Source: an optimization exercise on an open RTL-to-GDS flow (aim: small area). Production flows keep margins and buffers that such runs may drop.
Only simulation tests tie the RTL to the original design; equivalence was not proved.
Not every run is shown, and edits may drop behaviour that the tests do not exercise.

==> design.v <==
module sine_generator (
    input  wire        clk,
    input  wire        rst_n,
    input  wire        enable,
    input  wire [31:0] freq_increment,
    input  wire [15:0] modulation_index,
    input  wire [15:0] cu,
    output wire        cmp1,
    output wire        cmp2
);
    reg [11:0] ph_low;
    reg [11:0] ph_mid;
    reg        ph_cy;
    reg [7:0]  ph_top;
    wire [11:0] f0 = freq_increment[11:0];
    wire [11:0] f1 = freq_increment[23:12];
    wire [7:0]  f2 = freq_increment[31:24];
    wire [12:0] c0;
    wire [11:0] s0;
    wire [12:0] c1;
    wire [11:0] s1;
    wire [8:0]  c2;
    wire [7:0]  s2;
    assign c0[0] = 1'b0;
    assign c1[0] = ph_cy;
    assign c2[0] = 1'b0;
    genvar gi;
    generate
        for (gi = 0; gi < 12; gi = gi + 1) begin : g_low
            assign s0[gi]   = ph_low[gi] ^ f0[gi] ^ c0[gi];
            assign c0[gi+1] = (ph_low[gi] & f0[gi]) | (ph_low[gi] & c0[gi]) | (f0[gi] & c0[gi]);
            assign s1[gi]   = ph_mid[gi] ^ f1[gi] ^ c1[gi];
            assign c1[gi+1] = (ph_mid[gi] & f1[gi]) | (ph_mid[gi] & c1[gi]) | (f1[gi] & c1[gi]);
        end
        for (gi = 0; gi < 8; gi = gi + 1) begin : g_top
            assign s2[gi]   = ph_top[gi] ^ f2[gi] ^ c2[gi];
            assign c2[gi+1] = (ph_top[gi] & f2[gi]) | (ph_top[gi] & c2[gi]) | (f2[gi] & c2[gi]);
        end
    endgenerate
    wire k_now  = ph_cy & (&ph_mid);
    wire k_next = c0[12] & (&s1);
    wire inc    = k_now ? k_next : (c1[12] | k_next);
    wire [7:0] run;
    assign run[0] = inc;
    generate
        for (gi = 1; gi < 8; gi = gi + 1) begin : g_inc
            assign run[gi] = run[gi-1] & s2[gi-1];
        end
    endgenerate
    wire [7:0] top_next = s2 ^ run;
    always @(posedge clk or negedge rst_n) begin
        if (!rst_n) begin
            ph_low <= 12'd0;
            ph_mid <= 12'd0;
            ph_cy  <= 1'b0;
            ph_top <= 8'd0;
        end else if (enable) begin
            ph_low <= s0;
            ph_mid <= s1;
            ph_cy  <= c0[12];
            ph_top <= top_next;
        end else begin
            ph_low <= 12'd0;
            ph_mid <= 12'd0;
            ph_cy  <= 1'b0;
            ph_top <= 8'd0;
        end
    end
    wire [7:0] p = ph_top;
    wire       s = p[7];
    wire [6:0] idx = p[6] ? (7'd64 - {1'b0, p[5:0]}) : {1'b0, p[5:0]};
    reg [23:0] dg;
    reg [6:0]  zt;
    always @(*) begin
        case (idx)
            7'd0: {zt, dg} = 31'h7f000000;
            7'd1: {zt, dg} = 31'h06221004;
            7'd2: {zt, dg} = 31'h00280112;
            7'd3: {zt, dg} = 31'h02180027;
            7'd4: {zt, dg} = 31'h00442308;
            7'd5: {zt, dg} = 31'h00400f00;
            7'd6: {zt, dg} = 31'h00601902;
            7'd7: {zt, dg} = 31'h00610814;
            7'd8: {zt, dg} = 31'h0e500422;
            7'd9: {zt, dg} = 31'h00042340;
            7'd10: {zt, dg} = 31'h00051042;
            7'd11: {zt, dg} = 31'h00020154;
            7'd12: {zt, dg} = 31'h00300146;
            7'd13: {zt, dg} = 31'h02020065;
            7'd14: {zt, dg} = 31'h02807205;
            7'd15: {zt, dg} = 31'h1e846010;
            7'd16: {zt, dg} = 31'h00904300;
            7'd17: {zt, dg} = 31'h02a04a05;
            7'd18: {zt, dg} = 31'h00815c22;
            7'd19: {zt, dg} = 31'h06944228;
            7'd20: {zt, dg} = 31'h028e2001;
            7'd21: {zt, dg} = 31'h02861001;
            7'd22: {zt, dg} = 31'h00850a10;
            7'd23: {zt, dg} = 31'h02a0040b;
            7'd24: {zt, dg} = 31'h06801224;
            7'd25: {zt, dg} = 31'h00820d30;
            7'd26: {zt, dg} = 31'h00c82100;
            7'd27: {zt, dg} = 31'h00c01900;
            7'd28: {zt, dg} = 31'h00da0500;
            7'd29: {zt, dg} = 31'h02e4100b;
            7'd30: {zt, dg} = 31'h06e20410;
            7'd31: {zt, dg} = 31'h02c80021;
            7'd32: {zt, dg} = 31'h00c10038;
            7'd33: {zt, dg} = 31'h00922d40;
            7'd34: {zt, dg} = 31'h02861841;
            7'd35: {zt, dg} = 31'h00900740;
            7'd36: {zt, dg} = 31'h00a11440;
            7'd37: {zt, dg} = 31'h00b00946;
            7'd38: {zt, dg} = 31'h02841a61;
            7'd39: {zt, dg} = 31'h0083006c;
            7'd40: {zt, dg} = 31'h06800678;
            7'd41: {zt, dg} = 31'h00026184;
            7'd42: {zt, dg} = 31'h00016892;
            7'd43: {zt, dg} = 31'h02085285;
            7'd44: {zt, dg} = 31'h00114884;
            7'd45: {zt, dg} = 31'h060e4090;
            7'd46: {zt, dg} = 31'h00234c80;
            7'd47: {zt, dg} = 31'h00324180;
            7'd48: {zt, dg} = 31'h7e284090;
            7'd49: {zt, dg} = 31'h000057a8;
            7'd50: {zt, dg} = 31'h000241a8;
            7'd51: {zt, dg} = 31'h001140aa;
            7'd52: {zt, dg} = 31'h060042b8;
            7'd53: {zt, dg} = 31'h06083284;
            7'd54: {zt, dg} = 31'h00012086;
            7'd55: {zt, dg} = 31'h02102885;
            7'd56: {zt, dg} = 31'h0011208a;
            7'd57: {zt, dg} = 31'h06002294;
            7'd58: {zt, dg} = 31'h0600229c;
            7'd59: {zt, dg} = 31'h0e001082;
            7'd60: {zt, dg} = 31'h00091084;
            7'd61: {zt, dg} = 31'h0202108d;
            7'd62: {zt, dg} = 31'h00040982;
            7'd63: {zt, dg} = 31'h00030480;
            7'd64: {zt, dg} = 31'h00000180;
            default: {zt, dg} = 31'h00000000;
        endcase
    end
    wire [7:0] dg_p1 = dg[23:16];
    wire [7:0] dg_n1 = dg[15:8];
    wire [7:0] dg_p2 = dg[7:0];
    wire [15:0] m = modulation_index;
    wire [15:0] cx = cu ^ {16{s}};
    wire [15:0] ncx = ~cx;
    wire [7:0]  dn1n = dg_n1;
    wire z = zt[0] | (m[14:0] == 15'd0) |
             (zt[1] & (m[13:0] == 14'd0)) |
             (zt[2] & (m[12:0] == 13'd0)) |
             (zt[3] & (m[11:0] == 12'd0)) |
             (zt[4] & (m[10:0] == 11'd0)) |
             (zt[5] & (m[9:0] == 10'd0)) |
             (zt[6] & (m[8:0] == 9'd0));
    wire szn = (s & ~z);
    wire pn0_0 = ((dg_p1[0] & m[0]) | (dg_n1[0] & ~m[0]));
    wire pn0_1 = ((dg_p1[0] & m[1]) | (dg_n1[0] & ~m[1]) | (dg_p2[0] & m[0]));
    wire pn0_2 = ((dg_p1[0] & m[2]) | (dg_n1[0] & ~m[2]) | (dg_p2[0] & m[1]));
    wire pn0_3 = ((dg_p1[0] & m[3]) | (dg_n1[0] & ~m[3]) | (dg_p2[0] & m[2]));
    wire pn0_4 = ((dg_p1[0] & m[4]) | (dg_n1[0] & ~m[4]) | (dg_p2[0] & m[3]));
    wire pn0_5 = ((dg_p1[0] & m[5]) | (dg_n1[0] & ~m[5]) | (dg_p2[0] & m[4]));
    wire pn0_6 = ((dg_p1[0] & m[6]) | (dg_n1[0] & ~m[6]) | (dg_p2[0] & m[5]));
    wire pn0_7 = ((dg_p1[0] & m[7]) | (dg_n1[0] & ~m[7]) | (dg_p2[0] & m[6]));
    wire pn0_8 = ((dg_p1[0] & m[8]) | (dg_n1[0] & ~m[8]) | (dg_p2[0] & m[7]));
    wire pn0_9 = ((dg_p1[0] & m[9]) | (dg_n1[0] & ~m[9]) | (dg_p2[0] & m[8]));
    wire pn0_10 = ((dg_p1[0] & m[10]) | (dg_n1[0] & ~m[10]) | (dg_p2[0] & m[9]));
    wire pn0_11 = ((dg_p1[0] & m[11]) | (dg_n1[0] & ~m[11]) | (dg_p2[0] & m[10]));
    wire pn0_12 = ((dg_p1[0] & m[12]) | (dg_n1[0] & ~m[12]) | (dg_p2[0] & m[11]));
    wire pn0_13 = ((dg_p1[0] & m[13]) | (dg_n1[0] & ~m[13]) | (dg_p2[0] & m[12]));
    wire pn0_14 = ((dg_p1[0] & m[14]) | (dg_n1[0] & ~m[14]) | (dg_p2[0] & m[13]));
    wire pn0_15 = ((dg_p1[0] & m[15]) | (dg_n1[0] & ~m[15]) | (dg_p2[0] & m[14]));
    wire pt0 = ~((dg_p1[0] & m[15]) | (dg_n1[0] & ~m[15]) | (dg_p2[0] & m[15]));
    wire pn1_0 = ((dg_p1[1] & m[0]) | (dg_n1[1] & ~m[0]));
    wire pn1_1 = ((dg_p1[1] & m[1]) | (dg_n1[1] & ~m[1]) | (dg_p2[1] & m[0]));
    wire pn1_2 = ((dg_p1[1] & m[2]) | (dg_n1[1] & ~m[2]) | (dg_p2[1] & m[1]));
    wire pn1_3 = ((dg_p1[1] & m[3]) | (dg_n1[1] & ~m[3]) | (dg_p2[1] & m[2]));
    wire pn1_4 = ((dg_p1[1] & m[4]) | (dg_n1[1] & ~m[4]) | (dg_p2[1] & m[3]));
    wire pn1_5 = ((dg_p1[1] & m[5]) | (dg_n1[1] & ~m[5]) | (dg_p2[1] & m[4]));
    wire pn1_6 = ((dg_p1[1] & m[6]) | (dg_n1[1] & ~m[6]) | (dg_p2[1] & m[5]));
    wire pn1_7 = ((dg_p1[1] & m[7]) | (dg_n1[1] & ~m[7]) | (dg_p2[1] & m[6]));
    wire pn1_8 = ((dg_p1[1] & m[8]) | (dg_n1[1] & ~m[8]) | (dg_p2[1] & m[7]));
    wire pn1_9 = ((dg_p1[1] & m[9]) | (dg_n1[1] & ~m[9]) | (dg_p2[1] & m[8]));
    wire pn1_10 = ((dg_p1[1] & m[10]) | (dg_n1[1] & ~m[10]) | (dg_p2[1] & m[9]));
    wire pn1_11 = ((dg_p1[1] & m[11]) | (dg_n1[1] & ~m[11]) | (dg_p2[1] & m[10]));
    wire pn1_12 = ((dg_p1[1] & m[12]) | (dg_n1[1] & ~m[12]) | (dg_p2[1] & m[11]));
    wire pn1_13 = ((dg_p1[1] & m[13]) | (dg_n1[1] & ~m[13]) | (dg_p2[1] & m[12]));
    wire pn1_14 = ((dg_p1[1] & m[14]) | (dg_n1[1] & ~m[14]) | (dg_p2[1] & m[13]));
    wire pn1_15 = ((dg_p1[1] & m[15]) | (dg_n1[1] & ~m[15]) | (dg_p2[1] & m[14]));
    wire pt1 = ~((dg_p1[1] & m[15]) | (dg_n1[1] & ~m[15]) | (dg_p2[1] & m[15]));
    wire pn2_0 = ((dg_p1[2] & m[0]) | (dg_n1[2] & ~m[0]));
    wire pn2_1 = ((dg_p1[2] & m[1]) | (dg_n1[2] & ~m[1]) | (dg_p2[2] & m[0]));
    wire pn2_2 = ((dg_p1[2] & m[2]) | (dg_n1[2] & ~m[2]) | (dg_p2[2] & m[1]));
    wire pn2_3 = ((dg_p1[2] & m[3]) | (dg_n1[2] & ~m[3]) | (dg_p2[2] & m[2]));
    wire pn2_4 = ((dg_p1[2] & m[4]) | (dg_n1[2] & ~m[4]) | (dg_p2[2] & m[3]));
    wire pn2_5 = ((dg_p1[2] & m[5]) | (dg_n1[2] & ~m[5]) | (dg_p2[2] & m[4]));
    wire pn2_6 = ((dg_p1[2] & m[6]) | (dg_n1[2] & ~m[6]) | (dg_p2[2] & m[5]));
    wire pn2_7 = ((dg_p1[2] & m[7]) | (dg_n1[2] & ~m[7]) | (dg_p2[2] & m[6]));
    wire pn2_8 = ((dg_p1[2] & m[8]) | (dg_n1[2] & ~m[8]) | (dg_p2[2] & m[7]));
    wire pn2_9 = ((dg_p1[2] & m[9]) | (dg_n1[2] & ~m[9]) | (dg_p2[2] & m[8]));
    wire pn2_10 = ((dg_p1[2] & m[10]) | (dg_n1[2] & ~m[10]) | (dg_p2[2] & m[9]));
    wire pn2_11 = ((dg_p1[2] & m[11]) | (dg_n1[2] & ~m[11]) | (dg_p2[2] & m[10]));
    wire pn2_12 = ((dg_p1[2] & m[12]) | (dg_n1[2] & ~m[12]) | (dg_p2[2] & m[11]));
    wire pn2_13 = ((dg_p1[2] & m[13]) | (dg_n1[2] & ~m[13]) | (dg_p2[2] & m[12]));
    wire pn2_14 = ((dg_p1[2] & m[14]) | (dg_n1[2] & ~m[14]) | (dg_p2[2] & m[13]));
    wire pn2_15 = ((dg_p1[2] & m[15]) | (dg_n1[2] & ~m[15]) | (dg_p2[2] & m[14]));
    wire pt2 = ~((dg_p1[2] & m[15]) | (dg_n1[2] & ~m[15]) | (dg_p2[2] & m[15]));
    wire pn3_0 = ((dg_p1[3] & m[0]) | (dg_n1[3] & ~m[0]));
    wire pn3_1 = ((dg_p1[3] & m[1]) | (dg_n1[3] & ~m[1]) | (dg_p2[3] & m[0]));
    wire pn3_2 = ((dg_p1[3] & m[2]) | (dg_n1[3] & ~m[2]) | (dg_p2[3] & m[1]));
    wire pn3_3 = ((dg_p1[3] & m[3]) | (dg_n1[3] & ~m[3]) | (dg_p2[3] & m[2]));
    wire pn3_4 = ((dg_p1[3] & m[4]) | (dg_n1[3] & ~m[4]) | (dg_p2[3] & m[3]));
    wire pn3_5 = ((dg_p1[3] & m[5]) | (dg_n1[3] & ~m[5]) | (dg_p2[3] & m[4]));
    wire pn3_6 = ((dg_p1[3] & m[6]) | (dg_n1[3] & ~m[6]) | (dg_p2[3] & m[5]));
    wire pn3_7 = ((dg_p1[3] & m[7]) | (dg_n1[3] & ~m[7]) | (dg_p2[3] & m[6]));
    wire pn3_8 = ((dg_p1[3] & m[8]) | (dg_n1[3] & ~m[8]) | (dg_p2[3] & m[7]));
    wire pn3_9 = ((dg_p1[3] & m[9]) | (dg_n1[3] & ~m[9]) | (dg_p2[3] & m[8]));
    wire pn3_10 = ((dg_p1[3] & m[10]) | (dg_n1[3] & ~m[10]) | (dg_p2[3] & m[9]));
    wire pn3_11 = ((dg_p1[3] & m[11]) | (dg_n1[3] & ~m[11]) | (dg_p2[3] & m[10]));
    wire pn3_12 = ((dg_p1[3] & m[12]) | (dg_n1[3] & ~m[12]) | (dg_p2[3] & m[11]));
    wire pn3_13 = ((dg_p1[3] & m[13]) | (dg_n1[3] & ~m[13]) | (dg_p2[3] & m[12]));
    wire pn3_14 = ((dg_p1[3] & m[14]) | (dg_n1[3] & ~m[14]) | (dg_p2[3] & m[13]));
    wire pn3_15 = ((dg_p1[3] & m[15]) | (dg_n1[3] & ~m[15]) | (dg_p2[3] & m[14]));
    wire pt3 = ~((dg_p1[3] & m[15]) | (dg_n1[3] & ~m[15]) | (dg_p2[3] & m[15]));
    wire pn4_0 = ((dg_p1[4] & m[0]) | (dg_n1[4] & ~m[0]));
    wire pn4_1 = ((dg_p1[4] & m[1]) | (dg_n1[4] & ~m[1]) | (dg_p2[4] & m[0]));
    wire pn4_2 = ((dg_p1[4] & m[2]) | (dg_n1[4] & ~m[2]) | (dg_p2[4] & m[1]));
    wire pn4_3 = ((dg_p1[4] & m[3]) | (dg_n1[4] & ~m[3]) | (dg_p2[4] & m[2]));
    wire pn4_4 = ((dg_p1[4] & m[4]) | (dg_n1[4] & ~m[4]) | (dg_p2[4] & m[3]));
    wire pn4_5 = ((dg_p1[4] & m[5]) | (dg_n1[4] & ~m[5]) | (dg_p2[4] & m[4]));
    wire pn4_6 = ((dg_p1[4] & m[6]) | (dg_n1[4] & ~m[6]) | (dg_p2[4] & m[5]));
    wire pn4_7 = ((dg_p1[4] & m[7]) | (dg_n1[4] & ~m[7]) | (dg_p2[4] & m[6]));
    wire pn4_8 = ((dg_p1[4] & m[8]) | (dg_n1[4] & ~m[8]) | (dg_p2[4] & m[7]));
    wire pn4_9 = ((dg_p1[4] & m[9]) | (dg_n1[4] & ~m[9]) | (dg_p2[4] & m[8]));
    wire pn4_10 = ((dg_p1[4] & m[10]) | (dg_n1[4] & ~m[10]) | (dg_p2[4] & m[9]));
    wire pn4_11 = ((dg_p1[4] & m[11]) | (dg_n1[4] & ~m[11]) | (dg_p2[4] & m[10]));
    wire pn4_12 = ((dg_p1[4] & m[12]) | (dg_n1[4] & ~m[12]) | (dg_p2[4] & m[11]));
    wire pn4_13 = ((dg_p1[4] & m[13]) | (dg_n1[4] & ~m[13]) | (dg_p2[4] & m[12]));
    wire pn4_14 = ((dg_p1[4] & m[14]) | (dg_n1[4] & ~m[14]) | (dg_p2[4] & m[13]));
    wire pn4_15 = ((dg_p1[4] & m[15]) | (dg_n1[4] & ~m[15]) | (dg_p2[4] & m[14]));
    wire pt4 = ~((dg_p1[4] & m[15]) | (dg_n1[4] & ~m[15]) | (dg_p2[4] & m[15]));
    wire pn5_0 = ((dg_p1[5] & m[0]) | (dg_n1[5] & ~m[0]));
    wire pn5_1 = ((dg_p1[5] & m[1]) | (dg_n1[5] & ~m[1]) | (dg_p2[5] & m[0]));
    wire pn5_2 = ((dg_p1[5] & m[2]) | (dg_n1[5] & ~m[2]) | (dg_p2[5] & m[1]));
    wire pn5_3 = ((dg_p1[5] & m[3]) | (dg_n1[5] & ~m[3]) | (dg_p2[5] & m[2]));
    wire pn5_4 = ((dg_p1[5] & m[4]) | (dg_n1[5] & ~m[4]) | (dg_p2[5] & m[3]));
    wire pn5_5 = ((dg_p1[5] & m[5]) | (dg_n1[5] & ~m[5]) | (dg_p2[5] & m[4]));
    wire pn5_6 = ((dg_p1[5] & m[6]) | (dg_n1[5] & ~m[6]) | (dg_p2[5] & m[5]));
    wire pn5_7 = ((dg_p1[5] & m[7]) | (dg_n1[5] & ~m[7]) | (dg_p2[5] & m[6]));
    wire pn5_8 = ((dg_p1[5] & m[8]) | (dg_n1[5] & ~m[8]) | (dg_p2[5] & m[7]));
    wire pn5_9 = ((dg_p1[5] & m[9]) | (dg_n1[5] & ~m[9]) | (dg_p2[5] & m[8]));
    wire pn5_10 = ((dg_p1[5] & m[10]) | (dg_n1[5] & ~m[10]) | (dg_p2[5] & m[9]));
    wire pn5_11 = ((dg_p1[5] & m[11]) | (dg_n1[5] & ~m[11]) | (dg_p2[5] & m[10]));
    wire pn5_12 = ((dg_p1[5] & m[12]) | (dg_n1[5] & ~m[12]) | (dg_p2[5] & m[11]));
    wire pn5_13 = ((dg_p1[5] & m[13]) | (dg_n1[5] & ~m[13]) | (dg_p2[5] & m[12]));
    wire pn5_14 = ((dg_p1[5] & m[14]) | (dg_n1[5] & ~m[14]) | (dg_p2[5] & m[13]));
    wire pn5_15 = ((dg_p1[5] & m[15]) | (dg_n1[5] & ~m[15]) | (dg_p2[5] & m[14]));
    wire pt5 = ~((dg_p1[5] & m[15]) | (dg_n1[5] & ~m[15]) | (dg_p2[5] & m[15]));
    wire pn6_0 = ((dg_p1[6] & m[0]) | (dg_n1[6] & ~m[0]));
    wire pn6_1 = ((dg_p1[6] & m[1]) | (dg_n1[6] & ~m[1]) | (dg_p2[6] & m[0]));
    wire pn6_2 = ((dg_p1[6] & m[2]) | (dg_n1[6] & ~m[2]) | (dg_p2[6] & m[1]));
    wire pn6_3 = ((dg_p1[6] & m[3]) | (dg_n1[6] & ~m[3]) | (dg_p2[6] & m[2]));
    wire pn6_4 = ((dg_p1[6] & m[4]) | (dg_n1[6] & ~m[4]) | (dg_p2[6] & m[3]));
    wire pn6_5 = ((dg_p1[6] & m[5]) | (dg_n1[6] & ~m[5]) | (dg_p2[6] & m[4]));
    wire pn6_6 = ((dg_p1[6] & m[6]) | (dg_n1[6] & ~m[6]) | (dg_p2[6] & m[5]));
    wire pn6_7 = ((dg_p1[6] & m[7]) | (dg_n1[6] & ~m[7]) | (dg_p2[6] & m[6]));
    wire pn6_8 = ((dg_p1[6] & m[8]) | (dg_n1[6] & ~m[8]) | (dg_p2[6] & m[7]));
    wire pn6_9 = ((dg_p1[6] & m[9]) | (dg_n1[6] & ~m[9]) | (dg_p2[6] & m[8]));
    wire pn6_10 = ((dg_p1[6] & m[10]) | (dg_n1[6] & ~m[10]) | (dg_p2[6] & m[9]));
    wire pn6_11 = ((dg_p1[6] & m[11]) | (dg_n1[6] & ~m[11]) | (dg_p2[6] & m[10]));
    wire pn6_12 = ((dg_p1[6] & m[12]) | (dg_n1[6] & ~m[12]) | (dg_p2[6] & m[11]));
    wire pn6_13 = ((dg_p1[6] & m[13]) | (dg_n1[6] & ~m[13]) | (dg_p2[6] & m[12]));
    wire pn6_14 = ((dg_p1[6] & m[14]) | (dg_n1[6] & ~m[14]) | (dg_p2[6] & m[13]));
    wire pn6_15 = ((dg_p1[6] & m[15]) | (dg_n1[6] & ~m[15]) | (dg_p2[6] & m[14]));
    wire pt6 = ~((dg_p1[6] & m[15]) | (dg_n1[6] & ~m[15]) | (dg_p2[6] & m[15]));
    wire pn7_0 = ((dg_p1[7] & m[0]) | (dg_n1[7] & ~m[0]));
    wire pn7_1 = ((dg_p1[7] & m[1]) | (dg_n1[7] & ~m[1]) | (dg_p2[7] & m[0]));
    wire pn7_2 = ((dg_p1[7] & m[2]) | (dg_n1[7] & ~m[2]) | (dg_p2[7] & m[1]));
    wire pn7_3 = ((dg_p1[7] & m[3]) | (dg_n1[7] & ~m[3]) | (dg_p2[7] & m[2]));
    wire pn7_4 = ((dg_p1[7] & m[4]) | (dg_n1[7] & ~m[4]) | (dg_p2[7] & m[3]));
    wire pn7_5 = ((dg_p1[7] & m[5]) | (dg_n1[7] & ~m[5]) | (dg_p2[7] & m[4]));
    wire pn7_6 = ((dg_p1[7] & m[6]) | (dg_n1[7] & ~m[6]) | (dg_p2[7] & m[5]));
    wire pn7_7 = ((dg_p1[7] & m[7]) | (dg_n1[7] & ~m[7]) | (dg_p2[7] & m[6]));
    wire pn7_8 = ((dg_p1[7] & m[8]) | (dg_n1[7] & ~m[8]) | (dg_p2[7] & m[7]));
    wire pn7_9 = ((dg_p1[7] & m[9]) | (dg_n1[7] & ~m[9]) | (dg_p2[7] & m[8]));
    wire pn7_10 = ((dg_p1[7] & m[10]) | (dg_n1[7] & ~m[10]) | (dg_p2[7] & m[9]));
    wire pn7_11 = ((dg_p1[7] & m[11]) | (dg_n1[7] & ~m[11]) | (dg_p2[7] & m[10]));
    wire pn7_12 = ((dg_p1[7] & m[12]) | (dg_n1[7] & ~m[12]) | (dg_p2[7] & m[11]));
    wire pn7_13 = ((dg_p1[7] & m[13]) | (dg_n1[7] & ~m[13]) | (dg_p2[7] & m[12]));
    wire pn7_14 = ((dg_p1[7] & m[14]) | (dg_n1[7] & ~m[14]) | (dg_p2[7] & m[13]));
    wire pn7_15 = ((dg_p1[7] & m[15]) | (dg_n1[7] & ~m[15]) | (dg_p2[7] & m[14]));
    wire pt7 = ~((dg_p1[7] & m[15]) | (dg_n1[7] & ~m[15]) | (dg_p2[7] & m[15]));
    wire hs1, hc2;
    assign {hc2, hs1} = pn0_15 + pn1_13;
    wire fs3, fc4;
    assign {fc4, fs3} = 1'b1 + pt0 + pn1_14;
    wire hs5, hc6;
    assign {hc6, hs5} = 1'b1 + pn1_15;
    wire hs7, hc8;
    assign {hc8, hs7} = pn0_10 + pn1_8;
    wire hs9, hc10;
    assign {hc10, hs9} = pn0_11 + pn1_9;
    wire fs11, fc12;
    assign {fc12, fs11} = pn0_12 + pn1_10 + pn2_8;
    wire hs13, hc14;
    assign {hc14, hs13} = pn3_6 + pn4_4;
    wire fs15, fc16;
    assign {fc16, fs15} = pn0_13 + pn1_11 + pn2_9;
    wire hs17, hc18;
    assign {hc18, hs17} = pn3_7 + pn4_5;
    wire fs19, fc20;
    assign {fc20, fs19} = pn0_14 + pn1_12 + pn2_10;
    wire fs21, fc22;
    assign {fc22, fs21} = pn3_8 + pn4_6 + pn5_4;
    wire hs23, hc24;
    assign {hc24, hs23} = pn6_2 + pn7_0;
    wire fs25, fc26;
    assign {fc26, fs25} = hs1 + pn2_11 + pn3_9;
    wire fs27, fc28;
    assign {fc28, fs27} = pn4_7 + pn5_5 + pn6_3;
    wire fs29, fc30;
    assign {fc30, fs29} = pn7_1 + szn + ncx[0];
    wire fs31, fc32;
    assign {fc32, fs31} = hc2 + fs3 + pn2_12;
    wire fs33, fc34;
    assign {fc34, fs33} = pn3_10 + pn4_8 + pn5_6;
    wire fs35, fc36;
    assign {fc36, fs35} = pn6_4 + pn7_2 + ncx[1];
    wire fs37, fc38;
    assign {fc38, fs37} = fc4 + hs5 + pn2_13;
    wire fs39, fc40;
    assign {fc40, fs39} = pn3_11 + pn4_9 + pn5_7;
    wire fs41, fc42;
    assign {fc42, fs41} = pn6_5 + pn7_3 + ncx[2];
    wire fs43, fc44;
    assign {fc44, fs43} = hc6 + pt1 + pn2_14;
    wire fs45, fc46;
    assign {fc46, fs45} = pn3_12 + pn4_10 + pn5_8;
    wire fs47, fc48;
    assign {fc48, fs47} = pn6_6 + pn7_4 + ncx[3];
    wire fs49, fc50;
    assign {fc50, fs49} = 1'b1 + pn2_15 + pn3_13;
    wire fs51, fc52;
    assign {fc52, fs51} = pn4_11 + pn5_9 + pn6_7;
    wire hs53, hc54;
    assign {hc54, hs53} = pn7_5 + ncx[4];
    wire fs55, fc56;
    assign {fc56, fs55} = pt2 + pn3_14 + pn4_12;
    wire fs57, fc58;
    assign {fc58, fs57} = pn5_10 + pn6_8 + pn7_6;
    wire fs59, fc60;
    assign {fc60, fs59} = 1'b1 + pn3_15 + pn4_13;
    wire hs61, hc62;
    assign {hc62, hs61} = pn5_11 + pn6_9;
    wire fs63, fc64;
    assign {fc64, fs63} = pt3 + pn4_14 + pn5_12;
    wire hs65, hc66;
    assign {hc66, hs65} = 1'b1 + pn4_15;
    wire hs67, hc68;
    assign {hc68, hs67} = pn0_6 + pn1_4;
    wire hs69, hc70;
    assign {hc70, hs69} = pn0_7 + pn1_5;
    wire fs71, fc72;
    assign {fc72, fs71} = pn0_8 + pn1_6 + pn2_4;
    wire hs73, hc74;
    assign {hc74, hs73} = pn3_2 + pn4_0;
    wire fs75, fc76;
    assign {fc76, fs75} = pn0_9 + pn1_7 + pn2_5;
    wire hs77, hc78;
    assign {hc78, hs77} = pn3_3 + pn4_1;
    wire fs79, fc80;
    assign {fc80, fs79} = hs7 + pn2_6 + pn3_4;
    wire fs81, fc82;
    assign {fc82, fs81} = pn4_2 + pn5_0 + dn1n[5];
    wire fs83, fc84;
    assign {fc84, fs83} = hc8 + hs9 + pn2_7;
    wire fs85, fc86;
    assign {fc86, fs85} = pn3_5 + pn4_3 + pn5_1;
    wire fs87, fc88;
    assign {fc88, fs87} = hc10 + fs11 + hs13;
    wire fs89, fc90;
    assign {fc90, fs89} = pn5_2 + pn6_0 + dn1n[6];
    wire fs91, fc92;
    assign {fc92, fs91} = fc12 + hc14 + fs15;
    wire fs93, fc94;
    assign {fc94, fs93} = hs17 + pn5_3 + pn6_1;
    wire fs95, fc96;
    assign {fc96, fs95} = fc16 + hc18 + fs19;
    wire fs97, fc98;
    assign {fc98, fs97} = fs21 + hs23 + dn1n[7];
    wire fs99, fc100;
    assign {fc100, fs99} = fc20 + fc22 + hc24;
    wire fs101, fc102;
    assign {fc102, fs101} = fs25 + fs27 + fs29;
    wire fs103, fc104;
    assign {fc104, fs103} = fc26 + fc28 + fc30;
    wire fs105, fc106;
    assign {fc106, fs105} = fs31 + fs33 + fs35;
    wire fs107, fc108;
    assign {fc108, fs107} = fc32 + fc34 + fc36;
    wire fs109, fc110;
    assign {fc110, fs109} = fs37 + fs39 + fs41;
    wire fs111, fc112;
    assign {fc112, fs111} = fc38 + fc40 + fc42;
    wire fs113, fc114;
    assign {fc114, fs113} = fs43 + fs45 + fs47;
    wire fs115, fc116;
    assign {fc116, fs115} = fc44 + fc46 + fc48;
    wire fs117, fc118;
    assign {fc118, fs117} = fs49 + fs51 + hs53;
    wire fs119, fc120;
    assign {fc120, fs119} = fc50 + fc52 + hc54;
    wire fs121, fc122;
    assign {fc122, fs121} = fs55 + fs57 + ncx[5];
    wire fs123, fc124;
    assign {fc124, fs123} = fc56 + fc58 + fs59;
    wire fs125, fc126;
    assign {fc126, fs125} = hs61 + pn7_7 + ncx[6];
    wire fs127, fc128;
    assign {fc128, fs127} = fc60 + hc62 + fs63;
    wire fs129, fc130;
    assign {fc130, fs129} = pn6_10 + pn7_8 + ncx[7];
    wire fs131, fc132;
    assign {fc132, fs131} = fc64 + hs65 + pn5_13;
    wire fs133, fc134;
    assign {fc134, fs133} = pn6_11 + pn7_9 + ncx[8];
    wire fs135, fc136;
    assign {fc136, fs135} = hc66 + pt4 + pn5_14;
    wire fs137, fc138;
    assign {fc138, fs137} = pn6_12 + pn7_10 + ncx[9];
    wire fs139, fc140;
    assign {fc140, fs139} = 1'b1 + pn5_15 + pn6_13;
    wire hs141, hc142;
    assign {hc142, hs141} = pn7_11 + ncx[10];
    wire fs143, fc144;
    assign {fc144, fs143} = pt5 + pn6_14 + pn7_12;
    wire hs145, hc146;
    assign {hc146, hs145} = 1'b1 + pn6_15;
    wire hs147, hc148;
    assign {hc148, hs147} = pn0_4 + pn1_2;
    wire hs149, hc150;
    assign {hc150, hs149} = pn0_5 + pn1_3;
    wire fs151, fc152;
    assign {fc152, fs151} = hs67 + pn2_2 + pn3_0;
    wire fs153, fc154;
    assign {fc154, fs153} = hc68 + hs69 + pn2_3;
    wire fs155, fc156;
    assign {fc156, fs155} = hc70 + fs71 + hs73;
    wire fs157, fc158;
    assign {fc158, fs157} = fc72 + hc74 + fs75;
    wire fs159, fc160;
    assign {fc160, fs159} = fc76 + hc78 + fs79;
    wire fs161, fc162;
    assign {fc162, fs161} = fc80 + fc82 + fs83;
    wire fs163, fc164;
    assign {fc164, fs163} = fc84 + fc86 + fs87;
    wire fs165, fc166;
    assign {fc166, fs165} = fc88 + fc90 + fs91;
    wire fs167, fc168;
    assign {fc168, fs167} = fc92 + fc94 + fs95;
    wire fs169, fc170;
    assign {fc170, fs169} = fc96 + fc98 + fs99;
    wire fs171, fc172;
    assign {fc172, fs171} = fc100 + fc102 + fs103;
    wire fs173, fc174;
    assign {fc174, fs173} = fc104 + fc106 + fs107;
    wire fs175, fc176;
    assign {fc176, fs175} = fc108 + fc110 + fs111;
    wire fs177, fc178;
    assign {fc178, fs177} = fc112 + fc114 + fs115;
    wire fs179, fc180;
    assign {fc180, fs179} = fc116 + fc118 + fs119;
    wire fs181, fc182;
    assign {fc182, fs181} = fc120 + fc122 + fs123;
    wire fs183, fc184;
    assign {fc184, fs183} = fc124 + fc126 + fs127;
    wire fs185, fc186;
    assign {fc186, fs185} = fc128 + fc130 + fs131;
    wire fs187, fc188;
    assign {fc188, fs187} = fc132 + fc134 + fs135;
    wire fs189, fc190;
    assign {fc190, fs189} = fc136 + fc138 + fs139;
    wire fs191, fc192;
    assign {fc192, fs191} = fc140 + hc142 + fs143;
    wire fs193, fc194;
    assign {fc194, fs193} = fc144 + hs145 + pn7_13;
    wire fs195, fc196;
    assign {fc196, fs195} = hc146 + pt6 + pn7_14;
    wire hs197, hc198;
    assign {hc198, hs197} = 1'b1 + pn7_15;
    wire hs199, hc200;
    assign {hc200, hs199} = pn0_2 + pn1_0;
    wire hs201, hc202;
    assign {hc202, hs201} = pn0_3 + pn1_1;
    wire fs203, fc204;
    assign {fc204, fs203} = hs147 + pn2_0 + dn1n[2];
    wire fs205, fc206;
    assign {fc206, fs205} = hc148 + hs149 + pn2_1;
    wire fs207, fc208;
    assign {fc208, fs207} = hc150 + fs151 + dn1n[3];
    wire fs209, fc210;
    assign {fc210, fs209} = fc152 + fs153 + pn3_1;
    wire fs211, fc212;
    assign {fc212, fs211} = fc154 + fs155 + dn1n[4];
    wire fs213, fc214;
    assign {fc214, fs213} = fc156 + fs157 + hs77;
    wire fs215, fc216;
    assign {fc216, fs215} = fc158 + fs159 + fs81;
    wire fs217, fc218;
    assign {fc218, fs217} = fc160 + fs161 + fs85;
    wire fs219, fc220;
    assign {fc220, fs219} = fc162 + fs163 + fs89;
    wire fs221, fc222;
    assign {fc222, fs221} = fc164 + fs165 + fs93;
    wire fs223, fc224;
    assign {fc224, fs223} = fc166 + fs167 + fs97;
    wire fs225, fc226;
    assign {fc226, fs225} = fc168 + fs169 + fs101;
    wire fs227, fc228;
    assign {fc228, fs227} = fc170 + fs171 + fs105;
    wire fs229, fc230;
    assign {fc230, fs229} = fc172 + fs173 + fs109;
    wire fs231, fc232;
    assign {fc232, fs231} = fc174 + fs175 + fs113;
    wire fs233, fc234;
    assign {fc234, fs233} = fc176 + fs177 + fs117;
    wire fs235, fc236;
    assign {fc236, fs235} = fc178 + fs179 + fs121;
    wire fs237, fc238;
    assign {fc238, fs237} = fc180 + fs181 + fs125;
    wire fs239, fc240;
    assign {fc240, fs239} = fc182 + fs183 + fs129;
    wire fs241, fc242;
    assign {fc242, fs241} = fc184 + fs185 + fs133;
    wire fs243, fc244;
    assign {fc244, fs243} = fc186 + fs187 + fs137;
    wire fs245, fc246;
    assign {fc246, fs245} = fc188 + fs189 + hs141;
    wire fs247, fc248;
    assign {fc248, fs247} = fc190 + fs191 + ncx[11];
    wire fs249, fc250;
    assign {fc250, fs249} = fc192 + fs193 + ncx[12];
    wire fs251, fc252;
    assign {fc252, fs251} = fc194 + fs195 + ncx[13];
    wire fs253, fc254;
    assign {fc254, fs253} = fc196 + hs197 + ncx[14];
    wire fs255, fc256;
    assign {fc256, fs255} = hc198 + 1'b1 + pt7;
    wire [31:0] ra = {fc256, fc254, fc252, fc250, fc248, fc246, fc244, fc242, fc240, fc238, fc236, fc234, fc232, fc230, fc228, fc226, fc224, fc222, fc220, fc218, fc216, fc214, fc212, fc210, fc208, fc206, fc204, hc202, hc200, hs199, pn0_1, pn0_0};
    wire [31:0] rb = {1'b0, fs255, fs253, fs251, fs249, fs247, fs245, fs243, fs241, fs239, fs237, fs235, fs233, fs231, fs229, fs227, fs225, fs223, fs221, fs219, fs217, fs215, fs213, fs211, fs209, fs207, fs205, fs203, hs201, dn1n[1], 1'b0, dn1n[0]};
    wire [29:0] cg = ra[29:0] & rb[29:0];
    wire [29:0] cp = ra[29:0] | rb[29:0];
    wire tg0_0 = cg[1] | (cp[1] & cg[0]);
    wire tg0_1 = cg[3] | (cp[3] & cg[2]);
    wire tp0_1 = cp[3] & cp[2];
    wire tg0_2 = cg[5] | (cp[5] & cg[4]);
    wire tp0_2 = cp[5] & cp[4];
    wire tg0_3 = cg[7] | (cp[7] & cg[6]);
    wire tp0_3 = cp[7] & cp[6];
    wire tg0_4 = cg[9] | (cp[9] & cg[8]);
    wire tp0_4 = cp[9] & cp[8];
    wire tg0_5 = cg[11] | (cp[11] & cg[10]);
    wire tp0_5 = cp[11] & cp[10];
    wire tg0_6 = cg[13] | (cp[13] & cg[12]);
    wire tp0_6 = cp[13] & cp[12];
    wire tg0_7 = cg[15] | (cp[15] & cg[14]);
    wire tp0_7 = cp[15] & cp[14];
    wire tg0_8 = cg[17] | (cp[17] & cg[16]);
    wire tp0_8 = cp[17] & cp[16];
    wire tg0_9 = cg[19] | (cp[19] & cg[18]);
    wire tp0_9 = cp[19] & cp[18];
    wire tg0_10 = cg[21] | (cp[21] & cg[20]);
    wire tp0_10 = cp[21] & cp[20];
    wire tg0_11 = cg[23] | (cp[23] & cg[22]);
    wire tp0_11 = cp[23] & cp[22];
    wire tg0_12 = cg[25] | (cp[25] & cg[24]);
    wire tp0_12 = cp[25] & cp[24];
    wire tg0_13 = cg[27] | (cp[27] & cg[26]);
    wire tp0_13 = cp[27] & cp[26];
    wire tg0_14 = cg[29] | (cp[29] & cg[28]);
    wire tp0_14 = cp[29] & cp[28];
    wire tg1_0 = tg0_1 | (tp0_1 & tg0_0);
    wire tg1_1 = tg0_3 | (tp0_3 & tg0_2);
    wire tp1_1 = tp0_3 & tp0_2;
    wire tg1_2 = tg0_5 | (tp0_5 & tg0_4);
    wire tp1_2 = tp0_5 & tp0_4;
    wire tg1_3 = tg0_7 | (tp0_7 & tg0_6);
    wire tp1_3 = tp0_7 & tp0_6;
    wire tg1_4 = tg0_9 | (tp0_9 & tg0_8);
    wire tp1_4 = tp0_9 & tp0_8;
    wire tg1_5 = tg0_11 | (tp0_11 & tg0_10);
    wire tp1_5 = tp0_11 & tp0_10;
    wire tg1_6 = tg0_13 | (tp0_13 & tg0_12);
    wire tp1_6 = tp0_13 & tp0_12;
    wire tg2_0 = tg1_1 | (tp1_1 & tg1_0);
    wire tg2_1 = tg1_3 | (tp1_3 & tg1_2);
    wire tp2_1 = tp1_3 & tp1_2;
    wire tg2_2 = tg1_5 | (tp1_5 & tg1_4);
    wire tp2_2 = tp1_5 & tp1_4;
    wire tg2_3 = tg0_14 | (tp0_14 & tg1_6);
    wire tp2_3 = tp0_14 & tp1_6;
    wire tg3_0 = tg2_1 | (tp2_1 & tg2_0);
    wire tg3_1 = tg2_3 | (tp2_3 & tg2_2);
    wire tp3_1 = tp2_3 & tp2_2;
    wire tg4_0 = tg3_1 | (tp3_1 & tg3_0);
    wire        k30 = tg4_0;
    wire        e2 = cx[15];
    wire        e1 = ~cx[15];
    wire        a30 = ra[30];
    wire        b30 = rb[30];
    wire [1:0]  t2 = a30 + b30 + e2 + k30;
    wire [1:0]  t1 = a30 + b30 + e1 + k30;
    wire        d31_2 = ra[31] ^ rb[31] ^ t2[1];
    wire        d31_1 = ra[31] ^ rb[31] ^ t1[1];
    assign cmp2 = ~(s ^ d31_2);
    assign cmp1 = ~(s ^ d31_1);
endmodule
module carrier_generator (
    input  wire        clk,
    input  wire        rst_n,
    input  wire        enable,
    input  wire [15:0] freq_div,
    output wire [15:0] cu,
    output reg         sync_pulse
);
    reg [15:0] counter;
    reg        counter_dir;
    reg        prev_dir;
    wire [16:0] cnt_inc;
    assign cnt_inc[0] = 1'b1;
    wire [15:0] cnt_plus1;
    genvar gi;
    generate
        for (gi = 0; gi < 16; gi = gi + 1) begin : g_inc
            assign cnt_plus1[gi]  = counter[gi] ^ cnt_inc[gi];
            assign cnt_inc[gi+1]  = counter[gi] & cnt_inc[gi];
        end
    endgenerate
    wire [16:0] ge;
    assign ge[0] = 1'b1;
    generate
        for (gi = 0; gi < 16; gi = gi + 1) begin : g_ge
            assign ge[gi+1] = (cnt_plus1[gi] & ~freq_div[gi]) | (ge[gi] & (cnt_plus1[gi] | ~freq_div[gi]));
        end
    endgenerate
    wire wrap = (|freq_div) && (cnt_inc[16] || ge[16]);
    always @(posedge clk or negedge rst_n) begin
        if (!rst_n) begin
            counter     <= 16'd0;
            counter_dir <= 1'b0;
            prev_dir    <= 1'b0;
            sync_pulse  <= 1'b0;
        end else if (enable) begin
            if (wrap) begin
                counter     <= 16'd0;
                counter_dir <= ~counter_dir;
            end else begin
                counter     <= cnt_plus1;
            end
            prev_dir   <= counter_dir;
            sync_pulse <= ~prev_dir & counter_dir;
        end else begin
            counter     <= 16'd0;
            counter_dir <= 1'b0;
            sync_pulse  <= 1'b0;
        end
    end
    assign cu = counter_dir ? {counter[15], ~counter[14:0]} : counter;
endmodule
module pwm_comparator #(
    parameter RESET_CMP = 1'b0
)(
    input  wire       clk,
    input  wire       rst_n,
    input  wire       enable,
    input  wire       cmp_next,
    input  wire [7:0] deadtime,
    output wire       pwm_high,
    output wire       pwm_low
);
    reg       cmp;
    reg       pwm_raw;
    reg       pwm_raw_prev;
    reg [7:0] deadtime_counter;
    reg       out_en;
    wire       edge_seen = pwm_raw ^ pwm_raw_prev;
    wire       dt_zero   = ~|deadtime_counter;
    wire [8:0] borrow;
    wire [7:0] dt_dec;
    assign borrow[0] = 1'b1;
    genvar gi;
    generate
        for (gi = 0; gi < 8; gi = gi + 1) begin : g_dec
            assign dt_dec[gi]   = deadtime_counter[gi] ^ borrow[gi];
            assign borrow[gi+1] = borrow[gi] & ~deadtime_counter[gi];
        end
    endgenerate
    wire [7:0] dt_next = edge_seen ? deadtime : (dt_zero ? 8'd0 : dt_dec);
    always @(posedge clk or negedge rst_n) begin
        if (!rst_n) begin
            cmp              <= RESET_CMP;
            pwm_raw          <= 1'b0;
            pwm_raw_prev     <= 1'b0;
            deadtime_counter <= 8'd0;
            out_en           <= 1'b0;
        end else begin
            cmp              <= enable ? cmp_next : RESET_CMP;
            pwm_raw          <= enable & cmp;
            pwm_raw_prev     <= enable & pwm_raw;
            deadtime_counter <= enable ? dt_next : 8'd0;
            out_en           <= enable & ~edge_seen & dt_zero;
        end
    end
    assign pwm_high = out_en & pwm_raw_prev;
    assign pwm_low  = out_en & ~pwm_raw_prev;
endmodule
module inverter_5level_top #(
    parameter DATA_WIDTH = 16,
    parameter PHASE_WIDTH = 32,
    parameter DEADTIME_WIDTH = 8,
    parameter CARRIER_DIV_WIDTH = 16
)(
    input  wire                         clk,
    input  wire                         rst_n,
    input  wire                         enable,
    input  wire [PHASE_WIDTH-1:0]       freq_50hz,
    input  wire [DATA_WIDTH-1:0]        modulation_index,
    input  wire [DEADTIME_WIDTH-1:0]    deadtime_cycles,
    input  wire [CARRIER_DIV_WIDTH-1:0] carrier_freq_div,
    output wire                         pwm1_ch1_high,
    output wire                         pwm1_ch1_low,
    output wire                         pwm1_ch2_high,
    output wire                         pwm1_ch2_low,
    output wire                         pwm2_ch1_high,
    output wire                         pwm2_ch1_low,
    output wire                         pwm2_ch2_high,
    output wire                         pwm2_ch2_low,
    output wire                         sync_pulse,
    output wire                         fault
);
    wire [15:0] cu;
    wire        cmp1, cmp2;
    carrier_generator carrier_gen (
        .clk        (clk),
        .rst_n      (rst_n),
        .enable     (enable),
        .freq_div   (carrier_freq_div),
        .cu         (cu),
        .sync_pulse (sync_pulse)
    );
    sine_generator sine_gen (
        .clk              (clk),
        .rst_n            (rst_n),
        .enable           (enable),
        .freq_increment   (freq_50hz),
        .modulation_index (modulation_index),
        .cu               (cu),
        .cmp1             (cmp1),
        .cmp2             (cmp2)
    );
    wire h1, l1, h2, l2;
    pwm_comparator #(.RESET_CMP(1'b1)) pwm1 (
        .clk (clk), .rst_n (rst_n), .enable (enable),
        .cmp_next (cmp1), .deadtime (deadtime_cycles),
        .pwm_high (h1), .pwm_low (l1)
    );
    pwm_comparator #(.RESET_CMP(1'b0)) pwm2 (
        .clk (clk), .rst_n (rst_n), .enable (enable),
        .cmp_next (cmp2), .deadtime (deadtime_cycles),
        .pwm_high (h2), .pwm_low (l2)
    );
    assign pwm1_ch1_high = h1;
    assign pwm1_ch1_low  = l1;
    assign pwm1_ch2_high = h1;
    assign pwm1_ch2_low  = l1;
    assign pwm2_ch1_high = h2;
    assign pwm2_ch1_low  = l2;
    assign pwm2_ch2_high = h2;
    assign pwm2_ch2_low  = l2;
    assign fault = 1'b0;
endmodule
==> flow/run.sh <==
#!/bin/bash
# Own layout flow: the standard flow (standard.sh) with these changes:
#  - synthesis maps logic with an area-oriented ABC script (flow/abc_area.script)
#    instead of ORFS's speed script; registers are mapped as before (dfflibmap
#    runs before ABC), so their names and cells match the standard synthesis;
#  - Yosys's synth runs without its internal ABC pass (SYNTH_ARGS=-noabc), so
#    the adders written in the RTL reach extract_fa as written;
#  - port buffers are sky130_fd_sc_hd__buf_1 (every port still gets one).
# Each tool's output is in orfs/logs/...; make's own output goes to flow_make.log.
set -euo pipefail
here=$(pwd)
rm -rf "$here/scripts_area"
cp -r "$FLOW_HOME/scripts" "$here/scripts_area"
cp "$here/flow/abc_area.script" "$here/scripts_area/abc_area.script"
bash standard.sh \
  SCRIPTS_DIR="$here/scripts_area" \
  ABC_AREA=1 \
  SYNTH_ARGS=-noabc \
  BUFFER_PORTS_ARGS="-buffer_cell sky130_fd_sc_hd__buf_1" \
  finish > "$here/flow_make.log" 2>&1
==> flow/abc_area.script <==
strash
&get -n
&deepsyn -T 60
&put
dch
map -a
topo
stime -c
==> standard.sh <==
#!/bin/bash
# synth_recipe.tcl (not shown) runs the flow's synth.tcl, then flattens the netlist and writes it again
# the make line also repeats each setting of config.mk as NAME=value (left out here)
make -C /OpenROAD-flow-scripts/flow DESIGN_CONFIG=/design/flow/config.mk WORK_HOME=/design/flow/orfs CLKGATE_MAP_FILE= SYNTH_SCRIPT=/design/flow/synth_recipe.tcl "${@:-finish}"
==> config.mk <==
export PLATFORM = sky130hd
export DESIGN_NAME = inverter_5level_top
export DESIGN_NICKNAME = inverter_5level_top
export VERILOG_FILES = /design/flow/design.v
export SDC_FILE = /design/flow/constraint.sdc
export NUM_CORES = 4
export LEC_CHECK = 0
export CAP_MARGIN = 20
export CORE_MARGIN = 2
export CORE_UTILIZATION = 40
export CTS_BUF_LIST = sky130_fd_sc_hd__clkbuf_8
export GPL_TIMING_DRIVEN = 0
export SLEW_MARGIN = 20
==> constraint.sdc <==
create_clock -name core_clock -period 10.0 [get_ports {clk}]
set_input_delay 2.0000 -clock core_clock [delete_from_list [all_inputs] [get_ports {clk}]]
set_output_delay 2.0000 -clock core_clock [all_outputs]
set_load 0.01 [all_outputs]
==> flow_metrics.tcl, run 1 <==
set metrics [dict create \
    status "finished clean" \
    drt-total-wl_um 31170 \
    synth_nets 1494 \
    synthXorXnorAreaFrac 0.01730 \
    seq_cells 76 \
    cap_violations 0 \
    start_kind "flop" \
    largest_register_ffs 16 \
    hold_buffers 0 \
    grt_pass1_vias 9852 \
    synth_top_family_by_area "adder cells" \
    gr-usage-met1 0.3250 \
    grtUsageMet3 0.03504 \
    critPathRequiredTime_ps 10250 \
    whs_path_depth 1 \
    met2_usage 0.3971 \
    htree_num_levels 3 \
    setup_slack_ps 481.8 \
    port_buffers 83 \
    ys_ff_latch 76 \
    tns_ps 0 \
    clock-sinks 76 \
    dieArea_um2 26610 \
    multi_input_area_um2 7599 \
]
Figure 1. Power grid (run 1).
Scale bar: 50 um. Pins as bars on the die edge. Tap cells in grey.
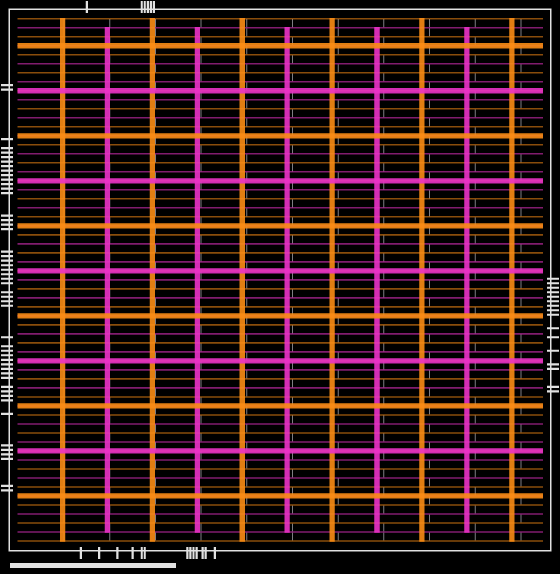
| colour | net |
|---|---|
| orange | VSS |
| magenta | VDD |
met5 straps: 11
signal pins: 85
met1 rails: 59
rows: 58
tap cells: 330
Die H: 163.1 um
Die Wd: 163.1 um

Figure 2. Cell classes on the final placement (run 1).
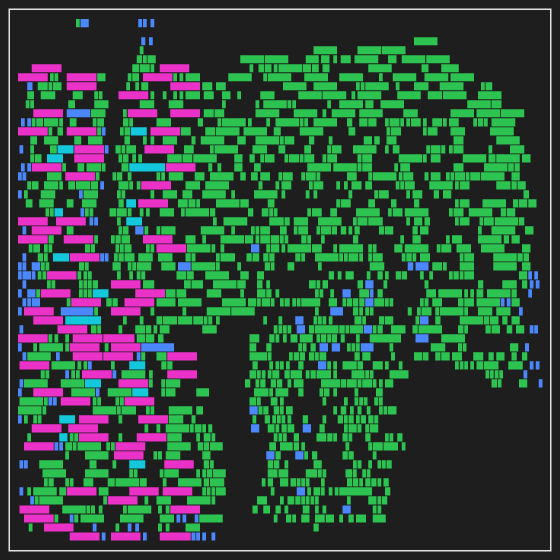
| colour | class | cells |
|---|---|---|
| blue | remaining buffers and delay cells | 116 |
| green | remaining logic cells | 1143 |
| cyan | clock drivers and dummy loads | 16 |
| magenta | registers | 76 |
CORE AREA: 25040 um2
# rows: 58
Seq area share: 0.1636
Post-Layout Inst Area: 11640 um2

Figure 3. Metal layers overlaid (run 1).
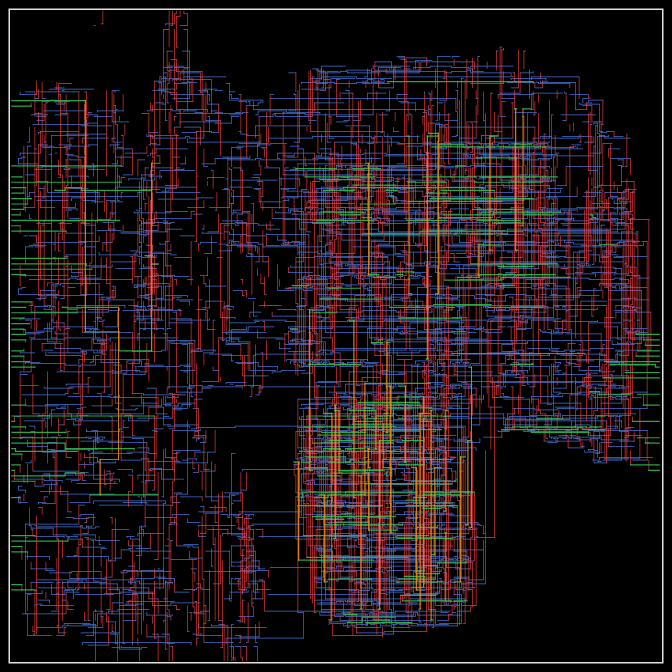
| colour | layer | wire length |
|---|---|---|
| green | M3 | 2320 um |
| red | M2 | 14500 um |
| blue | M1 | 13100 um |
| orange | M4 | 1200 um |
Vias: 9734
Avg WL per Cell: 18.54 um

--- run 2 (diff from run 1) ---
==> flow/abc_area.script (replaced) <==
strash
&get -n
&deepsyn -T 60
&b
&put
dch
map -a
topo
stime -c
Figure 4. Cell classes on the final placement (run 2).
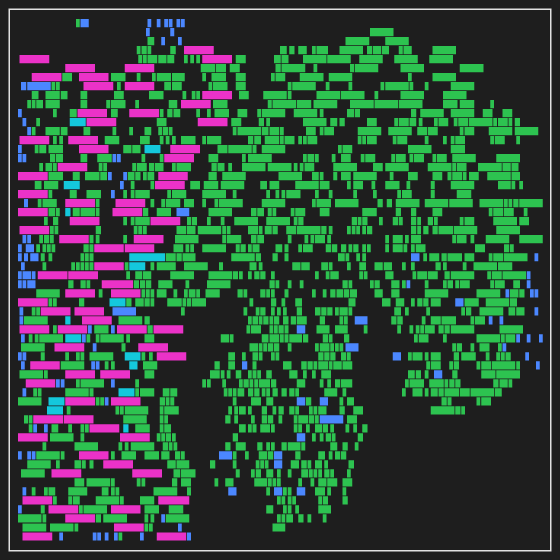
| colour | class | cells |
|---|---|---|
| magenta | registers | 76 |
| green | remaining logic cells | 1143 |
| cyan | clock drivers and dummy loads | 15 |
| blue | remaining buffers and delay cells | 109 |
Seq area share: 0.1675
Post-Layout Inst Area: 11370 um2
Util after Layout: 0.4542

Figure 5. The clock network (run 2).
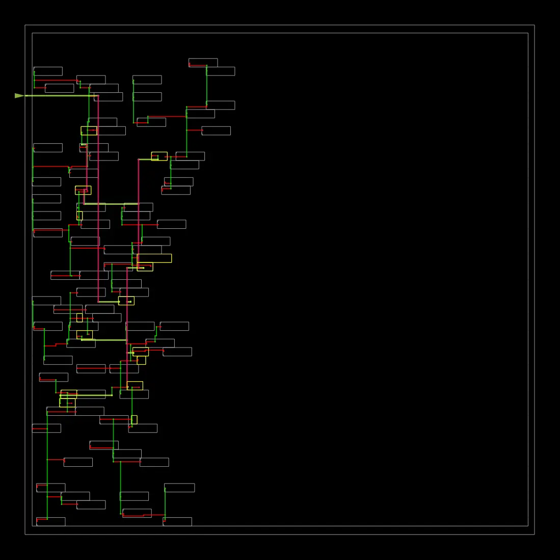
clk latency of the worst-skew pair: 350 ps
Clock buffer cells: 10
CTS Sinks: 76

==> run 2 against run 1 <==
First-iteration DRC count increased by 12%. Flip-flop and latch count unchanged. Sequential share of layout area increased by 0.39 points. Core utilization decreased by 1.1 points. Non-clock buffer count decreased by 7. Still clean. Final cell count decreased by 0.48%.
==> flow_metrics.tcl, run 2 <==
set metrics [dict create \
    end_kind "flop" \
    holdPathEnd "carrier_gen.sync_pulse" \
    seq_cells 76 \
    route.met3.wl_um 2493 \
    num_antenna_cells 0 \
    grt_pass1_vias 9916 \
    setup_slack_ps 477.9 \
    antenna_found_initial 0 \
    crit-reg2reg-capture "pwm2.cmp" \
    wl_per_cell_um 18.47 \
    gr-usage-met1 0.3096 \
    whs_path_depth 1 \
    hold_viol 0 \
    critPathRequiredTime_ps 10270 \
    multi_input_area_um2 7536 \
    synth_top_family_by_area "adder cells" \
    start_kind "input pin" \
    die_y_um 163.1 \
    cap_violations 0 \
    drt-total-wl_um 30900 \
    largest_register_ffs 16 \
    dieArea_um2 26590 \
    status "finished clean" \
    htree_num_levels 3 \
    fillers 2501 \
    die_w_um 163.1 \
    synth_edf_count 0 \
    fp.coreArea_um2 25040 \
    whs_ps 432.5 \
    crit_buf_inv 2 \
    met2_usage 0.4072 \
    tns_ps 0 \
    port_buffers 83 \
    synth_nets 1494 \
    rows 58 \
    stdcell_count 1673 \
    grt_max_degree 42 \
    grtUsageMet3 0.04088 \
    num-multi-input-gates 943 \
    synthMuxAreaShare 0 \
    drt_iter0_drc 887 \
    hold_buffers 0 \
    synthXorXnorAreaFrac 0.01904 \
    area.sequential_um2 1904 \
    ys_ff_latch 76 \
    io_pins 85 \
]
Figure 6. Metal layers overlaid (run 2).
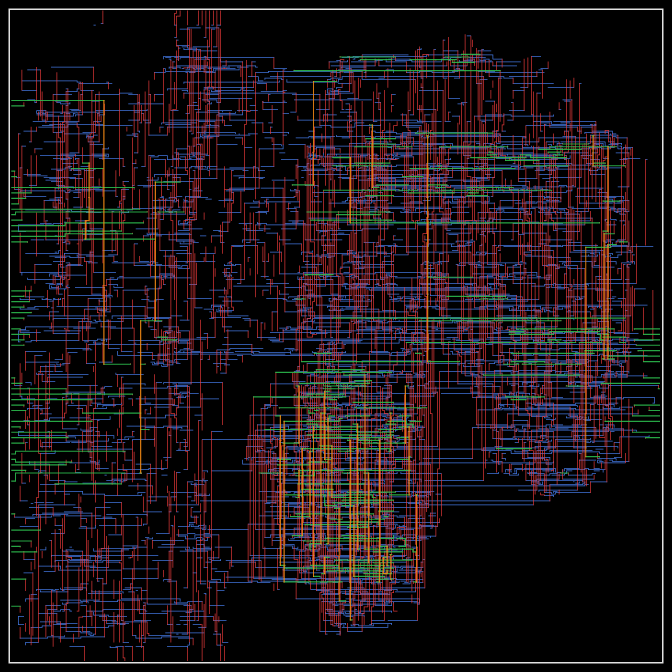
| colour | layer | wire length |
|---|---|---|
| orange | M4 | 983 um |
| red | M2 | 14600 um |
| blue | M1 | 12900 um |
| green | M3 | 2490 um |
Vias: 9819
Total GRT Usage: 0.2410

--- run 3 (diff from run 2) ---
--- a/config.mk
+++ b/config.mk
@@ -9,3 +9,3 @@
 export CORE_MARGIN = 2
-export CORE_UTILIZATION = 40
+export CORE_UTILIZATION = 55
 export CTS_BUF_LIST = sky130_fd_sc_hd__clkbuf_8
Figure 7. The clock network (run 3).
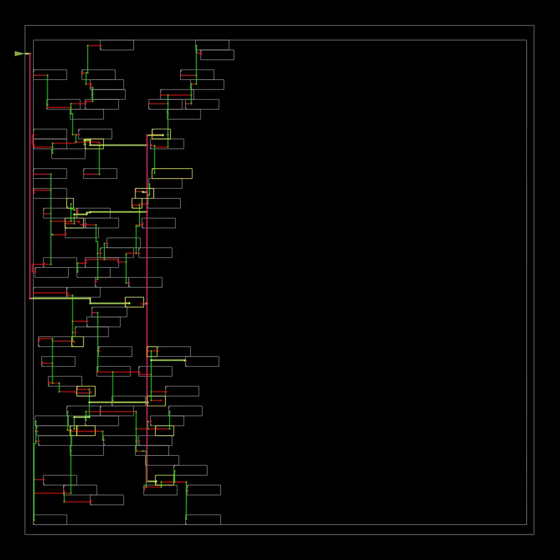
TritonCTS Buffers: 9
Setup Skew: 6.002 ps
sequential cell count: 76

Figure 8. Cell classes on the final placement (run 3).
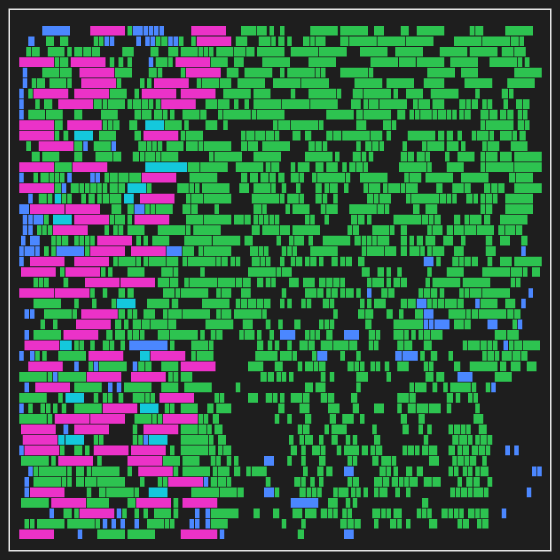
| colour | class | cells |
|---|---|---|
| magenta | registers | 76 |
| cyan | clock drivers and dummy loads | 16 |
| green | remaining logic cells | 1184 |
| blue | remaining buffers and delay cells | 109 |
Post-Layout Inst Area: 11370 um2
Seq area share: 0.1675
# rows: 49
Util after Layout: 0.6287

==> run 3 against run 2 <==
Still clean on timing, DRC and antenna. Critical endpoint unchanged. Area after synthesis rose by 0.56%. Final cell count fell by 3.5%. Flip-flop and latch count did not move.
==> flow_metrics.tcl, run 3 <==
set metrics [dict create \
    dieArea_um2 19610 \
    end_kind "flop" \
    die_y_um 140.0 \
    critPathRequiredTime_ps 10280 \
    num-multi-input-gates 966 \
    holdPathEnd "carrier_gen.sync_pulse" \
    largest_register_ffs 16 \
    multi_input_area_um2 7556 \
    whs_ps 431.0 \
    grtUsageMet3 0.06051 \
    route.met3.wl_um 2838 \
    area.sequential_um2 1904 \
    status "finished clean" \
    io_pins 85 \
    tap_cells 229 \
    hold_viol 0 \
    die_w_um 140.0 \
    setup_slack_ps 519.6 \
    cap_violations 0 \
    antenna_found_initial 0 \
    post_cts_buffers 0 \
    htree_num_levels 3 \
    port_buffers 83 \
    drt_iter0_drc 868 \
    synth_top_family_by_area "adder cells" \
    fp.coreArea_um2 18090 \
    synthMuxAreaShare 0 \
    crit-reg2reg-capture "pwm2.cmp" \
    synth_nets 1535 \
    drt-total-wl_um 31150 \
    grt_pass1_vias 10110 \
    hold_buffers 0 \
    num_antenna_cells 0 \
    fillers 1618 \
    via_count 10000 \
    clock_buffers 10 \
    synth_edf_count 0 \
    met2_usage 0.5390 \
]
Figure 9. Metal layers overlaid (run 3).
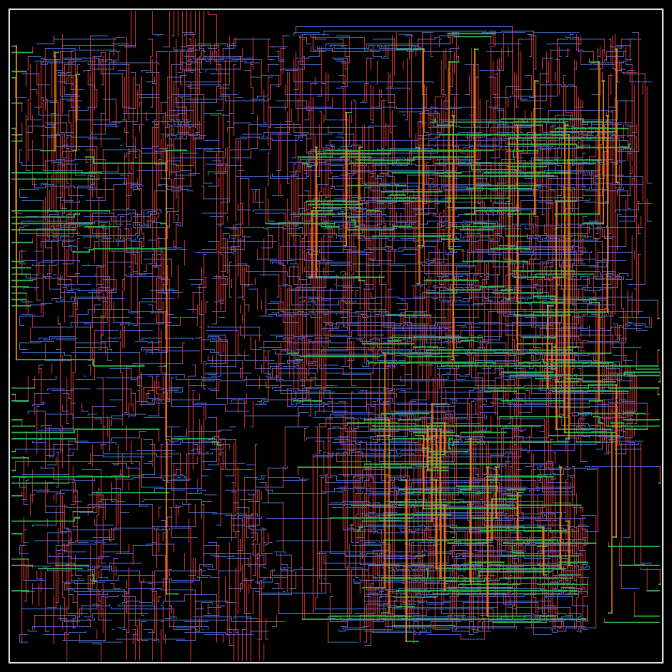
| colour | layer | wire length |
|---|---|---|
| green | M3 | 2840 um |
| orange | M4 | 1430 um |
| red | M2 | 14600 um |
| blue | M1 | 12200 um |
Total GRT Usage: 0.3289
Avg WL per Cell: 19.30 um

--- run 4 (diff from run 3) ---
--- a/config.mk
+++ b/config.mk
@@ -9,4 +9,6 @@
 export CORE_MARGIN = 2
-export CORE_UTILIZATION = 55
+export CORE_UTILIZATION = 40
 export CTS_BUF_LIST = sky130_fd_sc_hd__clkbuf_8
+export CTS_CLUSTER_DIAMETER = 100
+export CTS_CLUSTER_SIZE = 30
 export GPL_TIMING_DRIVEN = 0
Figure 10. Clock wires, drivers and flops (run 4).
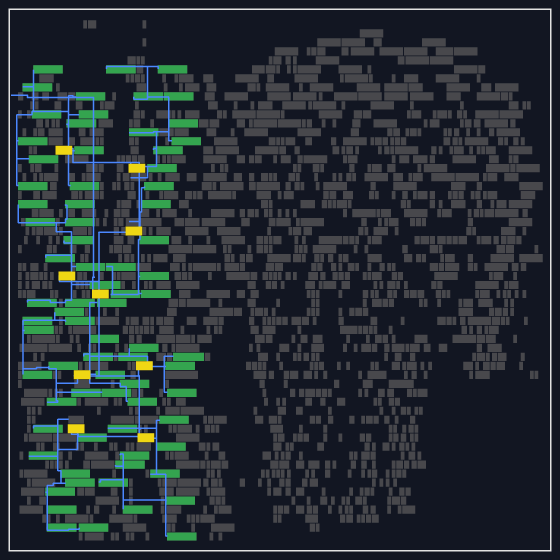
[blue] clock wires | length: 962 um
[green] flip-flops | count: 76
[yellow] clock-net drivers | count: 9
routed clock nets: 10
Setup Skew: 8.743 ps
clk latency of the worst-skew pair: 340 ps

Figure 11. Power grid (run 4).
Scale bar: 50 um. Pins as bars on the die edge. Tap cells in grey.
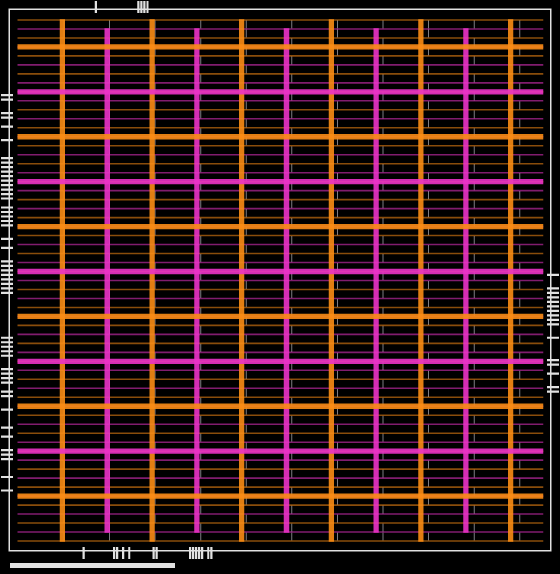
| colour | net |
|---|---|
| magenta | VDD |
| orange | VSS |
signal pins: 85
met4 straps: 11
Die H: 163.5 um
CORE AREA: 25110 um2
Die Wd: 163.5 um

==> run 4 against run 3 <==
Still clean. Global-route usage decreased by 8.2 points. Maximum frequency fell by 0.15%. Final cell count is 6.3% higher. Wire length grew 2.3%. Non-clock buffer count increased by 2. Sequential share of layout area down 0.19 points. Clock skew is 2.7 ps higher. First-iteration DRC count shrank 4.5%. Critical path type unchanged. Largest cell class unchanged. Highest routed layer unchanged.
==> flow_metrics.tcl, run 4 <==
set metrics [dict create \
    critPathRequiredTime_ps 10270 \
    status "finished clean" \
    seq_area_frac 0.1656 \
    met2_usage 0.4068 \
    cap_violations 0 \
    crit-reg2reg-capture "pwm2.cmp" \
    synth_nets 1535 \
    htree_num_levels 3 \
    synth_edf_count 0 \
    holdPathEnd "carrier_gen.sync_pulse" \
    fillers 2626 \
    hold_buffers 0 \
    io_pins 85 \
    synthMuxAreaShare 0 \
    num_antenna_cells 0 \
    end_kind "flop" \
    via_count 9822 \
    synth_top_family_by_area "adder cells" \
    hold_viol 0 \
    drt-total-wl_um 31850 \
    whs_ps 441.9 \
    grt_pass1_vias 9829 \
    port_buffers 83 \
    grtUsageMet3 0.03504 \
    area.sequential_um2 1904 \
    post_cts_buffers 0 \
    synth_top_cell_area_share 0.2557 \
    antenna_found_initial 0 \
    setup_slack_ps 505.1 \
    tap_cells 330 \
    wl_per_cell_um 18.56 \
    dieArea_um2 26730 \
    antenna_left 0 \
    gr-usage-all-layers 0.2466 \
    numCtsBuffers 9 \
    route.met3.wl_um 2302 \
    drt_iter0_drc 829 \
    clock_buffers 12 \
    multi_input_area_um2 7552 \
    num-multi-input-gates 966 \
    largest_register_ffs 16 \
]
Figure 12. Cell classes on the final placement (run 4).
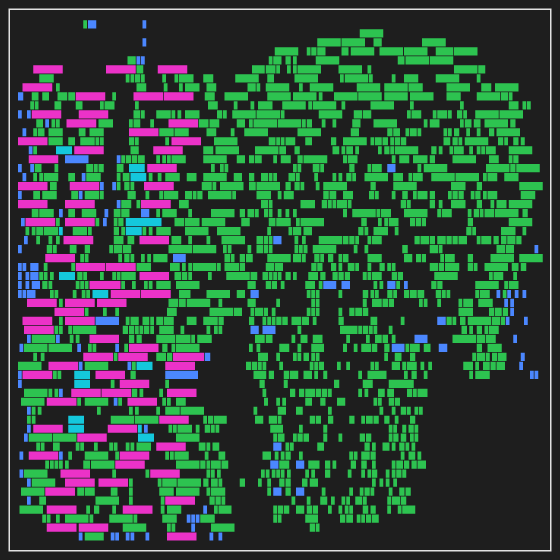
| colour | class | cells |
|---|---|---|
| cyan | clock drivers and dummy loads | 15 |
| magenta | registers | 76 |
| blue | remaining buffers and delay cells | 111 |
| green | remaining logic cells | 1184 |
# rows: 58
Post-Layout Inst Area: 11500 um2
Util after Layout: 0.4580

--- run 5 (diff from run 4) ---
--- a/config.mk
+++ b/config.mk
@@ -7,3 +7,3 @@
 export LEC_CHECK = 0
-export CAP_MARGIN = 20
+export CAP_MARGIN = 0
 export CORE_MARGIN = 2
@@ -11,5 +11,3 @@
 export CTS_BUF_LIST = sky130_fd_sc_hd__clkbuf_8
-export CTS_CLUSTER_DIAMETER = 100
-export CTS_CLUSTER_SIZE = 30
 export GPL_TIMING_DRIVEN = 0
-export SLEW_MARGIN = 20
+export SLEW_MARGIN = 0
Figure 13. The clock network (run 5).
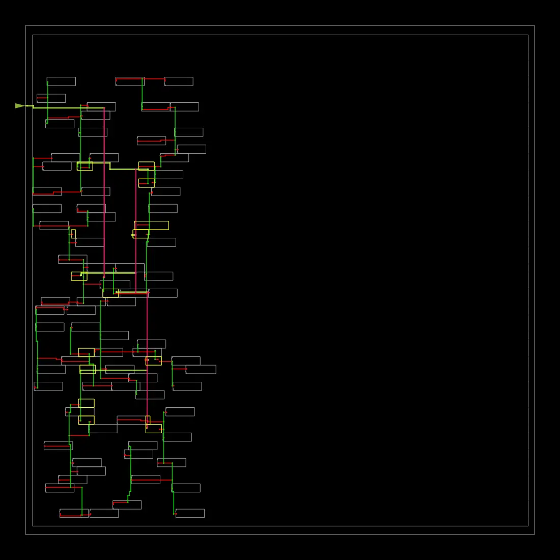
clk latency of the worst-skew pair: 350 ps
Clock buffer cells: 12

Figure 14. Metal layers overlaid (run 5).
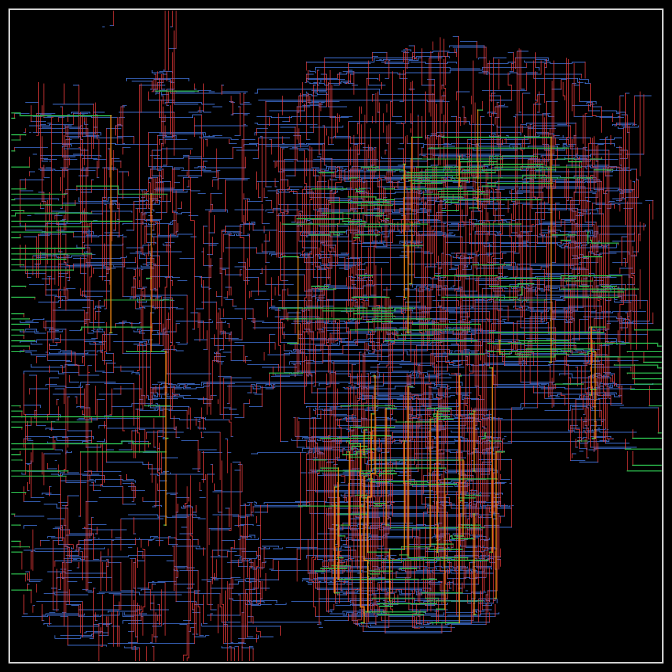
| colour | layer | wire length |
|---|---|---|
| red | M2 | 15000 um |
| blue | M1 | 13300 um |
| green | M3 | 2380 um |
| orange | M4 | 1020 um |
final wirelength: 31730 um
Vias: 9760
Avg WL per Cell: 18.56 um
Total GRT Usage: 0.2474

==> run 5 against run 4 <==
Die area unchanged. Clock-buffer cell count unchanged. Setup slack improved by 13 ps. Critical path depth unchanged. Hold slack got worse by 2.9 ps. Flip-flop and latch count unchanged. Wire length decreased by 0.38%. Final area decreased by 0.62%. Register-to-register slack improved by 90 ps. Critical path type unchanged. Critical endpoint unchanged.
==> flow_metrics.tcl, run 5 <==
set metrics [dict create \
    cp_top_family "adder cells" \
    hold_buffers 0 \
    cap_violations 0 \
    numCtsBuffers 9 \
    antenna_found_initial 0 \
    synthMuxAreaShare 0 \
    die_w_um 163.5 \
    largestClassByArea "multi-input combinational cells" \
    dpl_worst_slack_ps -2290 \
    area.sequential_um2 1904 \
    fp.coreArea_um2 25110 \
    holdPathEnd "carrier_gen.sync_pulse" \
    route.met3.wl_um 2379 \
    synth_edf_count 0 \
    largest_register_ffs 16 \
    dieArea_um2 26730 \
    whs_ps 439.0 \
    met2_usage 0.4171 \
    grt_pass1_vias 9887 \
    critPathRequiredTime_ps 10270 \
    clock_skew_ps 9.863 \
    num-multi-input-gates 966 \
    synth_nets 1535 \
    rows 58 \
    io_pins 85 \
    synth_area_leaders "fa_1 (26%), dfrtp_1 (18%), clkinv_1 (8.0%)" \
    drt_iter0_drc 886 \
    grtUsageMet3 0.03428 \
    synth_top_cell_area_share 0.2557 \
    port_buffers 83 \
    antenna_left 0 \
    status "finished clean" \
    post_cts_buffers 3 \
    place_inst 1686 \
    tap_cells 330 \
    hold_viol 0 \
    nonClockBufferCount 105 \
    setup_slack_ps 518.3 \
    synth_top_family_by_area "adder cells" \
    end_kind "flop" \
    fillers 2592 \
]
Figure 15. Cell classes on the final placement (run 5).
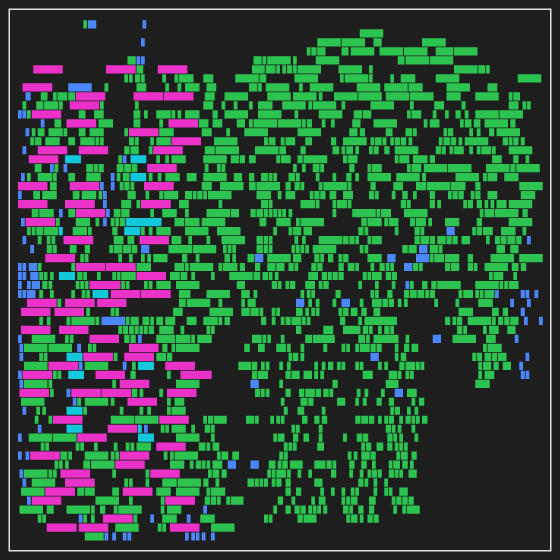
| colour | class | cells |
|---|---|---|
| magenta | registers | 76 |
| blue | remaining buffers and delay cells | 105 |
| cyan | clock drivers and dummy loads | 15 |
| green | remaining logic cells | 1184 |
Seq area share: 0.1666
Util after Layout: 0.4552
Post-Layout Inst Area: 11430 um2

--- run 6 (diff from run 5) ---
--- a/config.mk
+++ b/config.mk
@@ -10,3 +10,3 @@
 export CORE_UTILIZATION = 40
-export CTS_BUF_LIST = sky130_fd_sc_hd__clkbuf_8
+export CTS_BUF_LIST = sky130_fd_sc_hd__clkbuf_4 sky130_fd_sc_hd__clkbuf_8
 export GPL_TIMING_DRIVEN = 0
Figure 16. Metal layers overlaid (run 6).
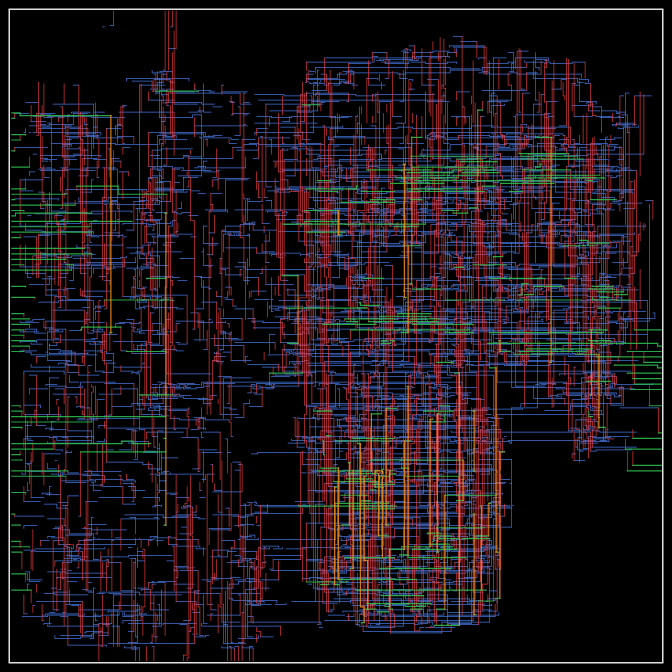
| colour | layer | wire length |
|---|---|---|
| orange | M4 | 1030 um |
| blue | M1 | 13500 um |
| green | M3 | 2090 um |
| red | M2 | 15100 um |
Total GRT Usage: 0.2475
Avg WL per Cell: 18.55 um
final wirelength: 31720 um

Figure 17. Cell classes on the final placement (run 6).
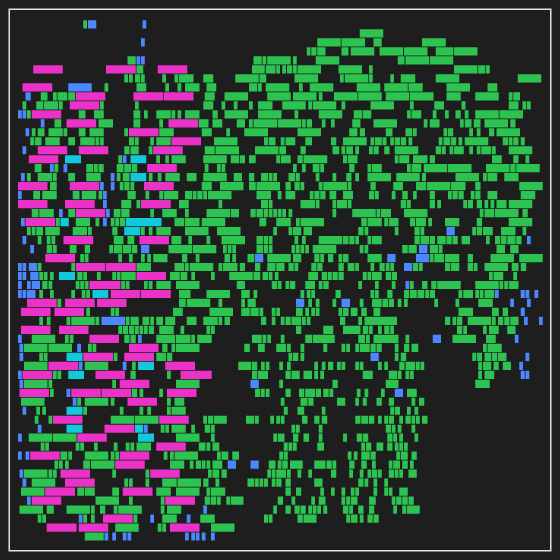
| colour | class | cells |
|---|---|---|
| cyan | clock drivers and dummy loads | 15 |
| magenta | registers | 76 |
| green | remaining logic cells | 1184 |
| blue | remaining buffers and delay cells | 105 |
Seq area share: 0.1665
Post-Layout Inst Area: 11440 um2
Util after Layout: 0.4555

==> run 6 against run 5 <==
First-iteration DRC count fell by 12%. Clock-buffer cell count increased by 2. Non-clock buffer count did not move. Critical path type unchanged. Critical endpoint unchanged.
==> flow_metrics.tcl, run 6 <==
set metrics [dict create \
    status "finished clean" \
    grtUsageMet3 0.03428 \
    dpl_worst_slack_ps -2290 \
    synth_top_family_by_area "adder cells" \
    num-multi-input-gates 966 \
    antenna_left 0 \
    rows 58 \
    synthMuxAreaShare 0 \
    cap_violations 0 \
    hold_viol 0 \
    fp.coreArea_um2 25110 \
    relSlewSlack 0.1500 \
    timing_worst_slew_pin_value_ps 1270 \
    io_pins 85 \
    critPathRequiredTime_ps 10270 \
    synth_top_cell_area_share 0.2557 \
    tap_cells 330 \
    cp_top_family "adder cells" \
    whs_ps 439.4 \
    synth_area_leaders "fa_1 (26%), dfrtp_1 (18%), clkinv_1 (8.0%)" \
    synth.avg_cell_area_um2 8.044 \
    route.met3.wl_um 2092 \
    setup_slack_ps 515.9 \
    nonClockBufferCount 105 \
    largestClassByArea "multi-input combinational cells" \
    dieArea_um2 26730 \
    end_kind "flop" \
    via_count 9785 \
    area.sequential_um2 1904 \
    holdPathEnd "carrier_gen.sync_pulse" \
    met2_usage 0.4171 \
    die_w_um 163.5 \
    port_buffers 83 \
    clock_buffers 14 \
    multi_input_area_share 0.6619 \
    ys_types 38 \
    seq_cells 76 \
    numCtsBuffers 9 \
    antenna_found_initial 0 \
    place_inst 1686 \
    clkLatencyLatePin_ps 340 \
]
Figure 18. Clock wires, drivers and flops (run 6).
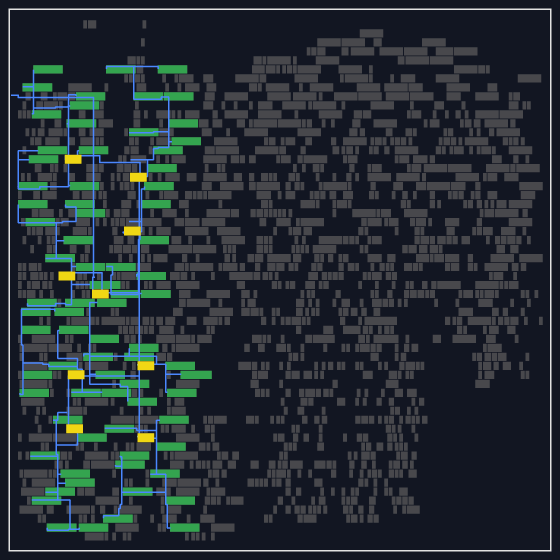
[green] flip-flops | count: 76
[blue] clock wires | length: 981 um
[yellow] clock-net drivers | count: 9
routed clock nets: 10
Setup Skew: 9.776 ps

## Run 7: large edit since run 6, in outline
design.v: 783 -> 783 lines; modules unchanged: 3
  sine_generator: edited, 619 -> 619 lines
--- a/config.mk
+++ b/config.mk
@@ -9,5 +9,5 @@
 export CORE_MARGIN = 2
 export CORE_UTILIZATION = 40
-export CTS_BUF_LIST = sky130_fd_sc_hd__clkbuf_4 sky130_fd_sc_hd__clkbuf_8
+export CTS_BUF_LIST = sky130_fd_sc_hd__clkbuf_8
 export GPL_TIMING_DRIVEN = 0
 export SLEW_MARGIN = 0
Figure 19. Power grid (run 7).
Scale bar: 50 um. Pins as bars on the die edge. Tap cells in grey.
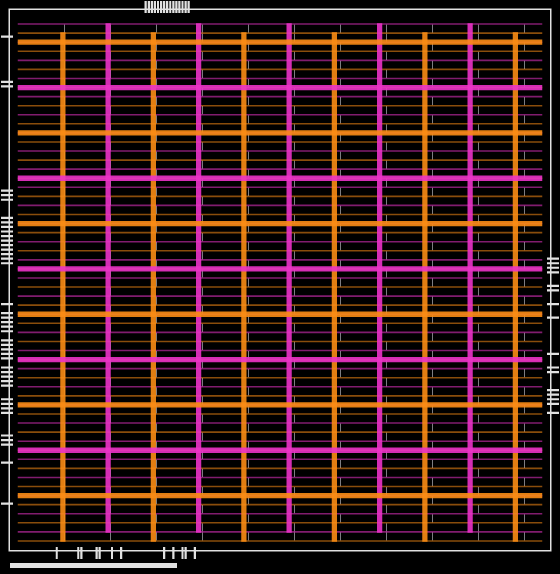
| colour | net |
|---|---|
| orange | VSS |
| magenta | VDD |
tap cells: 324
met4 straps: 11
met5 straps: 11
signal pins: 85
met1 rails: 58
Die H: 162.0 um

Figure 20. The clock network (run 7).
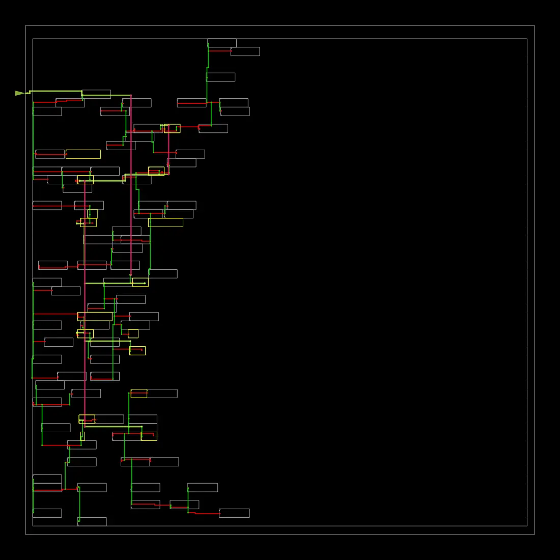
Setup Skew: 10.47 ps
clk latency of the worst-skew pair: 360 ps
Clock buffer cells: 10

==> run 7 against run 6 <==
Setup slack got worse by 45 ps. Hold slack got worse by 6.8 ps. Core utilization rose by 1.2 points. Critical path depth rose by 19. Via count fell by 2.6%. Sequential share of layout area rose by 0.075 points. Flip-flop and latch count did not move. Non-clock buffer count rose by 7. Final cell count fell by 4.7%. Global-route usage rose by 0.21 points.
==> flow_metrics.tcl, run 7 <==
set metrics [dict create \
    grtUsageMet3 0.03447 \
    port_buffers 83 \
    synth_top_cell_area_share 0.2607 \
    wl_per_cell_um 19.69 \
    status "finished clean" \
    synth_area_leaders "fa_1 (26%), dfrtp_1 (19%), o221ai_1 (8.6%)" \
    synth.avg_cell_area_um2 8.446 \
    holdPathEnd "carrier_gen.sync_pulse" \
    whs_ps 432.6 \
    die_w_um 162.0 \
    ys_types 39 \
    largestClassByArea "multi-input combinational cells" \
    area.sequential_um2 1907 \
    numCtsBuffers 9 \
    end_kind "flop" \
    antenna_found_initial 0 \
    seq_cells 76 \
    synth_nets 1455 \
    dieArea_um2 26240 \
    num-multi-input-gates 911 \
    dpl_worst_slack_ps -3071 \
    setup_slack_ps 470.5 \
    synth_top_family_by_area "adder cells" \
    route.met3.wl_um 2220 \
    via_count 9532 \
    cp_top_family "compound AO/OA/AOI/OAI gates" \
    critPathRequiredTime_ps 10230 \
    io_pins 85 \
    grt_pass1_vias 9615 \
    max_freq_mhz 104.9 \
    gr-usage-all-layers 0.2496 \
    multi_input_area_share 0.6614 \
    timing_worst_slew_pin_value_ps 1231 \
    relSlewSlack 0.1763 \
    cap_violations 0 \
    met2_usage 0.4118 \
    fin_util 0.4674 \
    design_area_um2 11400 \
    synthMuxAreaShare 0 \
    tap_cells 324 \
]
Figure 21. Cell classes on the final placement (run 7).
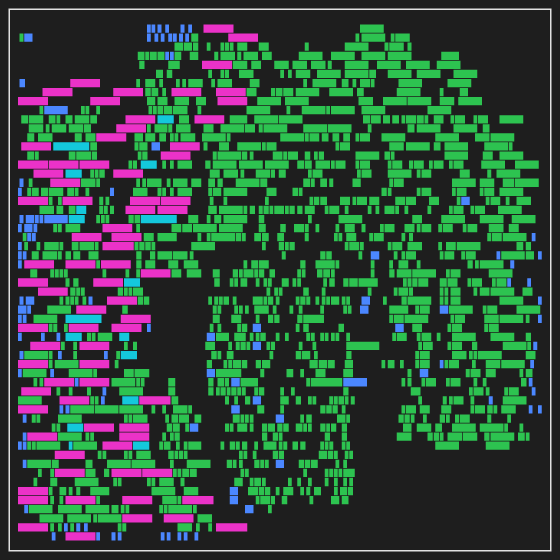
| colour | class | cells |
|---|---|---|
| blue | remaining buffers and delay cells | 112 |
| magenta | registers | 76 |
| green | remaining logic cells | 1101 |
| cyan | clock drivers and dummy loads | 16 |
CORE AREA: 24390 um2
# rows: 57


==> gallery <==
Clock wires, drivers and flops.
panel A
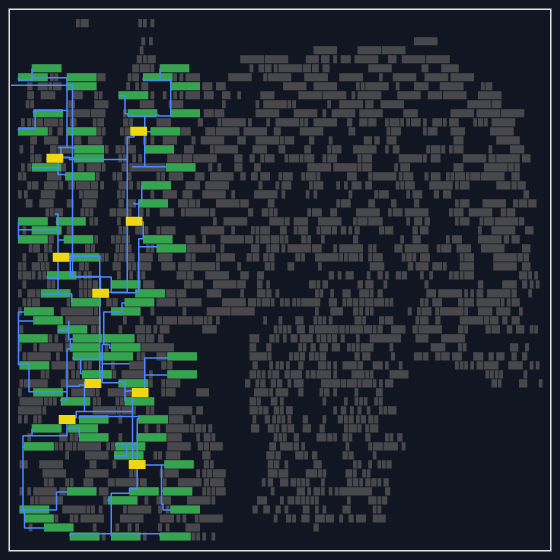
panel B
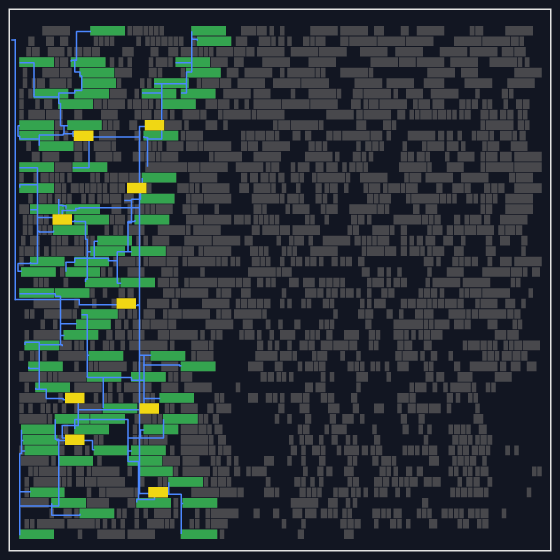
panel C
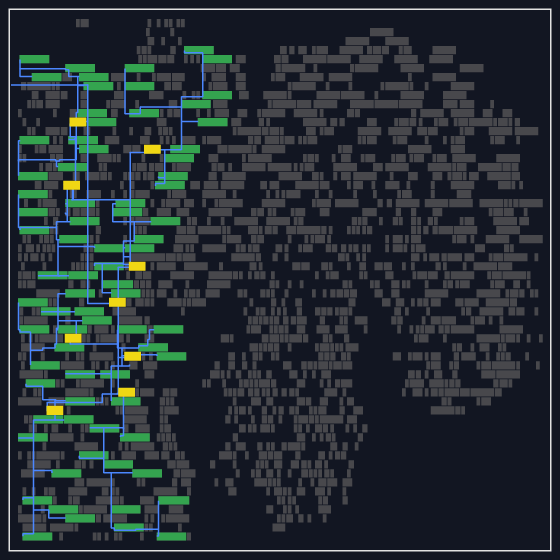
Panel A comes from run 1.
Panel B comes from run 3.
Panel C comes from run 2.

[separate check: timing with driven ports]
No port has a modelled driver above. Below, the same layouts with a new extraction and two added sets of constraints.
Step 1 (the two cells are an assumption about what drives the block):
set clk [get_ports {clk}]
set_driving_cell -lib_cell sky130_fd_sc_hd__clkbuf_16 $clk
set_driving_cell -lib_cell sky130_fd_sc_hd__buf_2 [delete_from_list [all_inputs] $clk]
Step 2 adds t to the input delays and takes it off the output delays; t is the mean of the earliest and latest rising clock arrival at the registers after step 1. Input paths then give back, and output paths get back, about the clock's delay inside the block.
a / b / c = ideal / step 1 / step 2; a / b = the first two.
run | t (ns) | setup WS [ns] | hold WS [ns] | worst setup path after step 2 | pins driven straight from the clock port
run 1 | 0.388 | 0.482 / 0.482 / 0.153 | 0.460 / 0.460 / 0.460 | input to register | 1
run 2 | 0.378 | 0.478 / 0.486 / 0.108 | 0.432 / 0.432 / 0.432 | input to register | 1
run 3 | 0.383 | 0.520 / 0.523 / 0.140 | 0.431 / 0.431 / 0.431 | input to register | 1
run 4 | 0.370 | 0.505 / 0.517 / 0.146 | 0.442 / 0.442 / 0.442 | input to register | 1
run 5 | 0.374 | 0.518 / 0.528 / 0.154 | 0.439 / 0.439 / 0.439 | input to register | 1
run 6 | 0.372 | 0.516 / 0.526 / 0.154 | 0.439 / 0.439 / 0.439 | input to register | 1
run 7 | 0.390 | 0.470 / 0.471 / 0.187 | 0.433 / 0.433 / 0.433 | input to register | 1
After both steps setup and hold are still met in every run listed. The setup slack of run 3, which loses most, moves by +0.003 ns with the drivers and by -0.380 ns with both steps.
